Background: an optimization exercise with open tools, aiming at small area. Do not read the settings as production practice. At most, simulation tests tie the RTL to the original design; equivalence was not proved. Some runs may be left out. An edit can pass the tests and still lose a function that they never use. No functional check of the RTL was part of runs 2 to 5. Power is estimated from default activity; no workload was simulated.

## design/flow/config.mk

```make
export PLATFORM = sky130hd
export DESIGN_NAME = Convolution_pipeline
export DESIGN_NICKNAME = Convolution_pipeline
export VERILOG_FILES = /design/flow/design.v
export SDC_FILE = /design/flow/constraint.sdc
export NUM_CORES = 4
export LEC_CHECK = 0
export CAP_MARGIN = 20
export CORE_MARGIN = 2
export CORE_UTILIZATION = 60
export GPL_TIMING_DRIVEN = 0
export PLACE_DENSITY = 0.7
export SLEW_MARGIN = 20
export SYNTH_HIERARCHICAL = 1
export SYNTH_MINIMUM_KEEP_SIZE = 0
```

## design/flow/constraint.sdc

```tcl
create_clock -name core_clock -period 3.0 [get_ports {clk}]
set_input_delay 0.6000 -clock core_clock [delete_from_list [all_inputs] [get_ports {clk}]]
set_output_delay 0.6000 -clock core_clock [all_outputs]
set_load 0.01 [all_outputs]
```

## design/flow/design.v

```verilog
module Convolution_pipeline(
    clk,
    rst_n,
    in_valid,
    In_IFM_1,
    In_IFM_2,
    In_IFM_3,
    In_IFM_4,
    In_Weight_1,
    In_Weight_2,
    In_Weight_3,
    In_Weight_4,
    Out_OFM
    );
input clk, rst_n;
input in_valid;
input [3:0] In_IFM_1;
input [3:0] In_IFM_2;
input [3:0] In_IFM_3;
input [3:0] In_IFM_4;
input [3:0] In_Weight_1;
input [3:0] In_Weight_2;
input [3:0] In_Weight_3;
input [3:0] In_Weight_4;
output [11:0] Out_OFM;
wire pp1_00, pp1_01, pp1_02, pp1_03, pp1_10, pp1_11, pp1_12, pp1_13, pp1_20, pp1_21, pp1_22, pp1_23, pp1_30, pp1_31, pp1_32, pp1_33, pp2_00, pp2_01, pp2_02, pp2_03, pp2_10, pp2_11, pp2_12, pp2_13, pp2_20, pp2_21, pp2_22, pp2_23, pp2_30, pp2_31, pp2_32, pp2_33, pp3_00, pp3_01, pp3_02, pp3_03, pp3_10, pp3_11, pp3_12, pp3_13, pp3_20, pp3_21, pp3_22, pp3_23, pp3_30, pp3_31, pp3_32, pp3_33, pp4_00, pp4_01, pp4_02, pp4_03, pp4_10, pp4_11, pp4_12, pp4_13, pp4_20, pp4_21, pp4_22, pp4_23, pp4_30, pp4_31, pp4_32, pp4_33, fs1, fc2, fs3, fc4, fs5, fc6, fs7, fc8, fs9, fc10, fs11, fc12, fs13, fc14, fs15, fc16, fs17, fc18, fs19, fc20, fs21, fc22, fs23, fc24, fs25, fc26, fs27, fc28, fs29, fc30, fs31, fc32, fs33, fc34, fs35, fc36, fs37, fc38, fs39, fc40, fs41, fc42, fs43, fc44, fs45, fc46, fs47, fc48, fs49, fc50, fs51, fc52, fs53, fc54, fs55, fc56, fs57, fc58, fs59, fc60, fs61, fc62, fs63, fc64, fs65, fc66, fs67, fc68, fs69, fc70, fs71, fc72, fs73, fc74, fs75, fc76, fs77, fc78, fs79, fc80, fs81, fc82, fs83, fc84, fs85, fc86, fs87, fc88, fs89, fc90, fs91, fc92, fs93, fc94, fs95, fc96, fs97, fc98, fs99, fc100, fs101, fc102;
assign pp1_00 = ~(In_IFM_1[0] & In_Weight_1[0]);
assign pp1_01 = ~(In_IFM_1[0] & In_Weight_1[1]);
assign pp1_02 = ~(In_IFM_1[0] & In_Weight_1[2]);
assign pp1_03 = ~(In_IFM_1[0] & In_Weight_1[3]);
assign pp1_10 = ~(In_IFM_1[1] & In_Weight_1[0]);
assign pp1_11 = ~(In_IFM_1[1] & In_Weight_1[1]);
assign pp1_12 = ~(In_IFM_1[1] & In_Weight_1[2]);
assign pp1_13 = ~(In_IFM_1[1] & In_Weight_1[3]);
assign pp1_20 = ~(In_IFM_1[2] & In_Weight_1[0]);
assign pp1_21 = ~(In_IFM_1[2] & In_Weight_1[1]);
assign pp1_22 = ~(In_IFM_1[2] & In_Weight_1[2]);
assign pp1_23 = ~(In_IFM_1[2] & In_Weight_1[3]);
assign pp1_30 = ~(In_IFM_1[3] & In_Weight_1[0]);
assign pp1_31 = ~(In_IFM_1[3] & In_Weight_1[1]);
assign pp1_32 = ~(In_IFM_1[3] & In_Weight_1[2]);
assign pp1_33 = ~(In_IFM_1[3] & In_Weight_1[3]);
assign pp2_00 = ~(In_IFM_2[0] & In_Weight_2[0]);
assign pp2_01 = ~(In_IFM_2[0] & In_Weight_2[1]);
assign pp2_02 = ~(In_IFM_2[0] & In_Weight_2[2]);
assign pp2_03 = ~(In_IFM_2[0] & In_Weight_2[3]);
assign pp2_10 = ~(In_IFM_2[1] & In_Weight_2[0]);
assign pp2_11 = ~(In_IFM_2[1] & In_Weight_2[1]);
assign pp2_12 = ~(In_IFM_2[1] & In_Weight_2[2]);
assign pp2_13 = ~(In_IFM_2[1] & In_Weight_2[3]);
assign pp2_20 = ~(In_IFM_2[2] & In_Weight_2[0]);
assign pp2_21 = ~(In_IFM_2[2] & In_Weight_2[1]);
assign pp2_22 = ~(In_IFM_2[2] & In_Weight_2[2]);
assign pp2_23 = ~(In_IFM_2[2] & In_Weight_2[3]);
assign pp2_30 = ~(In_IFM_2[3] & In_Weight_2[0]);
assign pp2_31 = ~(In_IFM_2[3] & In_Weight_2[1]);
assign pp2_32 = ~(In_IFM_2[3] & In_Weight_2[2]);
assign pp2_33 = ~(In_IFM_2[3] & In_Weight_2[3]);
assign pp3_00 = ~(In_IFM_3[0] & In_Weight_3[0]);
assign pp3_01 = ~(In_IFM_3[0] & In_Weight_3[1]);
assign pp3_02 = ~(In_IFM_3[0] & In_Weight_3[2]);
assign pp3_03 = ~(In_IFM_3[0] & In_Weight_3[3]);
assign pp3_10 = ~(In_IFM_3[1] & In_Weight_3[0]);
assign pp3_11 = ~(In_IFM_3[1] & In_Weight_3[1]);
assign pp3_12 = ~(In_IFM_3[1] & In_Weight_3[2]);
assign pp3_13 = ~(In_IFM_3[1] & In_Weight_3[3]);
assign pp3_20 = ~(In_IFM_3[2] & In_Weight_3[0]);
assign pp3_21 = ~(In_IFM_3[2] & In_Weight_3[1]);
assign pp3_22 = ~(In_IFM_3[2] & In_Weight_3[2]);
assign pp3_23 = ~(In_IFM_3[2] & In_Weight_3[3]);
assign pp3_30 = ~(In_IFM_3[3] & In_Weight_3[0]);
assign pp3_31 = ~(In_IFM_3[3] & In_Weight_3[1]);
assign pp3_32 = ~(In_IFM_3[3] & In_Weight_3[2]);
assign pp3_33 = ~(In_IFM_3[3] & In_Weight_3[3]);
assign pp4_00 = ~(In_IFM_4[0] & In_Weight_4[0]);
assign pp4_01 = ~(In_IFM_4[0] & In_Weight_4[1]);
assign pp4_02 = ~(In_IFM_4[0] & In_Weight_4[2]);
assign pp4_03 = ~(In_IFM_4[0] & In_Weight_4[3]);
assign pp4_10 = ~(In_IFM_4[1] & In_Weight_4[0]);
assign pp4_11 = ~(In_IFM_4[1] & In_Weight_4[1]);
assign pp4_12 = ~(In_IFM_4[1] & In_Weight_4[2]);
assign pp4_13 = ~(In_IFM_4[1] & In_Weight_4[3]);
assign pp4_20 = ~(In_IFM_4[2] & In_Weight_4[0]);
assign pp4_21 = ~(In_IFM_4[2] & In_Weight_4[1]);
assign pp4_22 = ~(In_IFM_4[2] & In_Weight_4[2]);
assign pp4_23 = ~(In_IFM_4[2] & In_Weight_4[3]);
assign pp4_30 = ~(In_IFM_4[3] & In_Weight_4[0]);
assign pp4_31 = ~(In_IFM_4[3] & In_Weight_4[1]);
assign pp4_32 = ~(In_IFM_4[3] & In_Weight_4[2]);
assign pp4_33 = ~(In_IFM_4[3] & In_Weight_4[3]);
Conv_fa u_fs1 (.a(pp1_00), .b(pp2_00), .c(pp3_00), .s(fs1), .co(fc2));
Conv_fa u_fs3 (.a(pp1_01), .b(pp1_10), .c(pp2_01), .s(fs3), .co(fc4));
Conv_fa u_fs5 (.a(pp2_10), .b(pp3_01), .c(pp3_10), .s(fs5), .co(fc6));
Conv_fa u_fs7 (.a(pp1_02), .b(pp1_11), .c(pp1_20), .s(fs7), .co(fc8));
Conv_fa u_fs9 (.a(pp2_02), .b(pp2_11), .c(pp2_20), .s(fs9), .co(fc10));
Conv_fa u_fs11 (.a(pp3_02), .b(pp3_11), .c(pp3_20), .s(fs11), .co(fc12));
Conv_fa u_fs13 (.a(pp4_02), .b(pp4_11), .c(pp4_20), .s(fs13), .co(fc14));
Conv_fa u_fs15 (.a(pp1_03), .b(pp1_12), .c(pp1_21), .s(fs15), .co(fc16));
Conv_fa u_fs17 (.a(pp1_30), .b(pp2_03), .c(pp2_12), .s(fs17), .co(fc18));
Conv_fa u_fs19 (.a(pp2_21), .b(pp2_30), .c(pp3_03), .s(fs19), .co(fc20));
Conv_fa u_fs21 (.a(pp3_12), .b(pp3_21), .c(pp3_30), .s(fs21), .co(fc22));
Conv_fa u_fs23 (.a(pp4_03), .b(pp4_12), .c(pp4_21), .s(fs23), .co(fc24));
Conv_fa u_fs25 (.a(pp1_13), .b(pp1_22), .c(pp1_31), .s(fs25), .co(fc26));
Conv_fa u_fs27 (.a(pp2_13), .b(pp2_22), .c(pp2_31), .s(fs27), .co(fc28));
Conv_fa u_fs29 (.a(pp3_13), .b(pp3_22), .c(pp3_31), .s(fs29), .co(fc30));
Conv_fa u_fs31 (.a(pp4_13), .b(pp4_22), .c(pp4_31), .s(fs31), .co(fc32));
Conv_fa u_fs33 (.a(pp1_23), .b(pp1_32), .c(pp2_23), .s(fs33), .co(fc34));
Conv_fa u_fs35 (.a(pp2_32), .b(pp3_23), .c(pp3_32), .s(fs35), .co(fc36));
Conv_fa u_fs37 (.a(pp1_33), .b(pp2_33), .c(pp3_33), .s(fs37), .co(fc38));
Conv_fa u_fs39 (.a(pp4_01), .b(pp4_10), .c(fc2), .s(fs39), .co(fc40));
Conv_fa u_fs41 (.a(pp4_30), .b(fc10), .c(fc12), .s(fs41), .co(fc42));
Conv_fa u_fs43 (.a(fc16), .b(fc18), .c(fc20), .s(fs43), .co(fc44));
Conv_fa u_fs45 (.a(pp4_23), .b(pp4_32), .c(fc26), .s(fs45), .co(fc46));
Conv_fa u_fs47 (.a(fc28), .b(fc30), .c(fc32), .s(fs47), .co(fc48));
Conv_fa u_fs49 (.a(pp4_33), .b(fc34), .c(fc36), .s(fs49), .co(fc50));
Conv_fa u_fs51 (.a(fc4), .b(fc6), .c(fs11), .s(fs51), .co(fc52));
Conv_fa u_fs53 (.a(fs13), .b(fs7), .c(fs9), .s(fs53), .co(fc54));
Conv_fa u_fs55 (.a(fc14), .b(fc8), .c(fs15), .s(fs55), .co(fc56));
Conv_fa u_fs57 (.a(fs17), .b(fs19), .c(fs21), .s(fs57), .co(fc58));
Conv_fa u_fs59 (.a(fc22), .b(fc24), .c(fs25), .s(fs59), .co(fc60));
Conv_fa u_fs61 (.a(fs27), .b(fs29), .c(fs31), .s(fs61), .co(fc62));
Conv_fa u_fs63 (.a(fs33), .b(fs35), .c(fc44), .s(fs63), .co(fc64));
Conv_fa u_fs65 (.a(fs37), .b(fc46), .c(fc48), .s(fs65), .co(fc66));
Conv_fa u_fs67 (.a(fs23), .b(fc52), .c(fc54), .s(fs67), .co(fc68));
Conv_fa u_fs69 (.a(fc42), .b(fc56), .c(fc58), .s(fs69), .co(fc70));
Conv_fa u_fs71 (.a(fs3), .b(fs5), .c(fs39), .s(fs71), .co(fc72));
Conv_fa u_fs73 (.a(fc60), .b(fc62), .c(fs45), .s(fs73), .co(fc74));
Conv_fa u_fs75 (.a(fc40), .b(fs51), .c(fs53), .s(fs75), .co(fc76));
Conv_fa u_fs77 (.a(fs41), .b(fs55), .c(fs57), .s(fs77), .co(fc78));
Conv_fa u_fs79 (.a(fs43), .b(fs59), .c(fs61), .s(fs79), .co(fc80));
Conv_fa u_fs81 (.a(fc38), .b(fc50), .c(fc66), .s(fs81), .co(fc82));
Conv_fa u_fs83 (.a(fs47), .b(fc70), .c(fs63), .s(fs83), .co(fc84));
Conv_fa u_fs85 (.a(fs49), .b(fc64), .c(fc74), .s(fs85), .co(fc86));
Conv_fa u_fs87 (.a(fc68), .b(fc78), .c(fs69), .s(fs87), .co(fc88));
Conv_fa u_fs89 (.a(fc76), .b(fs67), .c(fs77), .s(fs89), .co(fc90));
Conv_fa u_fs91 (.a(r1[6]), .b(r1[7]), .c(r1[8]), .s(fs91), .co(fc92));
Conv_fa u_fs93 (.a(r1[10]), .b(r1[11]), .c(r1[12]), .s(fs93), .co(fc94));
Conv_fa u_fs95 (.a(r1[9]), .b(fc92), .c(fs93), .s(fs95), .co(fc96));
Conv_fa u_fs97 (.a(r1[13]), .b(r1[14]), .c(r1[15]), .s(fs97), .co(fc98));
Conv_fa u_fs99 (.a(fc94), .b(fs97), .c(fc96), .s(fs99), .co(fc100));
Conv_fa u_fs101 (.a(r1[16]), .b(r1[17]), .c(fc98), .s(fs101), .co(fc102));
wire [9:0] rowA = {1'b1, r1[18], fc100, fs99, fs95, fs91, r1[5], r1[3], r1[2], r1[0]};
wire [9:0] rowB = {1'b1, fc102, fs101, 1'b1, 1'b1, 1'b1, 1'b1, r1[4], 1'b1, r1[1]};
reg [18:0] r1;
reg [9:0] s2, s3;
always @(posedge clk) begin
    if (in_valid) begin
        r1[0] <= pp4_00;
        r1[1] <= fs1;
        r1[2] <= fs71;
        r1[3] <= fc72;
        r1[4] <= fs75;
        r1[5] <= fs89;
        r1[6] <= fs79;
        r1[7] <= fs87;
        r1[8] <= fc90;
        r1[9] <= fc80;
        r1[10] <= fs73;
        r1[11] <= fs83;
        r1[12] <= fc88;
        r1[13] <= fs65;
        r1[14] <= fc84;
        r1[15] <= fs85;
        r1[16] <= fs81;
        r1[17] <= fc86;
        r1[18] <= fc82;
        s2 <= ~(rowA + rowB + 10'd1);
        s3 <= s2;
    end
end
reg [1:0] cnt;
always @(posedge clk or negedge rst_n) begin
    if (!rst_n)
        cnt <= 2'b00;
    else if (in_valid)
        cnt <= {cnt[1] | cnt[0], ~cnt[1]};
end
reg [9:0] ofm;
always @(posedge clk or negedge rst_n) begin
    if (!rst_n)
        ofm <= 10'd0;
    else if (in_valid && cnt == 2'b10)
        ofm <= s3;
end
assign Out_OFM = {2'b00, ofm};
endmodule
module Conv_fa(a, b, c, s, co);
input a, b, c;
output s, co;
assign s = a ^ b ^ c;
assign co = (a & b) | (c & (a ^ b));
endmodule
```

## design/flow/flow/run.sh

```bash
#!/bin/bash
# The standard layout (standard.sh), with two changes:
#  - the port buffers are buf_1 cells (the default picks a 10 um2 delay buffer)
#  - CTS inserts no dummy clock loads
export BUFFER_PORTS_ARGS="-buffer_cell sky130_fd_sc_hd__buf_1"
export CTS_ARGS="-sink_clustering_enable -repair_clock_nets -dont_use_dummy_load"
bash standard.sh > standard.log 2>&1
```

## design/flow/standard.sh

```bash
#!/bin/bash
# synth_recipe.tcl (not shown) runs the flow's synth.tcl, then flattens the netlist and writes it again
# the make line also repeats each setting of config.mk as NAME=value (left out here)
make -C /OpenROAD-flow-scripts/flow DESIGN_CONFIG=/design/flow/config.mk WORK_HOME=/design/flow/orfs CLKGATE_MAP_FILE= SYNTH_SCRIPT=/design/flow/synth_recipe.tcl "${@:-finish}"
```

==> run summary, run 1 <==
The library cell used most frequently in the layout, excluding fill and tap cells, is sky130_fd_sc_hd__nand2_1. The run gives 5250 um as the post-detailed-routing wire length. The top cell types in the final layout, fill and taps aside, are 67 x sky130_fd_sc_hd__nand2_1, 51 x sky130_fd_sc_hd__fa_1, 43 x sky130_fd_sc_hd__buf_1, 39 x sky130_fd_sc_hd__edfxtp_1, 12 x sky130_fd_sc_hd__dfrtp_1.

The tool flagged a number of max-cap violations equal to 0. The global routing stage identified its most utilized layer as met2. The beginning of the critical path is In_Weight_3[2]. The internal power consumption is 0.00174 W, and the post-synth design cell area is 3120 um^2. The run gives 358 as the final net count. The endpoint identified for the worst register-to-register timing path is s2[7]. Setup repair after global routing left no endpoint under its margin. Global routing consumed, on the met2 layer, 40.6% of the routing resources. After clock tree synthesis, the clock-pin slew on the worst setup and hold paths is 0.08 ns.

The core region is 5070 um^2. TritonCTS built the clock tree. The flow ran to the end and the layout has no timing, DRC or antenna violations. The tools report the number of sinks on the clock net as 51. VDD sags by at most 444 uV.

The number of instances resized during post-cts repair is 0. Synthesis inferred 51 register bits. The average instance in the mapped netlist occupies 14.6 um^2.

At the worst endpoint, the required time is 3.03 ns. The cell area after placement was 3400 um^2. Once the floorplan was initialized, standard cells occupied 61.5% of the core. The total count of hold-check failures in the final report is 0, and the total via count in the routed design is 1799.

The tools report the instance count after placement with tap cells included as 330. Final sum of negative setup slack: 0 ns. After synthesis, flip-flops and latches occupy 47.2% of the total area.

For this run, the number of Yosys warnings is 7. Power spread over the standard cell area amounts to 733 nW/um^2. The highest metal layer carrying signal wires in the routed design is met4.

The worst register-to-register path begins at r1[10]. Setup violations remaining at the end of the flow were counted as 0. Summed over all layers, the global routing overflow is 0. The cell taking the most area after synthesis was sky130_fd_sc_hd__edfxtp_1. The run gives 22.8% as the met1 usage in global routing. After floorplanning, the core was divided into 26 placement rows. With fillers left out, the area of the finished cells amounts to 3470 um^2. Cell at the root of the clock tree: sky130_fd_sc_hd__clkbuf_8. The logs give 0.30 ns for the clock latency on the worst-skew pair and 68.4% for the core occupancy in the finished layout. Once detail routing completed, the nets flagged for antenna violations numbered 0.

The worst setup path is of the in2reg kind. Synthesis produced a netlist whose cell count is 214. The design draws 0.00255 W. The global-route met3 utilization was 3.67%; the hold-fix buffer count after cts was 0. Sorting the synthesized cells by area gives the leading types as sky130_fd_sc_hd__edfxtp_1 38%, sky130_fd_sc_hd__fa_1 33%, sky130_fd_sc_hd__dfrtp_1 9.6%.

The total count of max-transition violations in the final report is 0. At the worst endpoint, the arrival time is 2.84 ns. The die covers 5790 um^2. For this design the total switching power over the nets is 0.000804 W.

Of the total power, the share spent switching nets is 31.6%. STA classifies the critical path startpoint as a primary input. The tightest hold path in the finished design has a slack of 0.281 ns. The number of antenna violations at the first check in global routing is 0, and the via count of the first global-routing pass is 1986. The final RePlAce weighted congestion was 0.897; the clock network power share was 13.2%. Share of cells above drive strength 1: 7.55%. The fraction of power consumed by sequential logic was 47.1%; the synthesis-to-finish area growth was 11.4%. After synthesis, the largest area contributor takes up 37.5% of total cell area. For this block, wires on met1 add up to 1840 um. Along the worst path, the maximum fanout reaches 4.

Class of the most critical hold timing path: in2async. For flop-to-flop paths, the worst setup slack is 0.41 ns. The worst setup path is captured at a flip-flop. The number of setup buffers added after CTS is 0. The first global-routing pass estimated 9090 um of wire. Combinational logic is responsible for 39.8% of the overall power.

The met2 layer wire length in the routed design came out at 3000 um. The count of cell types in the netlist was 23; the minimum setup slack in the final design was 0.188 ns. From bottom edge to top edge, the die measures 76.1 um. Number of standard cells in the layout, taps in and fillers out: 335. The die is 76.1 um wide. The final worst-path cycle share is 93.7%.
## run 1: final cells by class
cell class                 count  area [um^2]  area share, %
tap                           70         87.6           2.52
sequential                    51         1470           42.4
multi-input combinational    158         1620           46.7
buffer                         2         15.0          0.432
clock buffer                   5         68.8           1.98
inverter                       4         15.0          0.432
timing repair buffer          45          194           5.58
## run 1: cell families after synthesis
kind of cell / Yosys count / synth area share [%]
and+or+nand+nor: 75 / 9.43
AOI/OAI and AO/OA: 7 / 1.69
muxes: 11 / 3.93
other: 1 / 0.120
DFF: 51 / 47.2
buffers and inverters: 6 / 0.962
adders and majority gates: 56 / 34.7
xor gates and xnor gates: 7 / 1.97
## run 1: synthesized netlist by cell type (all sizes together)
library cell,count
nor2,3
mux2,10
dfrtp,12
edfxtp,39
buf,2
a2111oi,1
inv,4
conb,1
nor4,1
nand2b,2
o21a,1
fa,51
a211oi,1
xnor2,3
a31oi,1
a21oi,2
or4,1
a21o,1
ha,5
nand3,1
nand2,67
mux2i,1
xor2,4
## run 1: power by group through the flow
stage | sequential, W | combinational (W) | clock (W)
floorplan | 0.00122 | 0.000754 | 0
global placement | 0.00120 | 0.000984 | 0
detailed placement | 0.00122 | 0.00103 | 0
CTS | 0.00120 | 0.00104 | 0.000347
global route | 0.00123 | 0.00115 | 0.000377
finish | 0.00120 | 0.00101 | 0.000335
## run 1: sequential cells by signal (all words and copies together), names as in the netlist
name	count
ofm	10
s2	10
s3	10
r1	19
cnt	2
## run 1: per-module statistics from Yosys (local to each module, per instance)
module                copies in the design  flip-flops and latches  area [um^2]
Conv_fa                                 51                       0         20.0
Convolution_pipeline                     1                      51         2100
## run 1: worst max path at each step
stage,endpoint,depth (start not counted)
6_report,r1[5],6
4_1_cts,r1[5],6
3_5_place_dp,r1[5],6
2_1_floorplan,r1[5],5
3_3_place_gp,ofm[4],3
5_1_grt,r1[5],6
## run 1: critical path, cell delays in order
cell and delay, ns:
sky130_fd_sc_hd__buf_1 0.19, sky130_fd_sc_hd__nand2_1 0.11, sky130_fd_sc_hd__fa_1 0.56, sky130_fd_sc_hd__fa_1 0.47, sky130_fd_sc_hd__fa_1 0.44, sky130_fd_sc_hd__fa_1 0.47
run_1/density.png
The die is cut into 8 by 8 equal tiles; white is low, dark blue is high, 0 to 100% covered.
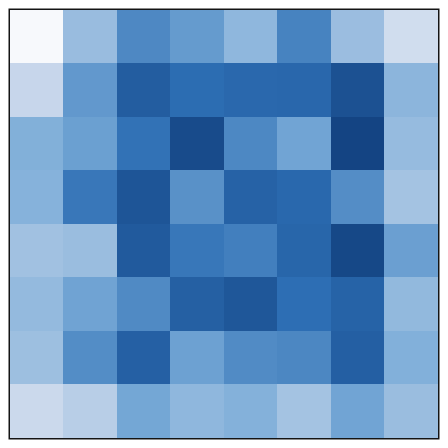
densest ninth of the die: middle
mean over tiles: 59%
fullest tile: 92%
tiles over 75% full: 28%

run_1/final_clocks.png
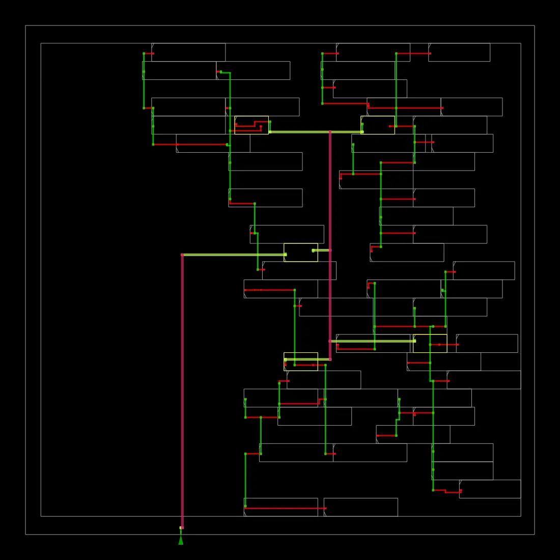
Worst Clk Skew: 0.0135 ns
CLK BUF: 5
number of clock buffers inserted by TritonCTS: 5

run_1/metal_stack.png
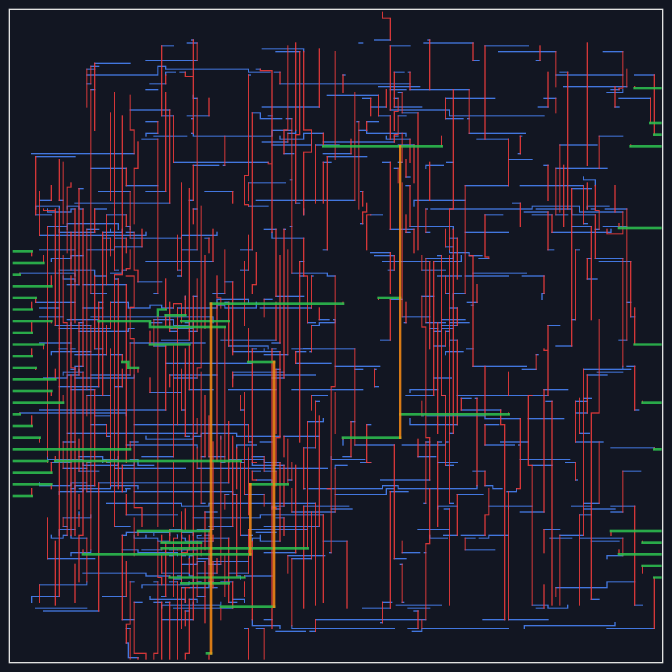
[green] met3 | wire length: 295 um
[orange] met4 | wire length: 112 um
[red] met2 | wire length: 3000 um
[blue] met1 | wire length: 1840 um

run_1/pdn.png
Pins as bars on the die edge.
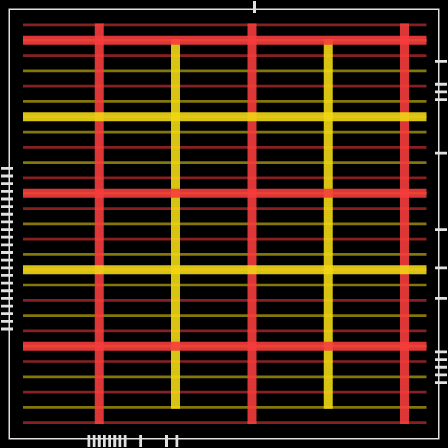

## Run 2: what changed since run 1
--- a/design/flow/design.v
+++ b/design/flow/design.v
@@ -164,7 +164,7 @@
         r1[16] <= fs81;
         r1[17] <= fc86;
         r1[18] <= fc82;
-        s2 <= ~(rowA + rowB + 10'd1);
+        s2 <= rowA + rowB + 10'd1;
         s3 <= s2;
     end
 end
@@ -180,7 +180,7 @@
     if (!rst_n)
         ofm <= 10'd0;
     else if (in_valid && cnt == 2'b10)
-        ofm <= s3;
+        ofm <= ~s3;
 end
 assign Out_OFM = {2'b00, ofm};
 endmodule
run_2/pdn.png
Pins as bars on the die edge.
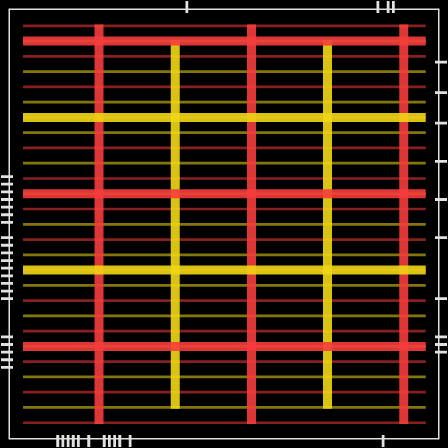
[red] VSS
[yellow] VDD
rows: 26
met5 straps: 5
met1 rails: 27
signal pins: 47
met4 straps: 5

run_2/clock_map.png
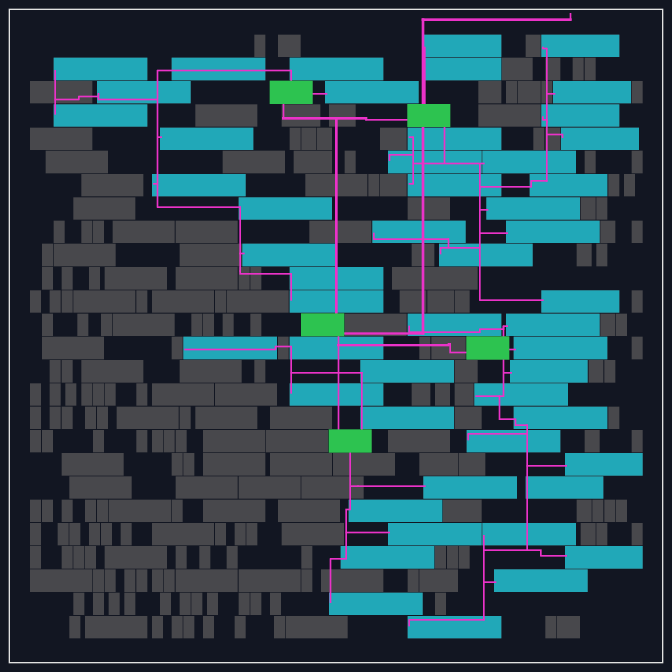
[green] cells driving clock nets | count: 5
[cyan] flip-flops | count: 51
[magenta] clock wires | length: 496 um
routed clock nets: 6

==> run 2 against run 1 <==
Net effect: still clean on timing, DRC and antenna; total power is 1.9% higher; fmax is 0.26% higher; flip-flop and latch count stayed put; clock power hardly changed; clock skew is 0.0070 ns higher; cell count is 4.5% higher; worst hold slack better by 0.0054 ns; routed wire length is 1.5% lower; die area is 0.42% higher; combinational power is 7% higher; sequential share of layout area is 0.076 points lower; core utilization is 0.12 points higher; largest cell class unchanged.
==> run summary, run 2 <==
The die span in x was 76.3 um; the initial core utilization was 61.7%. The first global-routing pass estimated 9250 um of wire. Setup repair after global routing left no endpoint under its margin.

Summed over all failing endpoints, the final setup total negative slack is 0 ns. The total area of sequential cells was 1470 um^2. Headroom to the max-slew limit came out at 58.0%. The synthesized design contains 51 register bits. The clock network burns 12.8% of the power. The cell taking the most area after synthesis was sky130_fd_sc_hd__edfxtp_1. Group with the largest share of power: registers. After floorplanning, the core was divided into 26 placement rows. The tools report the detailed placement HPWL as 4420 um. The synthesis warning total was 7; the max-cap check violation count was 0. The run gives 5070 um^2 as the core area.

The fraction of power spent switching nets is 33.0%, and the register area share after synthesis is 47.0%. At the pin with the least slew margin, the transition time is 0.630 ns. Sort of element at the start of the critical path: a primary input. The clock slew seen by the registers of the worst setup and hold paths is 0.09 ns, and the height of the chip is 76.3 um. In this run the number of H-tree levels came out at 2.

The final worst-path cycle share is 93.5%, and the internal power consumption is 0.00174 W. Entering global routing, the biggest net connects 29 pins. The run gives 3480 um^2 as the post-route cell area. The number of antenna violations at the first check in global routing was 0; the maximum clock insertion buffer count was 2. The repair_antennas step left the layout with diodes totalling 0.

In the synthesized netlist the dominant register cell turns out to be sky130_fd_sc_hd__edfxtp_1. After synthesis, the share of flip-flops with an asynchronous set or reset is 23.5%. The cell count after synthesis came out at 229.

TritonCTS built the clock tree. Across every metal layer, demand over resource in global routing totals 20.9%. Summed over all layers, the global routing overflow is 0. Most frequent cell after synthesis: sky130_fd_sc_hd__nand2_1.

The run gives 373 as the final net count. The synthesis-to-finish area growth is 11.1%, and the number of enable-type register cells in the synthesized netlist is 39. Sequential cells consume a total of 0.00118 W. Counting the buffers created by CTS gives 5.

The worst-case IR drop observed on VDD is 383 uV. After synthesis, the cell types taking the most area are sky130_fd_sc_hd__edfxtp_1 37%, sky130_fd_sc_hd__fa_1 33%, sky130_fd_sc_hd__dfrtp_1 9.6%. Dividing the detail-routed via count by the number of cells gives 5.27. For the area of the die, the log shows 5820 um^2. Leaving out fill and tap cells, the most frequent cells in the layout are 76 x sky130_fd_sc_hd__nand2_1, 51 x sky130_fd_sc_hd__fa_1, 43 x sky130_fd_sc_hd__buf_1, 39 x sky130_fd_sc_hd__edfxtp_1, 12 x sky130_fd_sc_hd__dfrtp_1.

The mean area per synthesized cell is 13.7 um^2, and the total count of max-transition violations in the final report is 0. The first detailed-routing pass took 4 iterations. Summed over all combinational cells, the power is 0.00108 W.

In this run the cell area measured after placement is 3410 um^2. Routability-driven placement finished with a final weighted congestion of 0.867. The worst setup path is captured at a flip-flop. The commonest non-fill, non-tap cell in the layout was sky130_fd_sc_hd__nand2_1. The critical path is of the in2reg type. The required time at the worst-slack endpoint came out at 3.02 ns. Ranked by flip-flop count, first place goes to r1. The clock distribution power was 0.000333 W; the share of cells above drive strength 1 was 3.93%.

The post-synth design cell area came out at 3130 um^2. The run gives 1620 um^2 as the footprint of the multi-input gates. The logs give 24 for the count of cell types in the netlist and 2.82 ns for the arrival time reported for the critical path endpoint. The synthesized design devotes to its leading area cell type 37.4% of total area. After detailed routing, the average wire length per cell comes to 14.8 um. The number of instances resized during post-cts repair is 0. The final route contains 1844 vias. The cell at the root of the clock tree was sky130_fd_sc_hd__clkbuf_8.

The run gives 107 as the starting DRC count in detailed routing. The final-report setup violation count is 0, and the post-detailed-routing wire length is 5170 um. The min-delay analysis places its worst path in the category in2async.

Per report_power, the combinational group accounts for 41.6% of the total. The tools report the total count of hold-check failures in the final report as 0. The switching power total is 0.000856 W. Sequential cells burn 45.6% of the power. Power per cell area: 746 nW/um^2.

The number of sinks on the clock net is 51. In this run the worst path has a maximum fanout of 4. The count of nets left with antenna violations once routing finished came out at 0.

The run finished with no timing, DRC or antenna violations. The post-CTS repair timing setup buffer count was 0; the number of remaining DRC errors was 0. Hold-fix buffer count after cts: 0. The maximum achievable frequency came out at 0.357 GHz.

After synthesis, the most frequently instantiated cells are 76 x sky130_fd_sc_hd__nand2_1, 51 x sky130_fd_sc_hd__fa_1, 39 x sky130_fd_sc_hd__edfxtp_1. In this run the tool buffered the top-level ports with 44 buffer cells. The logs give 390 for the number of fill cells and 47 for the number of ports placed on the die boundary. The register with the most flip-flops in the layout has 19 of them. In this run the static leakage power is 1.24 nW. Clock skew on the completed layout was measured at 0.0206 ns. The smallest clock period supported by the final layout is computed as 2.80 ns. The run gives 1993 as the via count of the first global-routing pass.

The clock latency on the worst-skew pair was 0.30 ns.
## run 2: changes by cell type in the layout (fill, tap and decap cells not counted), moves of 2 or more
cell                       delta
sky130_fd_sc_hd__clkbuf_1     +2
sky130_fd_sc_hd__inv_1        +2
sky130_fd_sc_hd__mux2_2      -10
sky130_fd_sc_hd__nand2_1      +9
sky130_fd_sc_hd__o21ai_0     +10
## run 2: through the flow
stage	hold WS, ns	utilization, %	power (W)	worst slack (ns)	std cells
after global routing	0.334	68.6	0.00285	0.0841	350
after floorplan	0.304	-	0.00201	0.182	230
final	0.286	68.6	0.00259	0.195	350
after detailed placement	0.405	67.2	0.00230	-0.0958	345
after global placement	0.402	66.8	0.00222	-0.0822	344
after CTS	0.297	68.6	0.00264	0.210	350
## run 2: kinds of logic after synthesis
group | Yosys count | share of synthesized area (%)
and+or+nand+nor | 85 | 10.7
adders and majority gates | 56 | 34.6
DFF | 51 | 47.0
AOI/OAI and AO/OA | 18 | 3.87
buffers and inverters | 10 | 1.44
xor gates and xnor gates | 7 | 1.96
other | 1 | 0.120
muxes | 1 | 0.320
## run 2: Yosys stat by module (local to each module, per instance)
module	flip-flops and latches	cells inside	cell area [um^2]
Conv_fa	0	1	20.0
Convolution_pipeline	51	178	2110
## run 2: layout make-up
type / instances / area share [%]
Timing Repair Buffer: 45 / 5.36
Inverter: 6 / 0.647
Buffer: 4 / 0.647
Multi-Input combinational cell: 169 / 46.6
Sequential cell: 51 / 42.3
Tap cell: 70 / 2.52
Clock buffer: 5 / 1.98
## run 2: critical path: stages
cell and delay [ns]:
sky130_fd_sc_hd__buf_1 0.18, sky130_fd_sc_hd__nand2_1 0.11, sky130_fd_sc_hd__fa_1 0.47, sky130_fd_sc_hd__fa_1 0.52, sky130_fd_sc_hd__fa_1 0.54, sky130_fd_sc_hd__fa_1 0.40
## run 2: final timing paths
kind	startpoint	to	slack [ns]	cells after the start
worst max-delay path	In_IFM_4[0]	r1[5]	0.20	6
worst min-delay path	rst_n	ofm[3]	0.29	1
worst max register to register	r1[6]	s2[8]	0.40	7
worst min register to register	s2[7]	s3[7]	0.41	0
max in group asynchronous	rst_n	ofm[5]	2.30	1
min in group core_clock	s2[7]	s3[7]	0.41	0
## run 2: per-layer routing
metal	vias up	GRT usage, %	part of all wire, %
met5	-	0	0
met4	0	6.00	1.2
met2	63	38.4	56
met1	922	25.4	38
li1	855	-	-
met3	4	3.44	4.9
run_2/final_clocks.png
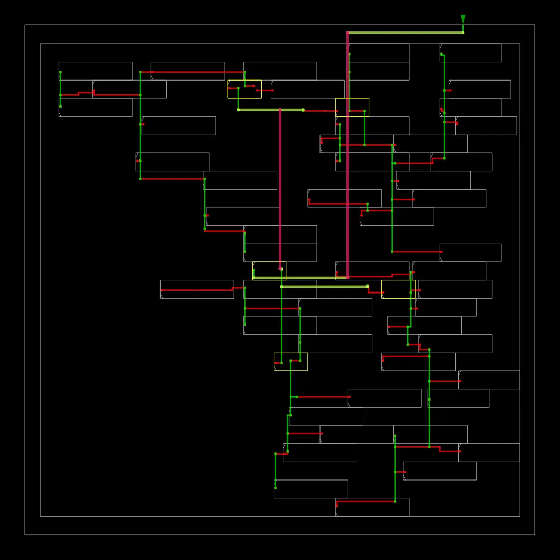

## Run 3: what changed since run 2
--- a/design/flow/design.v
+++ b/design/flow/design.v
@@ -164,23 +164,23 @@
         r1[16] <= fs81;
         r1[17] <= fc86;
         r1[18] <= fc82;
-        s2 <= rowA + rowB + 10'd1;
+        s2 <= ~(rowA + rowB + 10'd1);
         s3 <= s2;
     end
 end
 reg [1:0] cnt;
 always @(posedge clk or negedge rst_n) begin
     if (!rst_n)
-        cnt <= 2'b00;
-    else if (in_valid)
-        cnt <= {cnt[1] | cnt[0], ~cnt[1]};
+        cnt <= 2'd0;
+    else if (in_valid && cnt != 2'd3)
+        cnt <= cnt + 2'd1;
 end
 reg [9:0] ofm;
 always @(posedge clk or negedge rst_n) begin
     if (!rst_n)
         ofm <= 10'd0;
-    else if (in_valid && cnt == 2'b10)
-        ofm <= ~s3;
+    else if (in_valid && cnt == 2'd3)
+        ofm <= s3;
 end
 assign Out_OFM = {2'b00, ofm};
 endmodule
==> design/flow/flow/run.sh (replaced) <==
#!/bin/bash
# Standard layout, with the port buffers made of buf_1 cells and no dummy clock loads.
export BUFFER_PORTS_ARGS="-buffer_cell sky130_fd_sc_hd__buf_1"
export CTS_ARGS="-sink_clustering_enable -repair_clock_nets -dont_use_dummy_load"
bash standard.sh > standard.log 2>&1
--- a/design/flow/config.mk
+++ b/design/flow/config.mk
@@ -7,9 +7,8 @@
 export LEC_CHECK = 0
 export CAP_MARGIN = 20
 export CORE_MARGIN = 2
-export CORE_UTILIZATION = 60
+export CORE_UTILIZATION = 40
 export GPL_TIMING_DRIVEN = 0
-export PLACE_DENSITY = 0.7
 export SLEW_MARGIN = 20
 export SYNTH_HIERARCHICAL = 1
 export SYNTH_MINIMUM_KEEP_SIZE = 0
run_3/final_clocks.png
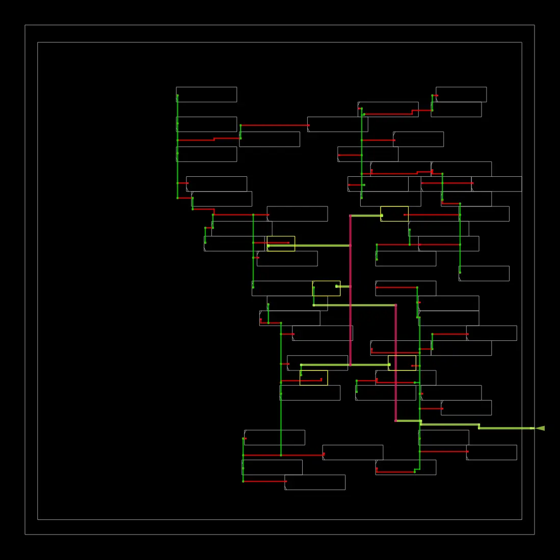
Worst Clk Skew: 0.0284 ns
insertion delay to the later sink of the worst-skew pair: 0.30 ns

run_3/pdn.png
Pins as bars on the die edge.
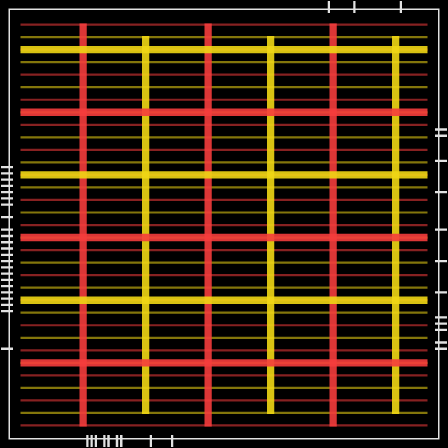
[red] VSS
[yellow] VDD
signal pins: 47
rows: 32
met1 rails: 33

==> run 3 against run 2 <==
Net effect: sequential power grew 6%; clock skew is 0.0079 ns higher; via count shrank 5.3%; synthesized cell count is 6.1% lower; clock-buffer cell count is the same; global-route usage decreased by 7.3 points; combinational power increased by about 10%; synthesized area grew 0.96%; cell count is 5.1% higher; total power increased by 7.0%; largest cell class unchanged.
==> run summary, run 3 <==
The tools report the sort of element at the start of the critical path as a primary input. In this run, synthesis produced a sequential element count of 51. The fraction of power spent switching nets is 32.4%, and the remaining max-slew budget at the tightest pin is 57.4%.

The run gives 3160 um^2 as the post-synth design cell area. TritonCTS built the clock tree. The maximum clock insertion buffer count was 2; the global-route congestion overflow total was 0. The top-area cell type share of the netlist area is 37.0%.

VDD sags by at most 290 uV. The area of the die was 8640 um^2; the core occupancy in the finished layout was 46.3%. The synthesis-to-finish area growth works out to 12.5%. The number of flip-flops under the largest register name came out at 19. Yosys printed 7 warnings. The run gives 0 as the total count of hold-check failures in the final report.

Summing all placed instances gives a cell area of 3490 um^2. The group with the largest share of power is registers. The library cells used most frequently in the layout, excluding fill and tap cells, are 67 x sky130_fd_sc_hd__nand2_1, 51 x sky130_fd_sc_hd__fa_1, 43 x sky130_fd_sc_hd__buf_1, 39 x sky130_fd_sc_hd__edfxtp_1, 12 x sky130_fd_sc_hd__dfrtp_1.

Setup repair after global routing left no endpoint under its margin. Counting distinct cell types in the post-synthesis netlist gives 21. Each instance of the synthesized netlist takes up on average 14.7 um^2. The category of the most critical setup path is in2reg. For the core area, the log shows 7690 um^2.

The number of antenna diodes in the final layout is 0. Gates resized during post-CTS repair numbered 0. For the number of nets with antenna violations after routing, the log shows 0. For this design, the sink count on the clock tree is 51. Using the TritonRoute via totals, the vias-per-cell ratio works out to 4.74. From bottom edge to top edge, the die measures 92.9 um. In this run, the combinational gates consume 42.8% of the power.

The cell leakage power was 1.24 nW; the final-report setup violation count was 0. The clock distribution power is 0.000339 W, and the CTS buffer count is 5. Power per cell area: 781 nW/um^2. By area the synthesized netlist is led by sky130_fd_sc_hd__edfxtp_1 37%, sky130_fd_sc_hd__fa_1 32%, sky130_fd_sc_hd__dfrtp_1 9.5%. Before CTS, the worst setup slack after placement is -0.141 ns. The first global-routing pass estimated 8920 um of wire.

The run finished with no timing, DRC or antenna violations. After routing the design area is 3560 um^2. Combinational cells consume a total of 0.00119 W.

The fraction of power consumed by sequential logic is 45.0%. The logs give 1746 for the total via count in the routed design and 0.283 ns for the tightest hold margin. The floorplan has 32 rows. After clock tree synthesis, the clock-pin slew on the worst setup and hold paths is 0.09 ns. Max-cap check violation count: 0. The number of remaining DRC errors came out at 0.

Total count of max-transition violations in the final report: 0. Element type at the critical path end: a flip-flop. Routability-driven placement finished with a final weighted congestion of 0.917. The routed design could run at a clock period as short as 2.84 ns. Die span in x: 92.9 um.

47 I/O pins were placed. The clock network power share was 12.2%. After the last flow step, the layout net total stands at 360. For the minimum setup slack in the final design, the log shows 0.159 ns. The biggest area contributor in the post-synthesis netlist is sky130_fd_sc_hd__edfxtp_1. The synthesized design contains 39 enable-type register cells. Cells with a size suffix above 1 make up 8.65% of the layout.

Global routing used 13.6% of the available tracks across all layers. Buffers added to address setup during post-CTS repair amount to 0. Counting tap cells, the placed design contains a total of 363 instances. The most common cell in the synthesized netlist is sky130_fd_sc_hd__nand2_1.

Leaving out filler cells and counting taps, the final layout contains 368. The number of antenna violations at the first check in global routing was 0. The tools report the arrival time reported for the critical path endpoint as 2.86 ns. The H-tree was split into 2 levels.

Post-detailed-routing wire length: 5260 um. The logs give 6 for the number of detailed-route iterations in the first pass and 1856 for the via count of the first global-routing pass. The maximum number of pins on one net before global-route repair is 23, and the starting DRC count in detailed routing is 72.

In the final routed layout, each cell accounts on average for 14.3 um. Among all flip-flop cells after synthesis, the most frequent one is sky130_fd_sc_hd__edfxtp_1. The tools report the power attributed to sequential cells as 0.00125 W. The commonest non-fill, non-tap cell in the layout is sky130_fd_sc_hd__nand2_1.

The tools report the gate count after technology mapping as 215. For the worst setup path, the data required time is 3.02 ns. The internal power of the cells totals 0.00188 W.

Biggest fanout along the worst timing path: 4. The transition at the pin with the smallest max-transition slack works out to 0.639 ns. In the synthesized netlist, the cells that appear most often are 67 x sky130_fd_sc_hd__nand2_1, 51 x sky130_fd_sc_hd__fa_1, 39 x sky130_fd_sc_hd__edfxtp_1.

The share of synthesized flip-flops with an asynchronous set or reset was 23.5%. Once the floorplan was initialized, standard cells occupied 41.1% of the core. Counting the fill cells in the layout gives 721. Of the synthesized area, sequential elements account for 46.5%. The run gives 0.000899 W as the switching power total. Dividing the final minimum period by the clock period gives 94.7%. Input and output buffers added on the ports amount to 44. CTS placed an instance of sky130_fd_sc_hd__clkbuf_8 at the clock tree root. The tightest min-delay check is of the in2async type.

The top register by number of flip-flops is r1. Once detailed placement completed, the half-perimeter wirelength came to 4580 um. Timing would allow up to 0.352 GHz.
-- run 3: cell types whose count changed in the layout (fill, tap and decap cells not counted), sizes merged, moves of 2 or more --
cell    delta
clkbuf     -2
nand2      -9
o21ai     -11
mux2      +11
inv        -3
-- run 3: timing repair --
action,4_1_cts,5_1_grt
hold buffers,0,0
hold endpoints to repair,0,0
setup endpoints to repair,0,1
-- run 3: worst paths after layout --
path / start / to / slack, ns / cells past startpoint
min in group core_clock: s2[0] / s3[0] / 0.40 / 0
hold / removal: rst_n / cnt[1] / 0.28 / 1
setup reg to reg: r1[6] / s2[7] / 0.20 / 6
setup / recovery: In_IFM_1[3] / r1[5] / 0.16 / 6
hold reg to reg: s2[0] / s3[0] / 0.40 / 0
max in group asynchronous: rst_n / ofm[3] / 2.29 / 1
-- run 3: per-module statistics from Yosys (local to each module, per instance) --
module / flip-flops and latches / cells inside / times used
Convolution_pipeline: 51 / 164 / 1
Conv_fa: 0 / 1 / 51
-- run 3: through the flow --
step | power, W | setup TNS, ns
finish | 0.00278 | 0
global route | 0.00303 | 0
CTS | 0.00283 | 0
detailed placement | 0.00249 | -0.434
global placement | 0.00244 | -5.75
floorplan | 0.00217 | 0
-- run 3: kinds of logic after synthesis --
family / Yosys count / share of synthesized area [%]
simple gates: 76 / 9.77
buf+inv: 5 / 0.831
other cells: 1 / 0.119
fa+ha+maj: 57 / 34.7
compound gates: 6 / 1.98
flops: 51 / 46.5
xor+xnor: 8 / 2.21
mux: 11 / 3.92
-- run 3: cell type report --
type	instances	area [um^2]	area share, %
multi-input cells	160	1670	46.9
flip-flops and latches	51	1470	41.4
repair buffers	45	194	5.45
well taps	102	128	3.59
clock buffers	5	68.8	1.93
plain buffers	2	15.0	0.422
inverters	3	11.3	0.317
-- run 3: worst max-delay path, cell delays in order --
cell                      delay (ns)
sky130_fd_sc_hd__buf_1          0.16
sky130_fd_sc_hd__nand2_1        0.11
sky130_fd_sc_hd__fa_1           0.52
sky130_fd_sc_hd__fa_1           0.59
sky130_fd_sc_hd__fa_1           0.45
sky130_fd_sc_hd__fa_1           0.43
-- run 3: layer usage --
| metal | up-vias | share of wire, % | track usage, % |
|---|---|---|---|
| li1 | 814 | - | - |
| met1 | 882 | 41 | 16.6 |
| met2 | 44 | 54 | 24.8 |
| met3 | 6 | 4.4 | 2.69 |
| met4 | 0 | 0.91 | 2.94 |
| met5 | - | 0 | 0 |
run_3/metal_stack.png
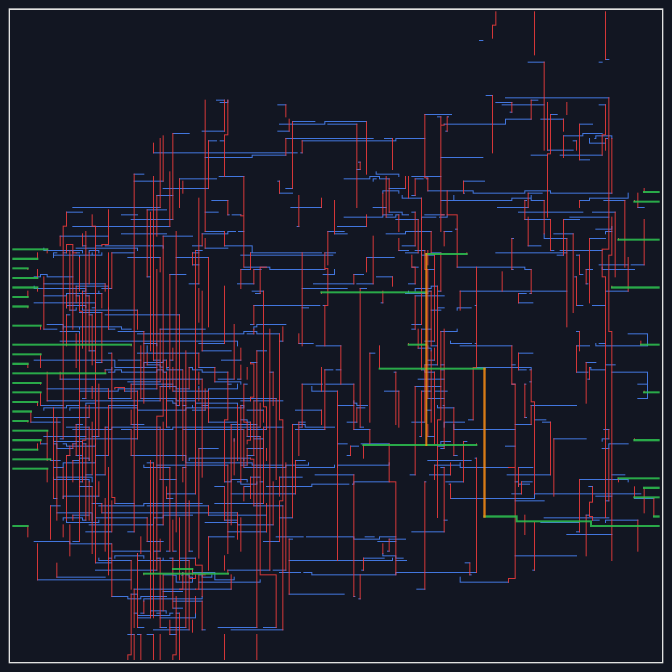

## Run 4: what changed since run 3
--- a/design/flow/config.mk
+++ b/design/flow/config.mk
@@ -7,8 +7,9 @@
 export LEC_CHECK = 0
 export CAP_MARGIN = 20
 export CORE_MARGIN = 2
-export CORE_UTILIZATION = 40
+export CORE_UTILIZATION = 60
 export GPL_TIMING_DRIVEN = 0
+export PLACE_DENSITY = 0.7
 export SLEW_MARGIN = 20
 export SYNTH_HIERARCHICAL = 1
 export SYNTH_MINIMUM_KEEP_SIZE = 0
run_4/metal_stack.png
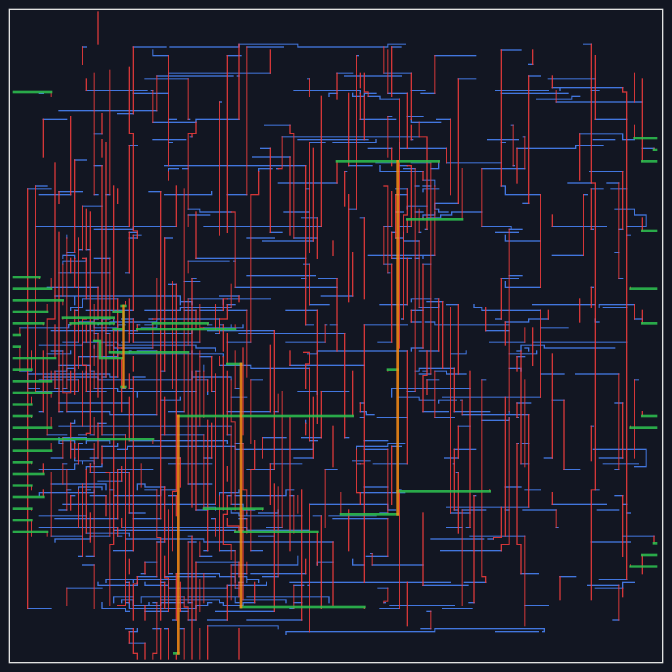
[red] met2 | wire length: 2900 um
[green] met3 | wire length: 249 um
[blue] met1 | wire length: 1990 um
[orange] met4 | wire length: 107 um

==> run 4 against run 3 <==
Net effect: combinational power hardly changed; still clean; routed wire length fell by 0.21%; critical path depth did not move; highest routed layer unchanged; total power rose by 0.38%; clock skew decreased by 0.0096 ns.
==> run summary, run 4 <==
Once detailed placement completed, the half-perimeter wirelength came to 4500 um. The final sum of negative setup slack is 0 ns. After synthesis, the mean cell area works out to 14.7 um^2. The mapped netlist covers 3160 um^2. The logs give 0 for the final-report setup violation count and 2.89 ns for the arrival time reported for the critical path endpoint.

Clock latency on the worst-skew pair: 0.30 ns. The top layer used by detailed routing is met4. In this run, distinct cell masters in the synthesized netlist total 21. Summed over all layers, the global routing overflow is 0.

Counting every sink on the clock net gives 51. The first-pass GRT wire length was 8980 um; the share of synthesized flip-flops with an asynchronous set or reset was 23.5%. The biggest area contributor in the post-synthesis netlist is sky130_fd_sc_hd__edfxtp_1.

The total count of hold-check failures in the final report was 0; the fraction of power consumed by sequential logic was 45.1%. Setup repair after global routing left no endpoint under its margin. The number of flip-flops under the largest register name works out to 19.

In this run the most used layer during global routing was met2. The post-detailed-routing wire length was 5250 um. The die span in x works out to 76.6 um.

After detailed routing, the number of vias per cell comes to 5.25. In this run the static leakage power is 1.24 nW. The final worst-path cycle share was 94.9%. The number of antenna diodes in the final layout is 0. The synthesis-to-finish area growth is 11.0%, and the post-CTS repair timing setup buffer count is 0.

After synthesis, the most frequently instantiated cells are 67 x sky130_fd_sc_hd__nand2_1, 51 x sky130_fd_sc_hd__fa_1, 39 x sky130_fd_sc_hd__edfxtp_1. The cell at the root of the clock tree is sky130_fd_sc_hd__clkbuf_8. For this design the top-level I/O count stands at 47.

Sort of element at the start of the critical path: a flip-flop. The number of antenna violations at the first check in global routing was 0. The most frequent cell after synthesis was sky130_fd_sc_hd__nand2_1. In the final routing, the length of wire on met1 measures 1990 um. Clock tree synthesis inserted a total of 5 buffers.

The number of register bits inferred by synthesis works out to 51. Detailed routing placed a total of 248 um of wire on met3. TritonCTS built the clock tree. The library cells used most frequently in the layout, excluding fill and tap cells, are 67 x sky130_fd_sc_hd__nand2_1, 51 x sky130_fd_sc_hd__fa_1, 43 x sky130_fd_sc_hd__buf_1, 39 x sky130_fd_sc_hd__edfxtp_1, 12 x sky130_fd_sc_hd__dfrtp_1.

The total count of max-transition violations in the final report is 0. The worst setup path is of the reg2reg kind. The total via count in the routed design was 1764; the number of standard cells in the layout, taps in and fillers out was 336. The clock arrives with 0.0189 ns of skew. The height of the chip is 76.6 um, and the number of instances resized during post-cts repair is 0. Global routing used 24.0% of the available met1 tracks.

Summing the sequential cell areas from Yosys gives 46.5% of the chip area. For this run, design rule violations remaining after detail routing come to 0. Summed over all nets, the switching power comes to 0.000912 W. Global-route total usage across every layer: 20.6%.

The final critical-path required period came out at 2.85 ns. Commonest non-fill, non-tap cell in the layout: sky130_fd_sc_hd__nand2_1. The flow ran to the end and the layout has no timing, DRC or antenna violations. Across the run, the number of max-cap violations was 0. After detailed routing, the average wire length per cell comes to 15.6 um. The tools report the met2 layer wire length in the routed design as 2900 um. The floorplan step defined a core boundary enclosing 5110 um^2. After clock tree synthesis, the clock-pin slew on the worst setup and hold paths is 0.09 ns. The tools report the number of placement rows as 26. Global routing consumed, on the met3 layer, 3.79% of the routing resources.

The worst hold path belongs to the class in2async. Synthesis handed over a netlist of 215 instances. Of the total power, combinational logic draws 42.8%. For this run, the detailed router's first-pass iteration total came to 4.

The share of cells above drive strength 1 works out to 8.65%. The H-tree level count is 2, and the number of nets with antenna violations after routing is 0. The final RePlAce weighted congestion is 0.882, and the met2 usage is 38.4%.

The internal power consumption was 0.00188 W. In the post-synthesis netlist, the biggest area contributors are sky130_fd_sc_hd__edfxtp_1 37%, sky130_fd_sc_hd__fa_1 32%, sky130_fd_sc_hd__dfrtp_1 9.5%. The die covers 5870 um^2. For the final net count, the log shows 360. The synthesis warning total is 7, and the maximum number of pins on one net before global-route repair is 37.

The number of placed instances, taps included, is 331. Of the post-synthesis cell area, the dominant cell type holds 37.0%. The clock passes through at most 2 buffers. The initial utilization of the core area, before any placement, comes to 61.9%. For this run, the leading register cell type out of synthesis is sky130_fd_sc_hd__edfxtp_1. The first routing iteration left 81 violations.

Ranked by flip-flop count, first place goes to r1. In this run, synthesis inferred 39 flip-flops with an integrated enable. The logs give 12.1% for the clock network power share and 3.05 ns for the required time at the worst-slack endpoint.

Net switching is 32.7% of the power. Along the worst path, the maximum fanout reaches 3. Timing would allow up to 0.351 GHz. The transition at the pin with the smallest max-transition slack came out at 0.620 ns. The run gives 58.7% as the remaining max-slew budget at the tightest pin. Hold timing on the final database bottoms out at a slack of 0.277 ns.

The power per cell area was 794 nW/um^2; the via count of the first global-routing pass was 1958. The count of buffers inserted at the top-level ports works out to 44. The tools report the element type at the critical path end as a flip-flop. Hold-fix buffer count after cts: 0.

The worst-case IR drop observed on VDD is 321 uV.
run_4/density.png
The die is cut into 8 by 8 equal tiles; white is low, dark blue is high, 0 to 100% covered.
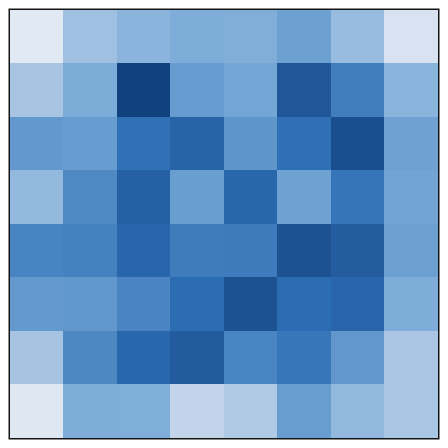
fullest tile: 93%
mean over tiles: 58%
tiles over 75% full: 23%

[run 4: cell counts after synthesis]
Identical to the previous run, type by type.
[run 4: area by class of cell]
cell class,count,area (um^2)
Tap cell,70,87.6
Clock buffer,5,68.8
Inverter,3,11.3
Fill cell,395,1600
Sequential cell,51,1470
Multi-Input combinational cell,160,1670
Timing Repair Buffer,45,186
Buffer,2,15.0
[run 4: critical path: stages (launching register included)]
cell                        delay (ns)
sky130_fd_sc_hd__edfxtp_1         0.40
sky130_fd_sc_hd__fa_1             0.50
sky130_fd_sc_hd__fa_1             0.39
sky130_fd_sc_hd__fa_1             0.51
sky130_fd_sc_hd__or3_4            0.42
sky130_fd_sc_hd__a2111oi_4        0.27
sky130_fd_sc_hd__xor2_1           0.11
[run 4: path summary, 6_finish.rpt]
kind | startpoint | endpoint | slack [ns] | cells past startpoint
min in group core_clock | s2[5] | s3[5] | 0.41 | 0
max in group asynchronous | rst_n | cnt[1] | 2.31 | 1
hold / removal | rst_n | ofm[4] | 0.28 | 1
setup reg to reg | r1[10] | s2[7] | 0.15 | 6
hold reg to reg | s2[5] | s3[5] | 0.41 | 0
setup / recovery | r1[10] | s2[7] | 0.15 | 6
[run 4: power groups by stage]
stage                     combinational (W)  clock (W)  sequential (W)
after CTS                           0.00122   0.000352         0.00126
after global placement              0.00117          0         0.00126
after global routing                0.00138   0.000382         0.00129
final                               0.00119   0.000336         0.00126
after floorplan                    0.000887          0         0.00128
after detailed placement            0.00122          0         0.00128
[run 4: stage by stage]
step | area, um^2 | total power (W) | setup WS, ns | util [%]
after floorplan | 3170 | 0.00217 | 0.150 | -
after global placement | 3420 | 0.00242 | -0.515 | 67.0
after detailed placement | 3440 | 0.00250 | -0.0862 | 67.4
after CTS | 3510 | 0.00284 | 0.109 | 68.7
after global routing | 3510 | 0.00305 | 0.0405 | 68.7
final | 3510 | 0.00279 | 0.152 | 68.7
[run 4: kinds of logic (layout without fill, tap and decap cells)]
family	count (synthesis)	count (layout)	synth area share, %
simple gates	76	76	9.77
compound gates	6	6	1.98
xor+xnor	8	8	2.21
flops	51	51	46.5
buf+inv	5	55	0.831
mux	11	11	3.92
other cells	1	2	0.119
fa+ha+maj	57	57	34.7
[run 4: modules after synthesis, one instance, submodules excluded]
module,flops+latches,cell area (um^2)
Convolution_pipeline,51,2140
Conv_fa,0,20.0
run_4/clock_map.png
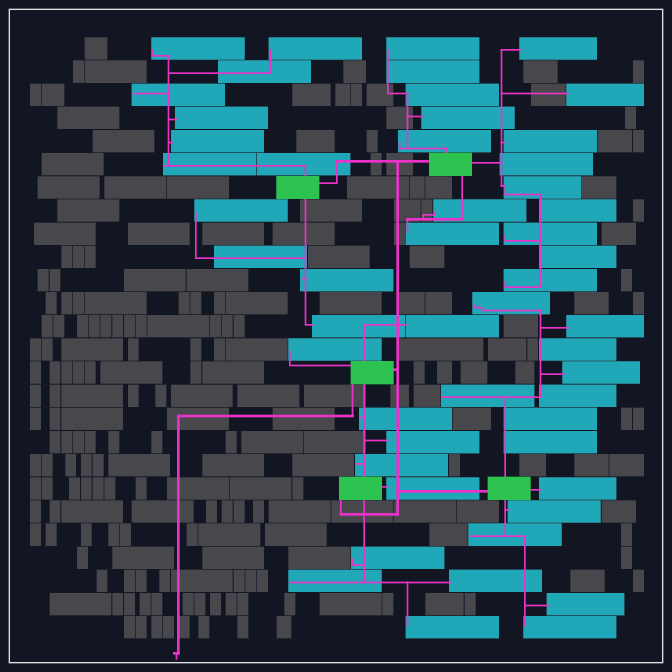

## Run 5: what changed since run 4
==> design/flow/flow/run.sh (replaced) <==
#!/bin/bash
# Standard layout, with the port buffers made of buf_1 cells and no dummy clock loads.
export BUFFER_PORTS_ARGS="-buffer_cell sky130_fd_sc_hd__buf_1"
export CTS_ARGS="-sink_clustering_enable -repair_clock_nets -dont_use_dummy_load -buf_list {sky130_fd_sc_hd__clkbuf_4 sky130_fd_sc_hd__clkbuf_8}"
bash standard.sh > standard.log 2>&1
--- a/design/flow/config.mk
+++ b/design/flow/config.mk
@@ -7,9 +7,8 @@
 export LEC_CHECK = 0
 export CAP_MARGIN = 20
 export CORE_MARGIN = 2
-export CORE_UTILIZATION = 60
+export CORE_UTILIZATION = 40
 export GPL_TIMING_DRIVEN = 0
-export PLACE_DENSITY = 0.7
 export SLEW_MARGIN = 20
 export SYNTH_HIERARCHICAL = 1
 export SYNTH_MINIMUM_KEEP_SIZE = 0
run_5/clock_map.png
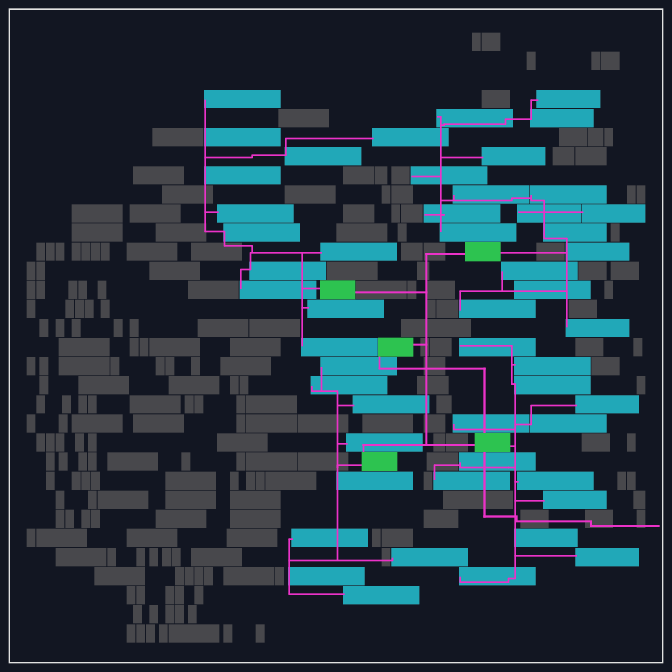
[magenta] clock wires | length: 529 um
[green] cells driving clock nets | count: 5
[cyan] flip-flops | count: 51
routed clock nets: 6

run_5/density.png
The die is cut into 9 by 9 equal tiles; white is low, dark blue is high, 0 to 100% covered.
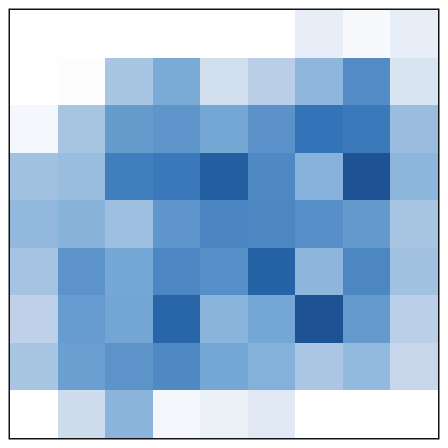
densest ninth of the die: middle
nearly empty tiles: 15%
emptiest ninth of the die: top left
fullest tile: 86%
mean over tiles: 40%
tiles over 75% full: 6.2%

==> run 5 against run 4 <==
Net effect: still clean; routed wire length rose by 0.21%; via count down 1.0%; combinational power hardly changed; sequential share of layout area down 0.56 points; highest routed layer unchanged; synthesized cell count did not move.
==> run summary, run 5 <==
Across all layers, the routed design uses 1746 vias. The routed wire length per instance came out at 14.3 um. The synthesis warning total is 7. The post-CTS repair timing setup buffer count is 0, and the mean area per synthesized cell is 14.7 um^2. The count of cell types in the netlist came out at 21. In this run the core area contains 32 standard-cell rows.

Ranked by flip-flop count, first place goes to r1. For this design the ratio of total power to cell area is 781 nW/um^2. The initial utilization of the core area, before any placement, comes to 41.1%. TritonCTS built the clock tree.

The tools report the via count of the first global-routing pass as 1856. By count the netlist is led by 67 x sky130_fd_sc_hd__nand2_1, 51 x sky130_fd_sc_hd__fa_1, 39 x sky130_fd_sc_hd__edfxtp_1. The number of instances resized during post-cts repair came out at 0. Before antenna repair, the detailed router went through 6 iterations. At the later pin of the worst-skew pair, clock insertion delay measures 0.30 ns. In this run, CTS created clock tree buffers numbering 5. The clock passes through at most 2 buffers. The top cell types in the final layout, fill and taps aside, are 67 x sky130_fd_sc_hd__nand2_1, 51 x sky130_fd_sc_hd__fa_1, 43 x sky130_fd_sc_hd__buf_1, 39 x sky130_fd_sc_hd__edfxtp_1, 12 x sky130_fd_sc_hd__dfrtp_1.

The repair_antennas step left the layout with diodes totalling 0. Maximum VDD drop: 290 uV. The core region is 7690 um^2. The first-pass GRT wire length was 8920 um. Across every metal layer, demand over resource in global routing totals 13.6%.

Cell at the root of the clock tree: sky130_fd_sc_hd__clkbuf_8. Summed over all nets, the half-perimeter wirelength after detailed placement is 4580 um. The worst path needs 2.84 ns of the cycle, external delays included. The tool flagged a number of max-cap violations equal to 0.

The starting DRC count in detailed routing is 72, and the number of gates on the worst path with buffers counted is 6. Fill cells in the final layout number 721. Of the post-synthesis cell area, the dominant cell type holds 37.0%. The H-tree level count is 2, and the core occupancy in the finished layout is 46.3%.

For the worst flop-to-flop path, the logic depth is 6. The count of buffers inserted at the top-level ports came out at 44. The tools report the sort of element at the start of the critical path as a primary input.

The critical register-to-register path startpoint is r1[6]. The arrival time reported for the critical path endpoint is 2.86 ns. The synthesized design contains 39 enable-type register cells. Across the whole layout, storage elements account for 1470 um^2.

sky130_fd_sc_hd__edfxtp_1 takes more of the synthesized area than any other cell. In this run the worst path has a maximum fanout of 4. The slowest stage of the critical path belongs to the cell sky130_fd_sc_hd__fa_1.

Synthesis produced 215 cells. Entering global routing, the biggest net connects 23 pins. Clock-pin slew was measured on the worst setup and hold paths at 0.09 ns. The class of the most critical hold timing path is in2async. The final RePlAce weighted congestion came out at 0.917. After synthesis the cells add up to 3160 um^2. For this block, the routed nets add up to 5260 um of wire. The top flip-flop cell by instance count after synthesis was sky130_fd_sc_hd__edfxtp_1.

Grouping stages by cell kind, the critical path spends the most delay in adder cells. For the register area share after synthesis, the log shows 46.5%. The share of synthesized flip-flops with an asynchronous set or reset came out at 23.5%. In the routed design, unresolved DRC markers number 0. The endpoint identified for the worst register-to-register timing path is s2[7]. For the global-route congestion overflow total, the log shows 0.

The number of flip-flops under the largest register name was 19. Required time at the worst-slack endpoint: 3.02 ns. The worst path uses 94.7% of the clock period. The tools report the reg-to-reg setup timing slack as 0.20 ns.

In the routed layout, each cell is associated on average with a via count of 4.74. Measured along the y axis, the die boundary spans 92.9 um. Category of the most critical setup path: in2reg.

The run gives 0 as the total count of max-transition violations in the final report. The final net count came out at 360. The placed instances occupy a cell area of 3490 um^2. The run finished with no timing, DRC or antenna violations. In the final layout, the share of cells above drive strength 1 is 8.65%. Setup repair after global routing left no endpoint under its margin.
run 5: cell counts after synthesis:
No cell type changed its count.
run 5: through the flow:
stage	setup slack [ns]	cells	setup TNS, ns	total power, W
finish	0.159	368	0	0.00278
floorplan	0.150	216	0	0.00217
global route	0.0665	368	0	0.00303
CTS	0.0402	368	0	0.00283
global placement	-0.549	362	-5.75	0.00244
detailed placement	-0.141	363	-0.434	0.00249
run 5: area by class of cell:
type / instances / area share (%)
Multi-Input combinational cell: 160 / 46.9
Sequential cell: 51 / 41.4
Timing Repair Buffer: 45 / 5.45
Tap cell: 102 / 3.59
Clock buffer: 5 / 1.93
Buffer: 2 / 0.422
Inverter: 3 / 0.317
run 5: how the worst max path moves through the flow:
stage / start / end / slack (ns)
after global placement: in_valid / ofm[9] / -0.55
after detailed placement: In_IFM_1[3] / r1[5] / -0.14
after floorplan: r1[10] / s2[7] / 0.15
after CTS: r1[6] / s2[7] / 0.04
after global routing: In_IFM_1[3] / r1[5] / 0.07
final: In_IFM_1[3] / r1[5] / 0.16
run 5: kinds of logic (layout without fill, tap and decap cells):
| group | count (synthesis) | count (layout) | share of synthesized area (%) |
|---|---|---|---|
| adder cells (fa/ha/maj) | 57 | 57 | 34.7 |
| AO/OA/AOI/OAI | 6 | 6 | 1.98 |
| XOR/XNOR | 8 | 8 | 2.21 |
| flip-flops | 51 | 51 | 46.5 |
| other | 1 | 2 | 0.119 |
| AND/OR/NAND/NOR | 76 | 76 | 9.77 |
| buffers and inverters | 5 | 55 | 0.831 |
| multiplexers | 11 | 11 | 3.92 |
run 5: Yosys stat by module, one instance, submodules excluded:
module                area [um^2]  cells inside  flops+latches  times used
Convolution_pipeline         2140           164             51           1
Conv_fa                      20.0             1              0          51
run 5: where the power goes:
group          internal [W]  switching (W)
Combinational      0.000582       0.000606
Sequential          0.00114       0.000105
Clock              0.000151       0.000188
Total               0.00188       0.000899
run 5: layer usage:
layer | up-vias | GRT usage (%) | part of all wire (%)
met4 | 0 | 2.94 | 0.91
met2 | 44 | 24.8 | 54
met5 | - | 0 | 0
met3 | 6 | 2.69 | 4.4
li1 | 814 | - | -
met1 | 882 | 16.6 | 41
run 5: worst register-to-register path, delay by kind of cell, from the launching register on:
kind | cells | cell delay, ns
simple gates | 1 | 0.42
xor+xnor | 1 | 0.11
compound gates | 1 | 0.25
flops | 1 | 0.40
fa+ha+maj | 3 | 1.39
## Run 6: what changed since run 5
--- a/design/flow/design.v
+++ b/design/flow/design.v
@@ -23,7 +23,7 @@
 input [3:0] In_Weight_3;
 input [3:0] In_Weight_4;
 output [11:0] Out_OFM;
-wire pp1_00, pp1_01, pp1_02, pp1_03, pp1_10, pp1_11, pp1_12, pp1_13, pp1_20, pp1_21, pp1_22, pp1_23, pp1_30, pp1_31, pp1_32, pp1_33, pp2_00, pp2_01, pp2_02, pp2_03, pp2_10, pp2_11, pp2_12, pp2_13, pp2_20, pp2_21, pp2_22, pp2_23, pp2_30, pp2_31, pp2_32, pp2_33, pp3_00, pp3_01, pp3_02, pp3_03, pp3_10, pp3_11, pp3_12, pp3_13, pp3_20, pp3_21, pp3_22, pp3_23, pp3_30, pp3_31, pp3_32, pp3_33, pp4_00, pp4_01, pp4_02, pp4_03, pp4_10, pp4_11, pp4_12, pp4_13, pp4_20, pp4_21, pp4_22, pp4_23, pp4_30, pp4_31, pp4_32, pp4_33, fs1, fc2, fs3, fc4, fs5, fc6, fs7, fc8, fs9, fc10, fs11, fc12, fs13, fc14, fs15, fc16, fs17, fc18, fs19, fc20, fs21, fc22, fs23, fc24, fs25, fc26, fs27, fc28, fs29, fc30, fs31, fc32, fs33, fc34, fs35, fc36, fs37, fc38, fs39, fc40, fs41, fc42, fs43, fc44, fs45, fc46, fs47, fc48, fs49, fc50, fs51, fc52, fs53, fc54, fs55, fc56, fs57, fc58, fs59, fc60, fs61, fc62, fs63, fc64, fs65, fc66, fs67, fc68, fs69, fc70, fs71, fc72, fs73, fc74, fs75, fc76, fs77, fc78, fs79, fc80, fs81, fc82, fs83, fc84, fs85, fc86, fs87, fc88, fs89, fc90, fs91, fc92, fs93, fc94, fs95, fc96, fs97, fc98, fs99, fc100, fs101, fc102;
+wire pp1_00, pp1_01, pp1_02, pp1_03, pp1_10, pp1_11, pp1_12, pp1_13, pp1_20, pp1_21, pp1_22, pp1_23, pp1_30, pp1_31, pp1_32, pp1_33, pp2_00, pp2_01, pp2_02, pp2_03, pp2_10, pp2_11, pp2_12, pp2_13, pp2_20, pp2_21, pp2_22, pp2_23, pp2_30, pp2_31, pp2_32, pp2_33, pp3_00, pp3_01, pp3_02, pp3_03, pp3_10, pp3_11, pp3_12, pp3_13, pp3_20, pp3_21, pp3_22, pp3_23, pp3_30, pp3_31, pp3_32, pp3_33, pp4_00, pp4_01, pp4_02, pp4_03, pp4_10, pp4_11, pp4_12, pp4_13, pp4_20, pp4_21, pp4_22, pp4_23, pp4_30, pp4_31, pp4_32, pp4_33, fs1, fc2, fs3, fc4, fs5, fc6, fs7, fc8, fs9, fc10, fs11, fc12, fs13, fc14, fs15, fc16, fs17, fc18, fs19, fc20, fs21, fc22, fs23, fc24, fs25, fc26, fs27, fc28, fs29, fc30, fs31, fc32, fs33, fc34, fs35, fc36, fs37, fc38, fs39, fc40, fs41, fc42, fs43, fc44, fs45, fc46, fs47, fc48, fs49, fc50, fs51, fc52, fs53, fc54, fs55, fc56, fs57, fc58, fs59, fc60, fs61, fc62, fs63, fc64, fs65, fc66, fs67, fc68, fs69, fc70, fs71, fc72, fs73, fc74, fs75, fc76, fs77, fc78, fs79, fc80, fs81, fc82, fs83, fc84, fs85, fc86, fs87, fc88, fs89, fc90, fs91, fc92, fs93, fc94, fs95, fc96, fs97, fc98, fs99, fc100, fs101, fc102, x103, cn104, x105, cn106, x107, x108, cn109, x110, cn111, x112, cn113, x114, cn115, x116, cn117, x118, x119, cn120, x121, x122, cn123;
 assign pp1_00 = ~(In_IFM_1[0] & In_Weight_1[0]);
 assign pp1_01 = ~(In_IFM_1[0] & In_Weight_1[1]);
 assign pp1_02 = ~(In_IFM_1[0] & In_Weight_1[2]);
@@ -139,8 +139,27 @@
 Conv_fa u_fs97 (.a(r1[13]), .b(r1[14]), .c(r1[15]), .s(fs97), .co(fc98));
 Conv_fa u_fs99 (.a(fc94), .b(fs97), .c(fc96), .s(fs99), .co(fc100));
 Conv_fa u_fs101 (.a(r1[16]), .b(r1[17]), .c(fc98), .s(fs101), .co(fc102));
-wire [9:0] rowA = {1'b1, r1[18], fc100, fs99, fs95, fs91, r1[5], r1[3], r1[2], r1[0]};
-wire [9:0] rowB = {1'b1, fc102, fs101, 1'b1, 1'b1, 1'b1, 1'b1, r1[4], 1'b1, r1[1]};
+Conv_xor u_x103 (.a(r1[0]), .b(r1[1]), .y(x103));
+assign cn104 = r1[0] | r1[1];
+Conv_xor u_x105 (.a(r1[2]), .b(cn104), .y(x105));
+assign cn106 = r1[2] | cn104;
+Conv_xor u_x107 (.a(r1[3]), .b(r1[4]), .y(x107));
+Conv_xor u_x108 (.a(x107), .b(cn106), .y(x108));
+assign cn109 = x107 ? cn106 : r1[3];
+Conv_xor u_x110 (.a(r1[5]), .b(cn109), .y(x110));
+assign cn111 = r1[5] | cn109;
+Conv_xor u_x112 (.a(fs91), .b(cn111), .y(x112));
+assign cn113 = fs91 | cn111;
+Conv_xor u_x114 (.a(fs95), .b(cn113), .y(x114));
+assign cn115 = fs95 | cn113;
+Conv_xor u_x116 (.a(fs99), .b(cn115), .y(x116));
+assign cn117 = fs99 | cn115;
+Conv_xor u_x118 (.a(fc100), .b(fs101), .y(x118));
+Conv_xor u_x119 (.a(x118), .b(cn117), .y(x119));
+assign cn120 = x118 ? cn117 : fc100;
+Conv_xor u_x121 (.a(r1[18]), .b(fc102), .y(x121));
+Conv_xor u_x122 (.a(x121), .b(cn120), .y(x122));
+assign cn123 = x121 ? cn120 : r1[18];
 reg [18:0] r1;
 reg [9:0] s2, s3;
 always @(posedge clk) begin
@@ -164,23 +183,23 @@
         r1[16] <= fs81;
         r1[17] <= fc86;
         r1[18] <= fc82;
-        s2 <= ~(rowA + rowB + 10'd1);
+        s2 <= {cn123, x122, x119, x116, x114, x112, x110, x108, x105, x103};
         s3 <= s2;
     end
 end
 reg [1:0] cnt;
 always @(posedge clk or negedge rst_n) begin
     if (!rst_n)
-        cnt <= 2'd0;
-    else if (in_valid && cnt != 2'd3)
-        cnt <= cnt + 2'd1;
+        cnt <= 2'b00;
+    else if (in_valid)
+        cnt <= {cnt[1] | cnt[0], ~cnt[1]};
 end
 reg [9:0] ofm;
 always @(posedge clk or negedge rst_n) begin
     if (!rst_n)
         ofm <= 10'd0;
-    else if (in_valid && cnt == 2'd3)
-        ofm <= s3;
+    else if (in_valid && cnt == 2'b10)
+        ofm <= {~s3[9], ~s3[8], ~s3[7], s3[6], s3[5], s3[4], s3[3], ~s3[2], s3[1], s3[0]};
 end
 assign Out_OFM = {2'b00, ofm};
 endmodule
@@ -190,3 +209,8 @@
 assign s = a ^ b ^ c;
 assign co = (a & b) | (c & (a ^ b));
 endmodule
+module Conv_xor(a, b, y);
+input a, b;
+output y;
+assign y = a ^ b;
+endmodule
==> design/flow/flow/run.sh (replaced) <==
#!/bin/bash
# The standard layout (standard.sh), with two changes:
#  - the port buffers are buf_1 cells (the default picks a 10 um2 delay buffer)
#  - CTS inserts no dummy clock loads
export BUFFER_PORTS_ARGS="-buffer_cell sky130_fd_sc_hd__buf_1"
export CTS_ARGS="-sink_clustering_enable -repair_clock_nets -dont_use_dummy_load"
bash standard.sh > standard.log 2>&1
--- a/design/flow/config.mk
+++ b/design/flow/config.mk
@@ -7,8 +7,9 @@
 export LEC_CHECK = 0
 export CAP_MARGIN = 20
 export CORE_MARGIN = 2
-export CORE_UTILIZATION = 40
+export CORE_UTILIZATION = 60
 export GPL_TIMING_DRIVEN = 0
+export PLACE_DENSITY = 0.7
 export SLEW_MARGIN = 20
 export SYNTH_HIERARCHICAL = 1
 export SYNTH_MINIMUM_KEEP_SIZE = 0
run_6/pdn.png
Pins as bars on the die edge.
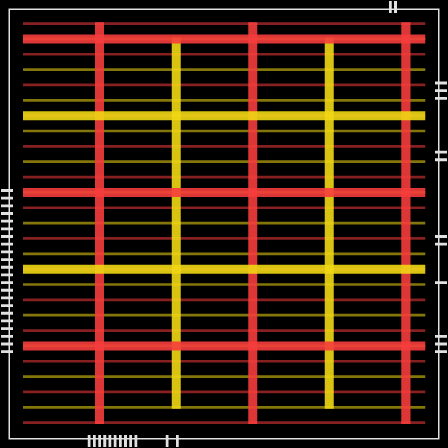
[yellow] VDD
[red] VSS
met4 straps: 5
rows: 26

run_6/final_clocks.png
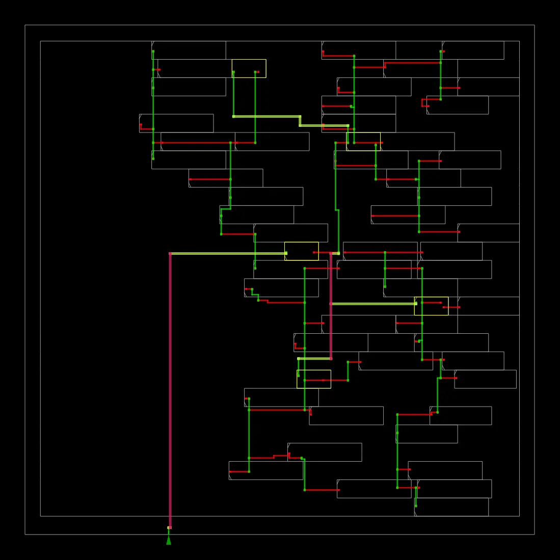
power of the clock network: 0.000336 W
number of sequential storage elements: 51

==> run 6 against run 5 <==
Net effect: sequential share of layout area up 1.4 points; fmax up 0.46%; critical path depth unchanged; die area down 33%; worst setup slack better by 0.013 ns; cell area down 3.2%; still clean; combinational power down 23%; non-clock buffer count up 1; worst hold slack about the same; clock power about the same; global-route usage up 7.2 points.
==> run summary, run 6 <==
The flow ran to the end and the layout has no timing, DRC or antenna violations. The detailed router finished its first iteration with 71 violations. The floorplan step defined a die boundary enclosing 5750 um^2.

Power attributed to sequential cells: 0.00119 W. No sink is reached through more buffers than the 2 on the longest clock path. The run gives 0 as the total count of max-transition violations in the final report.

The tools report the final RePlAce weighted congestion as 0.889. The largest total area in the synthesized netlist belongs to sky130_fd_sc_hd__edfxtp_1. Power spread over the standard cell area amounts to 709 nW/um^2. Critical register-to-register path startpoint: r1[6]. Number of sinks on the clock net: 51. The cell area after placement came out at 3370 um^2. Dividing the detail-routed via count by the number of cells gives 5.27.

The run gives 285 uV as the maximum VDD drop. In this run, power in combinational logic comes to 0.000915 W. The register area share after synthesis came out at 47.5%. The kind of cell with the highest combined delay on the critical path was adder cells.

In this run the number of H-tree levels came out at 2. The later pin in the worst-skew pair is clocked with a latency of 0.30 ns. For this block, the via count after detailed routing is 1781.

The setup path with the least slack is of type in2reg. In this run the static leakage power is 1.18 nW. Among all stages on the critical path, the largest delay is contributed by sky130_fd_sc_hd__fa_1. The end point of the critical path is r1[5]. The number of nets with antenna violations after routing was 0; the initial core utilization was 61.4%. The register with the most flip-flops in the layout has 19 of them. The footprint of the multi-input gates is 1610 um^2, and the fraction of power spent switching nets is 31.2%. The run gives 13.8% as the clock network power share.

The core region is 5040 um^2. The number of fill cells is 379, and the switching power total is 0.000761 W. The mean area per synthesized cell came out at 14.3 um^2.

The synthesized-area fraction occupied by ao, oa, aoi and oai cells came out at 1.62%. The worst path in the final design needs a cycle of 2.83 ns, including I/O delays and setup. The number of register bits inferred by synthesis is 51. The repair_antennas step left the layout with diodes totalling 0. The logs give 20.7% for the global-route total usage across every layer and 37.5% for the combinational power share.

The synthesis-to-finish area growth is 11.2%, and the maximum number of pins on one net before global-route repair is 35. The group with the largest share of power is registers. In the final design database the tool counted 356 nets. TritonCTS built the clock tree.

Gate count after technology mapping: 217. The number of detailed-route iterations in the first pass is 4. The worst setup path is launched from a primary input. After global routing the overflow that remains totals 0. The post-synth design cell area is 3100 um^2, and the portion of netlist area occupied by mux cells is 2.51%. Number of gates on the worst path with buffers counted: 6.

The final critical path takes up 94.3% of the cycle. Largest stage delay on the critical path: 0.54 ns. In the layout the commonest cells are 69 x sky130_fd_sc_hd__nand2_1, 51 x sky130_fd_sc_hd__fa_1, 43 x sky130_fd_sc_hd__buf_1, 39 x sky130_fd_sc_hd__edfxtp_1. The tool flagged a number of max-cap violations equal to 0. Yosys instantiated no cell more often than sky130_fd_sc_hd__nand2_1. For the worst setup path, the data required time is 3.03 ns.

The total area of sequential cells was 1470 um^2; the area share of fa/ha/maj cells after synthesis was 33.0%. At the pin with the least slew margin, the transition time is 0.622 ns. Derived from the worst setup path, the maximum achievable clock frequency is 0.354 GHz. The combined buffer and inverter count along the critical path was 1; the count of cell types in the netlist was 25. The cell with the most instances on the worst path is sky130_fd_sc_hd__fa_1.

The biggest fanout along the worst timing path is 4, and the count of buffers inserted at the top-level ports is 44. After routing the design area is 3440 um^2. In this run, flip-flops and latches consume 48.7% of the power. Combinational family with the most area after synthesis: adder cells.

The overall power consumption came out at 0.00244 W. The library cell used most frequently in the layout, excluding fill and tap cells, is sky130_fd_sc_hd__nand2_1. The share of cells above drive strength 1 came out at 7.46%. The clock slew seen by the registers of the worst setup and hold paths was 0.09 ns. The via count of the first global-routing pass is 1838, and the number of enable-type register cells in the synthesized netlist is 39. The tools report the remaining max-slew budget at the tightest pin as 58.6%. The critical path goes through buf_1, nand2_1, fa_1, fa_1, fa_1, fa_1. STA classifies the critical path endpoint as a flip-flop. The number of cells on the worst reg-to-reg path is 7. The xor/xnor cell area share of the yosys netlist works out to 3.39%.

After legalization and detailed placement, the total HPWL measured 4120 um. In this run the register-to-register setup slack is 0.18 ns. The endpoint identified for the worst register-to-register timing path is s2[8]. The logs give 26 for the number of placement rows and 5 for the CTS buffer count. The cell at the root of the clock tree is sky130_fd_sc_hd__clkbuf_8. Tightest hold margin: 0.283 ns. Ranked by flip-flop count, first place goes to r1. The simple-gate area share of the yosys netlist came out at 11.2%.

The worst hold path belongs to the class in2async. The arrival time reported for the critical path endpoint was 2.86 ns. The critical path starts at In_Weight_4[2].

In this run the horizontal extent of the chip is 75.8 um. The run gives 0 as the number of remaining DRC errors. From bottom edge to top edge, the die measures 75.8 um. Yosys printed 7 warnings.

Share of synthesized flip-flops with an asynchronous set or reset: 23.5%. Yosys attributes the largest share of cell area to sky130_fd_sc_hd__edfxtp_1 38%, sky130_fd_sc_hd__fa_1 33%, sky130_fd_sc_hd__dfrtp_1 9.7%. The first global-routing pass estimated 8340 um of wire. Setup violations remaining at the end of the flow were counted as 0. The internal portion of the total power is 0.00168 W. Wires add up to 4930 um. The total count of hold-check failures in the final report came out at 0.

Setup repair after global routing left no endpoint under its margin. After detailed routing, the average wire length per cell comes to 14.6 um. The run gives 0.0129 ns as the final setup skew. Number of antenna violations at the first check in global routing: 0. The top-area cell type share of the netlist area was 37.8%. The commonest cells after synthesis are 69 x sky130_fd_sc_hd__nand2_1, 51 x sky130_fd_sc_hd__fa_1, 39 x sky130_fd_sc_hd__edfxtp_1. Among all flip-flop cells after synthesis, the most frequent one is sky130_fd_sc_hd__edfxtp_1. For this design the top-level I/O count stands at 47.
-- run 6: cell count changes after synthesis, moves of 2 or more --
| cell | previous run | this run |
|---|---|---|
| sky130_fd_sc_hd__ha_1 | 6 | 0 |
| sky130_fd_sc_hd__inv_1 | 3 | 1 |
| sky130_fd_sc_hd__mux2_2 | 11 | 6 |
| sky130_fd_sc_hd__nand2_1 | 67 | 69 |
| sky130_fd_sc_hd__nand2b_1 | 2 | 0 |
| sky130_fd_sc_hd__nor2_1 | 4 | 2 |
| sky130_fd_sc_hd__o21ai_0 | 0 | 5 |
| sky130_fd_sc_hd__or2_2 | 0 | 3 |
| sky130_fd_sc_hd__xnor2_1 | 4 | 0 |
| sky130_fd_sc_hd__xor2_1 | 4 | 12 |
-- run 6: metrics by stage --
step	std cells	util, %	setup TNS (ns)	setup WS, ns
after floorplan	218	-	0	0.182
after global placement	332	66.5	-2.95	-0.418
after detailed placement	333	66.9	-0.247	-0.103
after CTS	338	68.3	0	0.0157
after global routing	338	68.3	0	0.000542
final	338	68.3	0	0.172
-- run 6: layer usage --
metal	GRT usage [%]	part of all wire, %
met5	0	0
met3	4.50	5.5
met1	23.6	39
met2	37.0	53
met4	10.1	2.6
-- run 6: kinds of logic (layout without fill, tap and decap cells) --
family | after synthesis | after routing
AOI/OAI and AO/OA | 9 | 9
other | 1 | 2
buffers and inverters | 4 | 54
DFF | 51 | 51
and+or+nand+nor | 82 | 82
muxes | 7 | 7
adders and majority gates | 51 | 51
xor gates and xnor gates | 12 | 12
-- run 6: modules after synthesis, one instance, submodules excluded --
module | flip-flops and latches | cell area [um^2] | cells | times used
Conv_xor | 0 | 8.76 | 1 | 12
Conv_fa | 0 | 20.0 | 1 | 51
Convolution_pipeline | 51 | 1970 | 154 | 1
-- run 6: area by class of cell --
class / count / share of cell area [%]
plain buffers: 3 / 0.545
clock buffers: 5 / 2.00
inverters: 1 / 0.109
multi-input cells: 163 / 46.7
flip-flops and latches: 51 / 42.7
repair buffers: 45 / 5.41
well taps: 70 / 2.54
-- run 6: timing repair --
action | in CTS | in global routing
gates resized for setup | 0 | 1
buffers inserted | 0 | 0
hold buffers | 0 | 0
endpoints found under the setup margin | 0 | 2
run_6/metal_stack.png
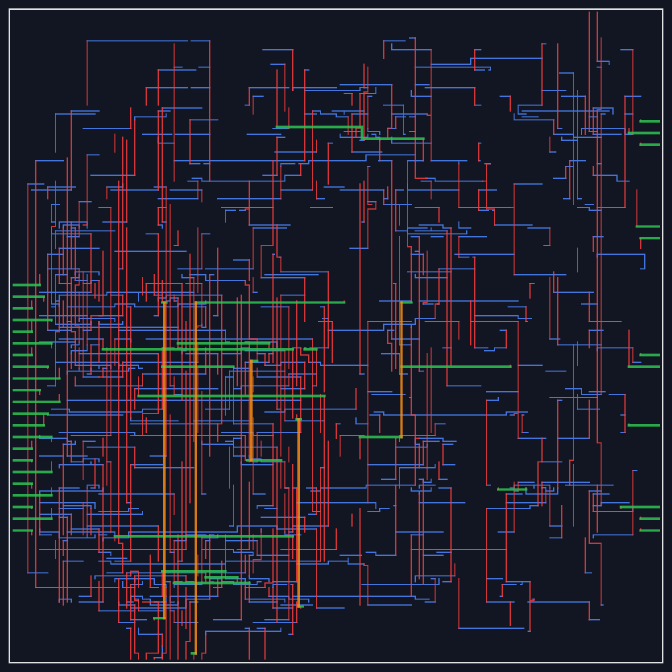

## Run 7: what changed since run 6
--- a/design/flow/config.mk
+++ b/design/flow/config.mk
@@ -7,9 +7,9 @@
 export LEC_CHECK = 0
 export CAP_MARGIN = 20
 export CORE_MARGIN = 2
-export CORE_UTILIZATION = 60
+export CORE_UTILIZATION = 70
 export GPL_TIMING_DRIVEN = 0
-export PLACE_DENSITY = 0.7
+export PLACE_DENSITY = 0.8
 export SLEW_MARGIN = 20
 export SYNTH_HIERARCHICAL = 1
 export SYNTH_MINIMUM_KEEP_SIZE = 0
run_7/metal_stack.png
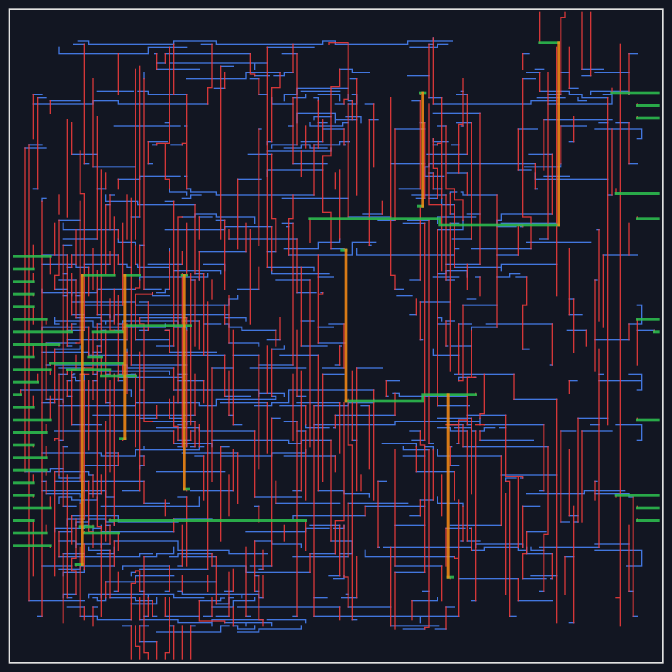
[orange] met4 | wire length: 140 um
[green] met3 | wire length: 208 um
[blue] met1 | wire length: 1990 um
[red] met2 | wire length: 2880 um

==> run 7 against run 6 <==
Net effect: flip-flop and latch count stayed put; core utilization increased by 12 points; non-clock buffer count unchanged; highest routed layer unchanged; fmax is 0.12% lower; largest power group unchanged; worst setup slack got worse by 0.0034 ns; cell area shrank 0.33%; first-iteration DRC count is 27% higher; register-to-register slack improved by 0.02 ns; clock skew rose by 0.0058 ns; combinational power rose by 4.3%.
==> run summary, run 7 <==
The cell at the root of the clock tree is sky130_fd_sc_hd__clkbuf_8. Summing the sequential cell areas from Yosys gives 47.5% of the chip area. The beginning of the critical path is In_IFM_4[0].

The tools report the number of antenna violations at the first check in global routing as 0. Cell taking the most area after synthesis: sky130_fd_sc_hd__edfxtp_1. The logs give 2 for the maximum clock insertion buffer count and 27 for the maximum number of pins on one net before global-route repair. For the global-route congestion overflow total, the log shows 0. Transition at the pin with the smallest max-transition slack: 0.634 ns. Along the worst path, the maximum fanout reaches 4.

Global routing used 24.1% of the available tracks. In the post-synthesis netlist, the biggest area contributors are sky130_fd_sc_hd__edfxtp_1 38%, sky130_fd_sc_hd__fa_1 33%, sky130_fd_sc_hd__dfrtp_1 9.7%. For the cell leakage power, the log shows 1.19 nW. The tools report the sort of element at the start of the critical path as a primary input. By startpoint and endpoint, the worst setup path is classified as in2reg.

The run gives 3100 um^2 as the post-synth design cell area. Once detail routing completed, the nets flagged for antenna violations numbered 0. The run gives 0 as the total count of max-transition violations in the final report. The post-route netlist has 7.84% of its cells at a drive strength greater than 1.

The register with the most flip-flops in the layout has 19 of them. Measured against its own limit, the worst slew margin works out to 57.7%. The mean area per synthesized cell was 14.3 um^2.

The gate count after technology mapping came out at 217. Multiplexer cells account for 2.51% of the synthesized area. For this block, the initial DRC count from the detailed router was 90. The synthesis-to-finish area growth is 10.8%, and the number of remaining DRC errors is 0.

The maximum achievable frequency came out at 0.353 GHz. The worst setup path is captured at a flip-flop. The count of buffers inserted at the top-level ports came out at 44. The first detailed-routing pass took 5 iterations. Setup total negative slack on the finished layout was measured at 0 ns.

The count of cells along the worst register-to-register path is 7, and the number of sinks on the clock net is 51. The number of different library cells used by synthesis comes to 25. Total area of sequential cells: 1470 um^2. Data on the critical path is required at its endpoint by 3.03 ns. The final critical-path required period was 2.83 ns. The routed layout has 1795 vias. Power comes to 0.00250 W.

The flow ran to the end and the layout has no timing, DRC or antenna violations. For the reg-to-reg setup timing slack, the log shows 0.20 ns. The post-detailed-routing wire length is 5220 um. The capturing point of the worst reg2reg path was s2[8].

The core region is 4290 um^2. The run gives 0 as the total count of hold-check failures in the final report. The combinational family with the most area after synthesis was adder cells.

The simple-gate area share of the yosys netlist is 11.2%. Area share of fa/ha/maj cells after synthesis: 33.0%. Class of the most critical hold timing path: in2async.

Post-CTS timing repair inserted 0 buffers for setup. By count the netlist is led by 69 x sky130_fd_sc_hd__nand2_1, 51 x sky130_fd_sc_hd__fa_1, 39 x sky130_fd_sc_hd__edfxtp_1. The average vias per placed instance works out to 5.61. The run gives 0 as the number of antenna cells inserted.

The final worst-path cycle share works out to 94.4%. The first global-routing pass estimated 8890 um of wire. The xor/xnor cell area share of the yosys netlist is 3.39%. Counting flops per register, the top entry is r1. The critical path ends at r1[5].

The routed wire length per instance works out to 16.3 um. The run gives 2 as the H-tree level count. In this run the power density over the cells is 728 nW/um^2.
run_7/density.png
The die is cut into 7 by 7 equal tiles; white is low, dark blue is high, 0 to 100% covered.
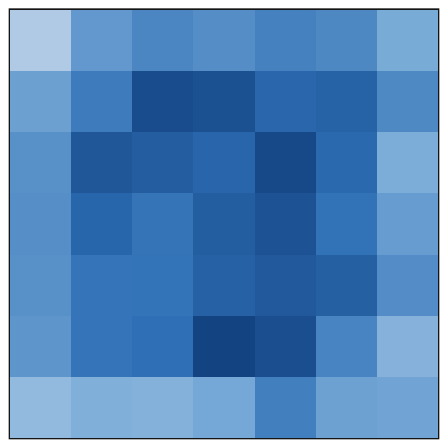
fullest tile: 92%
tiles over 75% full: 35%
mean over tiles: 68%

-- run 7: per-layer routing --
metal  global-route usage (%)  routed length, um  vias to the layer above
met4                     10.9                140                        0
met5                        0                  0                        -
met2                     43.1               2880                       66
li1                         -                  -                      814
met1                     29.3               1990                      901
met3                     3.46                207                       14
-- run 7: power by group --
group	switching [W]	total (W)	internal (W)	leakage [nW]
Clock	0.000195	0.000346	0.000151	0.0359
Combinational	0.000515	0.000954	0.000438	0.626
Sequential	0.0000965	0.00120	0.00110	0.524
-- run 7: worst max-delay path: stages --
cell,delay [ns]
sky130_fd_sc_hd__buf_1,0.20
sky130_fd_sc_hd__nand2_1,0.12
sky130_fd_sc_hd__fa_1,0.47
sky130_fd_sc_hd__fa_1,0.52
sky130_fd_sc_hd__fa_1,0.54
sky130_fd_sc_hd__fa_1,0.40
-- run 7: final cells by class --
class / count / area share, %
flip-flops and latches: 51 / 42.9
clock buffers: 5 / 2.01
well taps: 52 / 1.90
multi-input cells: 163 / 46.9
inverters: 1 / 0.109
repair buffers: 45 / 5.65
plain buffers: 3 / 0.547
-- run 7: timing repair --
action,in CTS,in global routing
resized for setup,0,2
hold buffers,0,0
setup endpoints to repair,0,2
-- run 7: through the flow --
stage          hold slack, ns  instances  worst slack (ns)  instance area, um^2  utilization (%)
6_report                0.288        320             0.169                 3430             79.9
5_1_grt                 0.320        320            0.0579                 3430             79.9
4_1_cts                 0.303        320            0.0347                 3430             79.8
3_5_place_dp            0.405        315            -0.154                 3360             78.2
3_3_place_gp            0.400        314            -0.394                 3330             77.6
2_1_floorplan           0.304        218             0.182                 3100                -
-- run 7: logic make-up (layout without fill, tap and decap cells) --
logic type                 Yosys count  after routing
other                                1              2
xor gates and xnor gates            12             12
DFF                                 51             51
AOI/OAI and AO/OA                    9              9
buffers and inverters                4             54
and+or+nand+nor                     82             82
muxes                                7              7
adders and majority gates           51             51
-- run 7: per-module statistics from Yosys, one instance, submodules excluded --
| module | cells inside | times used | cell area (um^2) | flip-flops and latches |
|---|---|---|---|---|
| Conv_fa | 1 | 51 | 20.0 | 0 |
| Convolution_pipeline | 154 | 1 | 1970 | 51 |
| Conv_xor | 1 | 12 | 8.76 | 0 |
run_7/clock_map.png
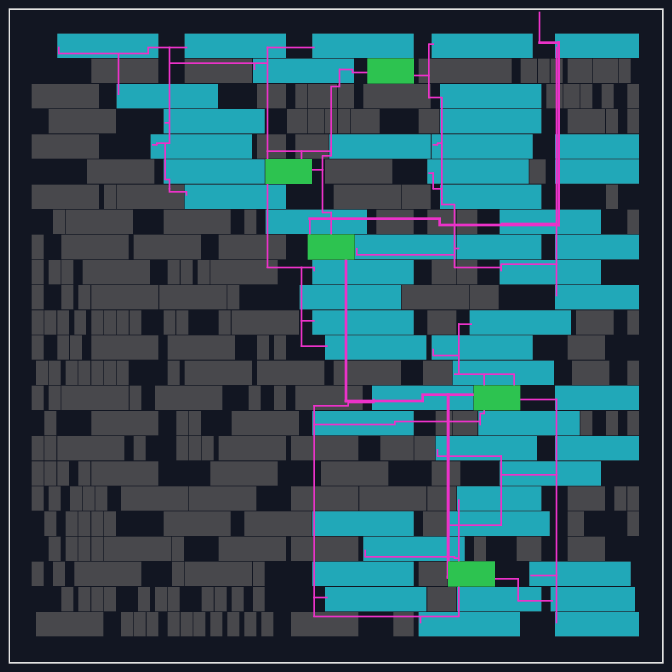

## Run 8: what changed since run 7
==> design/flow/config.mk (replaced) <==
export PLATFORM = sky130hd
export DESIGN_NAME = Convolution_pipeline
export DESIGN_NICKNAME = Convolution_pipeline
export VERILOG_FILES = /design/flow/design.v
export SDC_FILE = /design/flow/constraint.sdc
export NUM_CORES = 4
export LEC_CHECK = 0
export CAP_MARGIN = 0
export CORE_MARGIN = 2
export CORE_UTILIZATION = 60
export GPL_TIMING_DRIVEN = 0
export PLACE_DENSITY = 0.7
export SLEW_MARGIN = 0
export SYNTH_HIERARCHICAL = 1
export SYNTH_MINIMUM_KEEP_SIZE = 0
run_8/clock_map.png
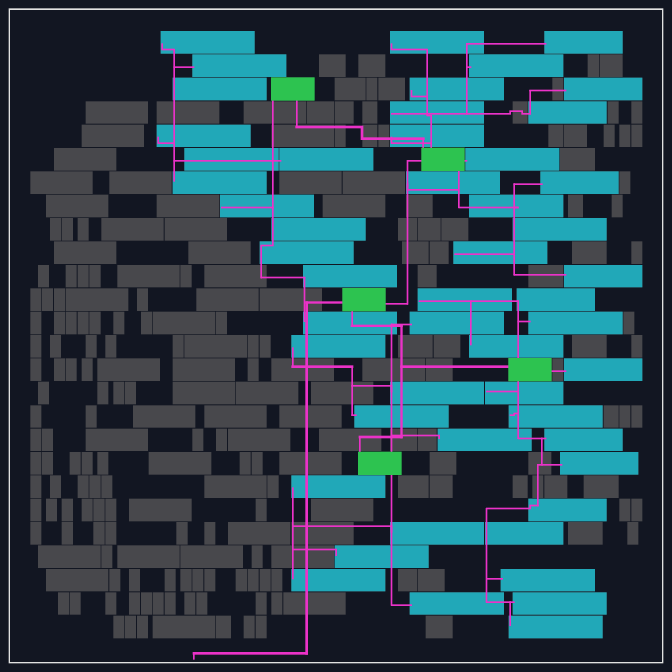
[green] cells driving clock nets | count: 5
[magenta] clock wires | length: 521 um
[cyan] flip-flops | count: 51
routed clock nets: 6

==> run 8 against run 7 <==
Net effect: combinational power is 4.6% lower; cell count is 5.3% higher; die area is 16% higher; sequential power hardly changed; synthesized cell count stayed put; worst hold slack worse by 0.0067 ns; critical path depth stayed put; fmax is 1.6% higher; first-iteration DRC count is 2.2% higher; via count is 1.8% lower.
==> run summary, run 8 <==
At the end of routability-driven placement, the weighted congestion stood at 0.889. Top-area cell type share of the netlist area: 37.8%. Counting buffers and inverters, the worst setup path is 6 cells deep. The routed wire length per instance is 14.6 um, and the post-CTS repair timing setup buffer count is 0. The minimum setup slack in the final design was 0.213 ns. The maximum VDD drop is 301 uV, and the transition at the pin with the smallest max-transition slack is 0.899 ns. In this run the worst hold path is classified as in2async.

By instance count, the cell type seen most on the critical path is sky130_fd_sc_hd__fa_1. The sort of element at the start of the critical path was a primary input. After the first detailed-routing iteration, the DRC count stood at 92. Instance count after placement with tap cells included: 332. The cell sitting at the root of the clock tree is a sky130_fd_sc_hd__clkbuf_8.

The simple-gate area share of the yosys netlist was 11.2%. Yosys printed 7 warnings. The arrival time reported for the critical path endpoint came out at 2.82 ns. The largest stage delay on the critical path works out to 0.54 ns. STA puts the critical path data required time at 3.03 ns. Clock latency on the worst-skew pair, taken at its later pin, is 0.30 ns. The post-detailed-routing wire length came out at 4900 um. Among all cell types in the netlist, the one instantiated most often is sky130_fd_sc_hd__nand2_1. The count of buffers inserted at the top-level ports came out at 44. The xor/xnor cell area share of the yosys netlist was 3.39%. The tools report the via count of the first global-routing pass as 1800. The internal power consumption was 0.00168 W. The signal on the critical path passes through buf_1, nand2_1, fa_1, fa_1, fa_1, fa_1.

For the clock network power share, the log shows 13.9%. The H-tree level count was 2; the global-route congestion overflow total was 0. The register with the most flip-flops in the layout has 19 of them.

The combinational family with the most area after synthesis was adder cells. Number of antenna cells inserted: 0. The cell taking the most area after synthesis was sky130_fd_sc_hd__edfxtp_1. The number of placement rows was 26.

The number of enable-type register cells in the synthesized netlist works out to 39. The run gives 4040 um as the detailed placement HPWL. The top cell types in the final layout, fill and taps aside, are 69 x sky130_fd_sc_hd__nand2_1, 51 x sky130_fd_sc_hd__fa_1, 43 x sky130_fd_sc_hd__buf_1, 39 x sky130_fd_sc_hd__edfxtp_1. After clock tree synthesis, the flow added hold-fix buffers numbering 0. On the critical path, the stage with the largest delay is an instance of sky130_fd_sc_hd__fa_1. The number of antenna violations at the first check in global routing was 0; the final-report setup violation count was 0.

The tools report the gate count after technology mapping as 217. The average vias per placed instance came out at 5.23. The library cell used most frequently in the layout, excluding fill and tap cells, is sky130_fd_sc_hd__nand2_1.

Timing analysis after detailed placement gives a worst setup slack of -0.0958 ns. The count of cells along the worst register-to-register path works out to 7. The number of detailed-route iterations in the first pass was 4.

TritonCTS built the clock tree. For the initial core utilization, the log shows 61.4%. After synthesis, flip-flops and latches occupy 47.5% of the total area. The worst path needs 2.79 ns of the cycle, external delays included. In this run, CTS created clock tree buffers numbering 5.

The combined buffer and inverter count along the critical path is 1. Once layout is done, the placed cells without fillers occupy 3430 um^2. For this run, the leading register cell type out of synthesis is sky130_fd_sc_hd__edfxtp_1. 47 I/O pins were placed. After synthesis, the cell types taking the most area are sky130_fd_sc_hd__edfxtp_1 38%, sky130_fd_sc_hd__fa_1 33%, sky130_fd_sc_hd__dfrtp_1 9.7%. The total count of hold-check failures in the final report came out at 0. The die covers 5750 um^2. The setup path with the least slack is of type in2reg.

In this run the cell area of the synthesized design comes to 3100 um^2. The fraction of power consumed by sequential logic is 48.8%, and the portion of netlist area occupied by mux cells is 2.51%. Entering global routing, the biggest net connects 44 pins. Once detail routing completed, the nets flagged for antenna violations numbered 0. The number of remaining DRC errors was 0.

Once the clock tree was built, the resizer swapped 0 gates to a different size. The analysis attributes to net switching a power of 0.000758 W. Total count of max-transition violations in the final report: 0.

Of the available clock period, the critical path in the final layout requires 92.9%. The floorplan step set the die height to 75.8 um. Of the total synthesized cell area, the portion taken by full adders, half adders and majority gates is 33.0%. Relative to the synthesized area, the layout overhead comes to 10.7%. Setup repair after global routing left no endpoint under its margin.

The share of total power dissipated in combinational logic is 37.3%. The die span in x is 75.8 um, and the cell area after placement is 3350 um^2. Power spread over the standard cell area amounts to 711 nW/um^2. Cells with a size suffix above 1 make up 7.49% of the layout. The maximum achievable frequency was 0.359 GHz; the share of synthesized flip-flops with an asynchronous set or reset was 23.5%.

The number of register bits inferred by synthesis works out to 51. The top register by number of flip-flops was r1. On the final layout, the worst clock skew is 0.0125 ns. In this run the deepest clock path goes through 2 buffers. Core area: 5040 um^2.

For the number of fill cells, the log shows 372. The tool flagged a number of max-cap violations equal to 0. Across the whole layout, storage elements account for 1470 um^2. The flow ran to the end and the layout has no timing, DRC or antenna violations. Net switching is 31.1% of the power. Summing the areas of all compound-gate instances in the mapped netlist gives 1.62% of the synthesized area. For this run, the total global-route usage over all layers was measured as 20.5%. The mean area per synthesized cell was 14.3 um^2; the count of cell types in the netlist was 25. The final net count was 355; the cell leakage power was 1.17 nW.

The multi-input combinational cells in the finished layout cover a total of 1610 um^2. Clock tree synthesis found a total of 51 sinks. The worst pin sits at a relative slew slack of 40.1%.

The finished layout holds 337 standard cells, fillers aside. Biggest fanout along the worst timing path: 4. The kind of cell with the highest combined delay on the critical path was adder cells. STA classifies the critical path endpoint as a flip-flop. Final sum of negative setup slack: 0 ns. The first global-routing pass estimated 8210 um of wire. The clock slew seen by the registers of the worst setup and hold paths works out to 0.09 ns. The commonest cells after synthesis are 69 x sky130_fd_sc_hd__nand2_1, 51 x sky130_fd_sc_hd__fa_1, 39 x sky130_fd_sc_hd__edfxtp_1. For the total via count in the routed design, the log shows 1763.
run_8/metal_stack.png
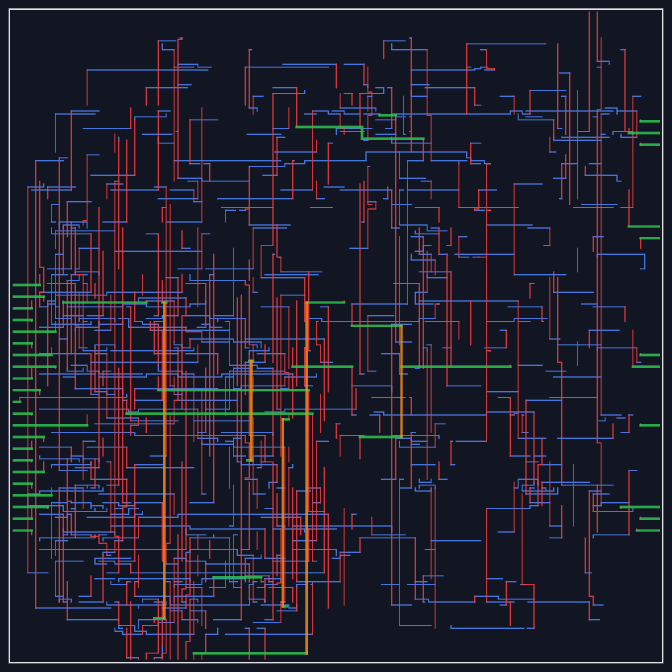
[orange] met4 | wire length: 124 um
[red] met2 | wire length: 2640 um
[blue] met1 | wire length: 1920 um
[green] met3 | wire length: 220 um

[run 8: cell types whose count changed in the layout (fill, tap and decap cells not counted), sizes merged]
cell  previous run  this run
buf             47        46
[run 8: final timing paths]
path | startpoint | end | slack [ns]
max reg2reg | r1[6] | s2[8] | 0.24
max | In_Weight_4[2] | r1[5] | 0.21
max in group asynchronous | rst_n | ofm[4] | 2.32
min in group core_clock | s2[1] | s3[1] | 0.42
min reg2reg | s2[1] | s3[1] | 0.42
min | rst_n | ofm[5] | 0.28
[run 8: kinds of logic (layout without fill, tap and decap cells)]
kind of cell | count (synthesis) | count (layout)
DFF | 51 | 51
adders and majority gates | 51 | 51
AOI/OAI and AO/OA | 9 | 9
buffers and inverters | 4 | 53
xor gates and xnor gates | 12 | 12
and+or+nand+nor | 82 | 82
muxes | 7 | 7
other | 1 | 2
[run 8: cell type report]
class | instances | share of cell area, %
plain buffers | 3 | 0.548
clock buffers | 5 | 2.01
inverters | 1 | 0.110
multi-input cells | 163 | 47.0
flip-flops and latches | 51 | 42.9
well taps | 70 | 2.56
repair buffers | 44 | 4.86
[run 8: through the flow]
| step | hold WS (ns) | utilization (%) | total power (W) |
|---|---|---|---|
| 6_report | 0.281 | 68.0 | 0.00244 |
| 5_1_grt | 0.324 | 68.0 | 0.00268 |
| 2_1_floorplan | 0.304 | - | 0.00189 |
| 3_3_place_gp | 0.401 | 66.5 | 0.00209 |
| 4_1_cts | 0.302 | 67.9 | 0.00247 |
| 3_5_place_dp | 0.406 | 66.5 | 0.00214 |
[run 8: power by group through the flow]
stage               sequential [W]  combinational [W]  clock, W
finish                     0.00119           0.000910  0.000338
global route               0.00122            0.00108  0.000374
CTS                        0.00119           0.000929  0.000354
detailed placement         0.00121           0.000929         0
global placement           0.00120           0.000892         0
floorplan                  0.00121           0.000675         0
[run 8: per-module statistics from Yosys (local to each module, per instance)]
module	copies in the design	cells
Conv_xor	12	1
Convolution_pipeline	1	154
Conv_fa	51	1
[run 8: routing by layer]
| layer | up-vias | track usage (%) | wire length, um |
|---|---|---|---|
| met5 | - | 0 | 0 |
| met4 | 0 | 9.75 | 123 |
| met3 | 11 | 3.97 | 220 |
| met2 | 59 | 36.2 | 2640 |
| met1 | 880 | 24.0 | 1920 |
| li1 | 813 | - | - |
run_8/density.png
The die is cut into 8 by 8 equal tiles; white is low, dark blue is high, 0 to 100% covered.
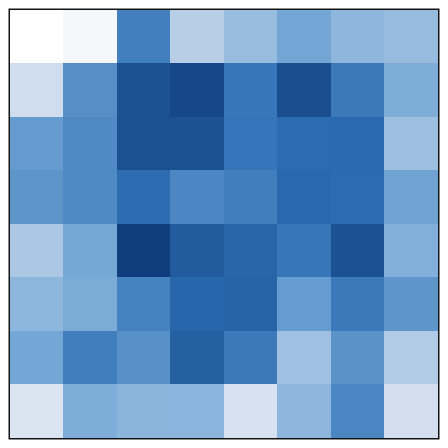

## Run 9: what changed since run 8
--- a/design/flow/config.mk
+++ b/design/flow/config.mk
@@ -8,6 +8,7 @@
 export CAP_MARGIN = 0
 export CORE_MARGIN = 2
 export CORE_UTILIZATION = 60
+export GPL_ROUTABILITY_DRIVEN = 0
 export GPL_TIMING_DRIVEN = 0
 export PLACE_DENSITY = 0.7
 export SLEW_MARGIN = 0
run_9/density.png
The die is cut into 8 by 8 equal tiles; white is low, dark blue is high, 0 to 100% covered.
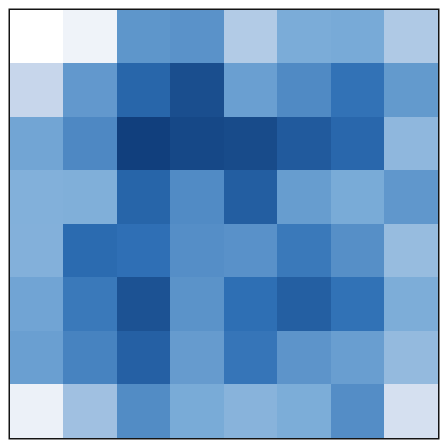
fullest tile: 94%
nearly empty tiles: 1.6%
tiles over 75% full: 20%

==> run 9 against run 8 <==
Net effect: cell area unchanged; worst setup slack got worse by 0.030 ns; clock skew increased by 0.010 ns; synthesized cell count unchanged; critical path depth unchanged; clock power about the same; largest cell class unchanged; synthesized area unchanged; flip-flop and latch count unchanged; clock-buffer cell count unchanged; die area unchanged; worst hold slack got worse by 0.0019 ns.
==> run summary, run 9 <==
The run finished with no timing, DRC or antenna violations. The area of the die is 5750 um^2. The sequential cells in the finished layout cover a total of 1470 um^2.

Detailed placement HPWL: 3980 um. The number of nets with antenna violations after routing is 0, and the count of buffers inserted at the top-level ports is 44. The cell leakage power was 1.17 nW; the met2 layer wire length in the routed design was 2710 um. Maximum VDD drop: 300 uV. The H-tree generated during clock tree synthesis spans 2 levels. The floorplan step defined a core boundary enclosing 5040 um^2.

Max-cap violations in this run came to 0. Among all cell types in the netlist, the one instantiated most often is sky130_fd_sc_hd__nand2_1. The final setup skew was 0.0230 ns; the biggest fanout along the worst timing path was 4. For the synthesis warning total, the log shows 7. After clock tree synthesis, the repair step resized 0 gates. Switching power total: 0.000762 W. The combinational power share came out at 37.6%. Setup repair after global routing left no endpoint under its margin.

In the layout the commonest cells are 69 x sky130_fd_sc_hd__nand2_1, 51 x sky130_fd_sc_hd__fa_1, 43 x sky130_fd_sc_hd__buf_1, 39 x sky130_fd_sc_hd__edfxtp_1. For the starting DRC count in detailed routing, the log shows 102. For this block, wires on met1 add up to 1830 um. For the number of placement rows, the log shows 26. For this run, design rule violations remaining after detail routing come to 0. The run gives 4750 um as the post-detailed-routing wire length. The total count of max-transition violations in the final report is 0, and the number of flip-flops under the largest register name is 19. Power spread over the standard cell area amounts to 713 nW/um^2. The filler cells instantiated in the layout total 376. For the fraction of power consumed by sequential logic, the log shows 48.6%.

The remaining max-slew budget at the tightest pin was 41.0%; the final critical-path required period was 2.82 ns. The tools report the number of antenna violations at the first check in global routing as 0. The CTS buffer count was 5. The run gives 13.8% as the clock network power share. Of all cell types, the one taking the most synthesized area is sky130_fd_sc_hd__edfxtp_1. For this run, asynchronously set or reset flops after synthesis account for 23.5%. After detailed routing, the number of vias per cell comes to 5.08. Hold repair after CTS inserted 0 buffers.

The routed design uses 190 um of met3 wire. The arrival time reported for the critical path endpoint was 2.83 ns. Setup violations remaining at the end of the flow were counted as 0. Required time at the worst-slack endpoint: 3.02 ns. The critical path in this run is classified as in2reg. Leaving out fill and tap cells, the most frequent cell in the layout is sky130_fd_sc_hd__nand2_1.

In this run the horizontal extent of the chip is 75.8 um. For the internal power consumption, the log shows 0.00168 W. The logs give 1738 for the via count of the first global-routing pass and 61.4% for the initial core utilization. The logs give 47 for the number of ports placed on the die boundary and 0 for the global-route congestion overflow total. The total count of hold-check failures in the final report is 0, and the post-route cell area is 3430 um^2. The first global-routing pass estimated 7730 um of wire. The logs give 18.9% for the global-route total usage across every layer and 3350 um^2 for the cell area after placement. Based on the critical path, the design can be clocked at up to 0.355 GHz. For the total via count in the routed design, the log shows 1711. The netlist uses 25 different library cells. Counting flops with a built-in enable in the synthesized netlist gives 39. The clock latency on the worst-skew pair came out at 0.30 ns. The worst path uses 93.9% of the clock period. Counting flops per register, the top entry is r1. The number of sinks on the clock net was 51; the number of antenna cells inserted was 0. At the pin with the least slew margin, the transition time is 0.886 ns.

The mean area per synthesized cell was 14.3 um^2. The footprint of the multi-input gates was 1610 um^2; the register area share after synthesis was 47.5%. After detailed routing, the average wire length per cell comes to 14.1 um.

TritonCTS built the clock tree. Cells with a size suffix above 1 make up 7.49% of the layout. The maximum clock insertion buffer count was 2; the synthesis-to-finish area growth was 10.7%. In the synthesized netlist, the cells that appear most often are 69 x sky130_fd_sc_hd__nand2_1, 51 x sky130_fd_sc_hd__fa_1, 39 x sky130_fd_sc_hd__edfxtp_1. Sorting the synthesized cells by area gives the leading types as sky130_fd_sc_hd__edfxtp_1 38%, sky130_fd_sc_hd__fa_1 33%, sky130_fd_sc_hd__dfrtp_1 9.7%. Net switching is 31.2% of the power.

The tightest min-delay check is of the in2async type. The final sum of negative setup slack is 0 ns. Across all hold checks on the routed design, the worst slack comes to 0.279 ns. The element type at the critical path end is a flip-flop. After synthesis the netlist holds a flip-flop and latch count of 51. Clock-pin slew was measured on the worst setup and hold paths at 0.09 ns. After the last flow step, the layout net total stands at 355. Routed signal wires occupy layers up through met4. The root buffer cell chosen for the clock tree is sky130_fd_sc_hd__clkbuf_8.

Post-CTS repair timing setup buffer count: 0. The maximum number of pins on one net before global-route repair is 44, and the top-area cell type share of the netlist area is 37.8%. The post-synth design cell area is 3100 um^2. STA classifies the critical path startpoint as a primary input.

Synthesis produced a netlist whose cell count is 217. In this run the vertical extent of the chip is 75.8 um. Measured in cells, the most critical reg-to-reg path has a length of 7. The first TritonRoute pass finished after 4 iterations. Among all flip-flop cells after synthesis, the most frequent one is sky130_fd_sc_hd__edfxtp_1.
run_9/clock_map.png
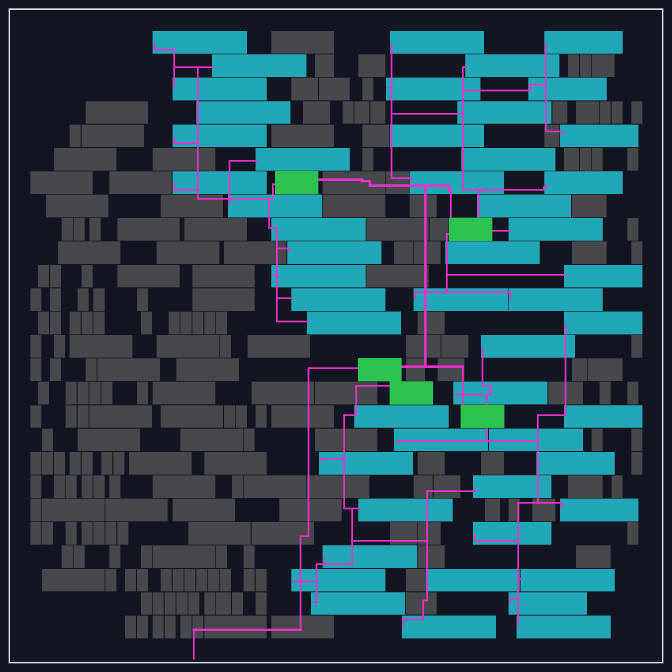
[magenta] clock wires | length: 484 um
[cyan] flip-flops | count: 51
[green] cells driving clock nets | count: 5
routed clock nets: 6

run 9: final timing paths:
kind | from | slack [ns] | to
worst max register to register | r1[10] | 0.25 | s2[8]
worst min-delay path | rst_n | 0.28 | ofm[8]
worst min register to register | s2[1] | 0.41 | s3[1]
worst max-delay path | In_IFM_4[1] | 0.18 | r1[5]
min in group core_clock | s2[1] | 0.41 | s3[1]
max in group asynchronous | rst_n | 2.30 | cnt[0]
run 9: per-layer routing:
layer	vias to the layer above	track usage (%)
li1	810	-
met1	852	21.6
met2	47	36.3
met3	2	3.17
met4	0	4.68
met5	-	0
run 9: Yosys stat by module, one instance, submodules excluded:
module,area (um^2),copies in the design
Conv_fa,20.0,51
Conv_xor,8.76,12
Convolution_pipeline,1970,1
run 9: power groups by stage:
stage	clock, W	combinational (W)	sequential (W)
floorplan	0	0.000675	0.00121
global placement	0	0.000890	0.00120
detailed placement	0	0.000931	0.00121
CTS	0.000350	0.000931	0.00119
global route	0.000374	0.00107	0.00122
finish	0.000337	0.000919	0.00119
run 9: through the flow:
step / total power, W / worst slack [ns] / cells / utilization (%)
2_1_floorplan: 0.00189 / 0.182 / 218 / -
3_3_place_gp: 0.00209 / -0.402 / 332 / 66.5
3_5_place_dp: 0.00214 / -0.108 / 332 / 66.5
4_1_cts: 0.00247 / 0.0260 / 337 / 67.9
5_1_grt: 0.00267 / 0.0710 / 337 / 68.0
6_report: 0.00244 / 0.182 / 337 / 68.0
run 9: cells by family after synthesis:
logic type      Yosys count  share of synthesized area (%)
mux                       7                           2.50
fa+ha+maj                51                           33.0
simple gates             82                           11.2
other cells               1                          0.121
flops                    51                           47.5
xor+xnor                 12                           3.39
buf+inv                   4                          0.727
compound gates            9                           1.62
run 9: area by class of cell:
cell class | count | area share [%]
Inverter | 1 | 0.110
Multi-Input combinational cell | 163 | 47.0
Tap cell | 70 | 2.56
Sequential cell | 51 | 42.9
Timing Repair Buffer | 44 | 4.86
Clock buffer | 5 | 2.01
Buffer | 3 | 0.548
run 9: critical path, stage by stage:
cell and delay [ns]:
sky130_fd_sc_hd__buf_1 0.20, sky130_fd_sc_hd__nand2_1 0.13, sky130_fd_sc_hd__fa_1 0.44, sky130_fd_sc_hd__fa_1 0.52
sky130_fd_sc_hd__fa_1 0.53, sky130_fd_sc_hd__fa_1 0.42
run_9/metal_stack.png
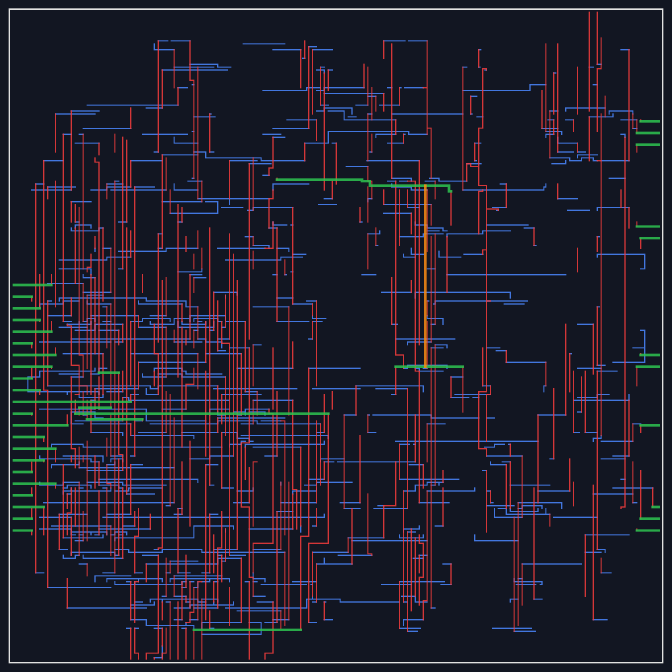

## Run 10: what changed since run 9
==> design/flow/flow/run.sh (replaced) <==
#!/bin/bash
# The standard layout (standard.sh), with two changes:
#  - the port buffers are buf_1 cells (the default picks a 10 um2 delay buffer)
#  - CTS inserts no dummy clock loads
export BUFFER_PORTS_ARGS="-buffer_cell sky130_fd_sc_hd__buf_1"
export CTS_ARGS="-repair_clock_nets -dont_use_dummy_load -buf_list sky130_fd_sc_hd__clkbuf_16 -root_buf sky130_fd_sc_hd__clkbuf_16"
bash standard.sh > standard.log 2>&1
--- a/design/flow/config.mk
+++ b/design/flow/config.mk
@@ -8,7 +8,6 @@
 export CAP_MARGIN = 0
 export CORE_MARGIN = 2
 export CORE_UTILIZATION = 60
-export GPL_ROUTABILITY_DRIVEN = 0
 export GPL_TIMING_DRIVEN = 0
 export PLACE_DENSITY = 0.7
 export SLEW_MARGIN = 0
run_10/metal_stack.png
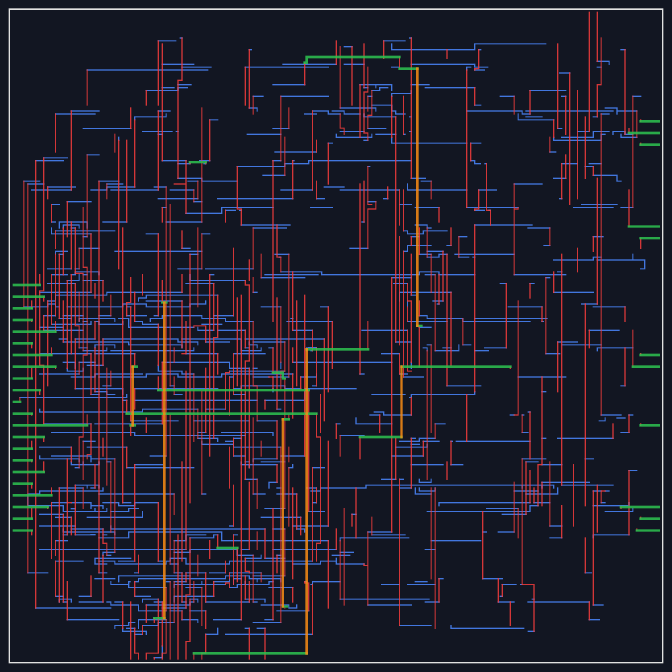
[blue] met1 | wire length: 2000 um
[green] met3 | wire length: 198 um
[red] met2 | wire length: 2630 um
[orange] met4 | wire length: 139 um

run_10/clock_map.png
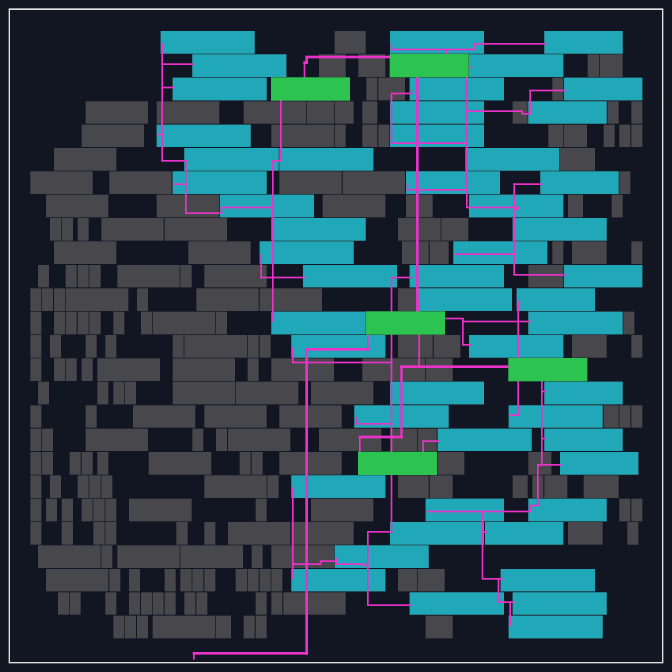
[magenta] clock wires | length: 520 um
[green] cells driving clock nets | count: 5
[cyan] flip-flops | count: 51
routed clock nets: 6

==> run 10 against run 9 <==
Net effect: non-clock buffer count did not move; sequential power barely moved; flip-flop and latch count did not move; cell count did not move; worst hold slack improved by 0.021 ns; sequential share of layout area fell by 0.69 points; worst setup slack improved by 0.020 ns; still clean; routed wire length rose by 4.5%; cell area rose by 1.6%.
==> run summary, run 10 <==
The flow ran to the end and the layout has no timing, DRC or antenna violations. The number of ports placed on the die boundary is 47. The cell taking the most area after synthesis is sky130_fd_sc_hd__edfxtp_1.

The congestion estimate from routability-driven global placement came to 0.889. For this run, the register share of the synthesized area comes to 47.5%. The run gives 337 as the number of standard cells in the layout, taps in and fillers out.

The logs give 0.357 GHz for the maximum achievable frequency and 0 for the number of nets with antenna violations after routing. The first global-routing pass estimated 8300 um of wire. Between clock sinks in the finished design, the worst skew comes to 0.00786 ns. The height of the chip is 75.8 um. Setup repair after global routing left no endpoint under its margin. For the worst-skew pair, the clock arrives at the later sink with an insertion delay of 0.28 ns. After the first detailed-routing iteration, the DRC count stood at 99.

Among all flip-flop cells after synthesis, the most frequent one is sky130_fd_sc_hd__edfxtp_1. Across the VDD grid, the largest voltage drop is 340 uV. The number of flip-flops under the largest register name was 19. After synthesis, the cell types taking the most area are sky130_fd_sc_hd__edfxtp_1 38%, sky130_fd_sc_hd__fa_1 33%, sky130_fd_sc_hd__dfrtp_1 9.7%. Counting flops per register, the top entry is r1.

The synthesized-area fraction occupied by ao, oa, aoi and oai cells was 1.62%; the count of cell types in the netlist was 25. Category of the most critical setup path: in2reg. By area, the combinational part of the netlist is dominated by adder cells.

The xor/xnor cell area share of the yosys netlist came out at 3.39%. The number of antenna violations at the first check in global routing was 0. The post-route cell area was 3480 um^2.

In the routed layout, each cell is associated on average with a via count of 5.28. Summing the areas of all and, or, nand and nor instances in the mapped netlist gives 11.2% of the synthesized area. Subtracting the final worst setup slack from the clock period gives 2.80 ns. In this run the horizontal extent of the chip is 75.8 um. The cell leakage power came out at 1.20 nW. The sort of element at the start of the critical path is a primary input. The portion of netlist area occupied by mux cells is 2.51%. The initial utilization of the core area, before any placement, comes to 61.4%. The remaining max-slew budget at the tightest pin is 40.2%. During synthesis, Yosys emitted a total of 7 warnings. The library cells used most frequently in the layout, excluding fill and tap cells, are 69 x sky130_fd_sc_hd__nand2_1, 51 x sky130_fd_sc_hd__fa_1, 43 x sky130_fd_sc_hd__buf_1, 39 x sky130_fd_sc_hd__edfxtp_1.

The overall power consumption came out at 0.00261 W. Buffers inserted to repair hold after CTS numbered 0. Setup violations remaining at the end of the flow were counted as 0.

The floorplan has 26 rows. At the pin with the least slew margin, the transition time is 0.896 ns. In the synthesized netlist, the number of instances is 217.

The filler cells instantiated in the layout total 364. Power per cell area: 749 nW/um^2. The share of cells above drive strength 1 was 7.49%; the share of synthesized flip-flops with an asynchronous set or reset was 23.5%. Counting flops with a built-in enable in the synthesized netlist gives 39. The total count of hold-check failures in the final report is 0, and the area of the die is 5750 um^2.

The synthesis-to-finish area growth came out at 12.5%. The number of remaining DRC errors is 0, and the number of antenna cells inserted is 0. The count of buffers inserted at the top-level ports was 44. Dividing the detail-routed wire length by the instance count gives 14.7 um. The run gives 3100 um^2 as the post-synth design cell area.

For flop-to-flop paths, the worst setup slack is 0.22 ns. The cell at the root of the clock tree was sky130_fd_sc_hd__clkbuf_16. The multi-input combinational cells in the finished layout cover a total of 1610 um^2.

CTS built an H-tree with a depth of 2. Once placement finished, the instance area stood at 3350 um^2. Class of the most critical hold timing path: in2async.

The met3 wirelength from detailed routing is 198 um, and the post-detailed-routing wire length is 4970 um. The tools report the max-cap check violation count as 0. Data on the critical path is required at its endpoint by 3.02 ns. For the final routed database, the setup TNS stands at 0 ns. In this run the standard cell core region covers 5040 um^2. Including well taps, the total number of placed cells is 332. The via count of the first global-routing pass is 1804.

Clock-pin slew was measured on the worst setup and hold paths at 0.06 ns. For this run, the total global-route usage over all layers was measured as 20.7%.
## run 10: cell counts after synthesis
Identical to the previous run, type by type.
## run 10: cell type report
type,count,share of cell area [%]
multi-input cells,163,46.2
inverters,1,0.108
well taps,70,2.51
flip-flops and latches,51,42.2
clock buffers,5,3.59
repair buffers,44,4.78
plain buffers,3,0.539
## run 10: cells by family (layout without fill, tap and decap cells)
family                   count (synthesis)  count (layout)
AND/OR/NAND/NOR                         82              82
multiplexers                             7               7
other                                    1               2
buffers and inverters                    4              53
AO/OA/AOI/OAI                            9               9
adder cells (fa/ha/maj)                 51              51
flip-flops                              51              51
XOR/XNOR                                12              12
## run 10: path summary, 6_finish.rpt
check | from | end | cells past startpoint
min in group core_clock | s2[2] | s3[2] | 0
setup reg to reg | r1[6] | s2[8] | 7
hold / removal | rst_n | ofm[5] | 1
hold reg to reg | s2[2] | s3[2] | 0
max in group asynchronous | rst_n | ofm[3] | 1
setup / recovery | In_Weight_1[0] | r1[5] | 6
## run 10: where the power goes
part           internal (W)  total [W]  switching, W
sequential          0.00110    0.00119     0.0000877
clock              0.000294   0.000500      0.000206
combinational      0.000427   0.000917      0.000491
## run 10: metal layers
| layer | global-route usage, % | up-vias |
|---|---|---|
| met5 | 0 | - |
| met1 | 24.7 | 894 |
| met4 | 9.16 | 0 |
| met2 | 36.3 | 58 |
| met3 | 4.37 | 12 |
| li1 | - | 816 |
## run 10: metrics by stage
| step | hold slack [ns] | setup slack (ns) |
|---|---|---|
| floorplan | 0.304 | 0.182 |
| global placement | 0.401 | -0.418 |
| detailed placement | 0.406 | -0.0958 |
| CTS | 0.319 | 0.0995 |
| global route | 0.348 | 0.0663 |
| finish | 0.300 | 0.202 |
## run 10: Yosys stat by module, one instance, submodules excluded
module	copies in the design	cell area [um^2]	cells	flip-flops and latches
Convolution_pipeline	1	1970	154	51
Conv_fa	51	20.0	1	0
Conv_xor	12	8.76	1	0
## run 10: timing repair
item	in CTS	in global routing
endpoints found under the setup margin	1	1
gates resized for setup	1	1
buffers inserted	0	0
## run 10: worst max-delay path, stage by stage
cell	delay, ns
sky130_fd_sc_hd__buf_1	0.16
sky130_fd_sc_hd__nand2_1	0.10
sky130_fd_sc_hd__fa_1	0.53
sky130_fd_sc_hd__fa_1	0.57
sky130_fd_sc_hd__fa_1	0.43
sky130_fd_sc_hd__fa_1	0.43

afterwards: timing with drivers on the ports:
Ports are ideal in the flow. The routed layouts listed here were re-timed in OpenROAD.
Step 1: set_driving_cell puts a clkbuf_16 on clk and a buf_2 on each other input, an assumption about the parent block.
Step 2 times the ports against the registers' clock, not the clock port: input delays grow and output delays shrink by t, the midpoint of the rising clock arrivals with the driver on.
a / b / c = ideal ports / drivers / drivers and shift; a / b = the first two.
run | t, ns | slack for setup (ns) | latest minus earliest clock arrival (ns) | worst register clock-pin slew, ns
run 1 | 0.316 | 0.188 / 0.194 / -0.122 | 0.013 / 0.014 | 0.08 / 0.08
run 2 | 0.314 | 0.195 / 0.203 / -0.111 | 0.020 / 0.020 | 0.09 / 0.09
run 3 | 0.314 | 0.159 / 0.165 / -0.149 | 0.028 / 0.028 | 0.09 / 0.09
run 4 | 0.318 | 0.152 / 0.152 / -0.102 | 0.019 / 0.019 | 0.09 / 0.09
run 5 | 0.314 | 0.159 / 0.165 / -0.149 | 0.028 / 0.028 | 0.09 / 0.09
run 6 | 0.317 | 0.172 / 0.176 / -0.141 | 0.013 / 0.014 | 0.09 / 0.09
run 7 | 0.316 | 0.169 / 0.171 / -0.145 | 0.020 / 0.019 | 0.09 / 0.09
run 8 | 0.317 | 0.213 / 0.209 / -0.107 | 0.012 / 0.013 | 0.09 / 0.09
run 9 | 0.309 | 0.182 / 0.179 / -0.130 | 0.023 / 0.023 | 0.09 / 0.09
run 10 | 0.309 | 0.202 / 0.205 / -0.104 | 0.008 / 0.008 | 0.06 / 0.06
Met with ideal ports but missed after step 2: setup timing in every run listed. The setup slack of run 8, which loses most, moves by -0.004 ns with the drivers and by -0.320 ns with both steps.
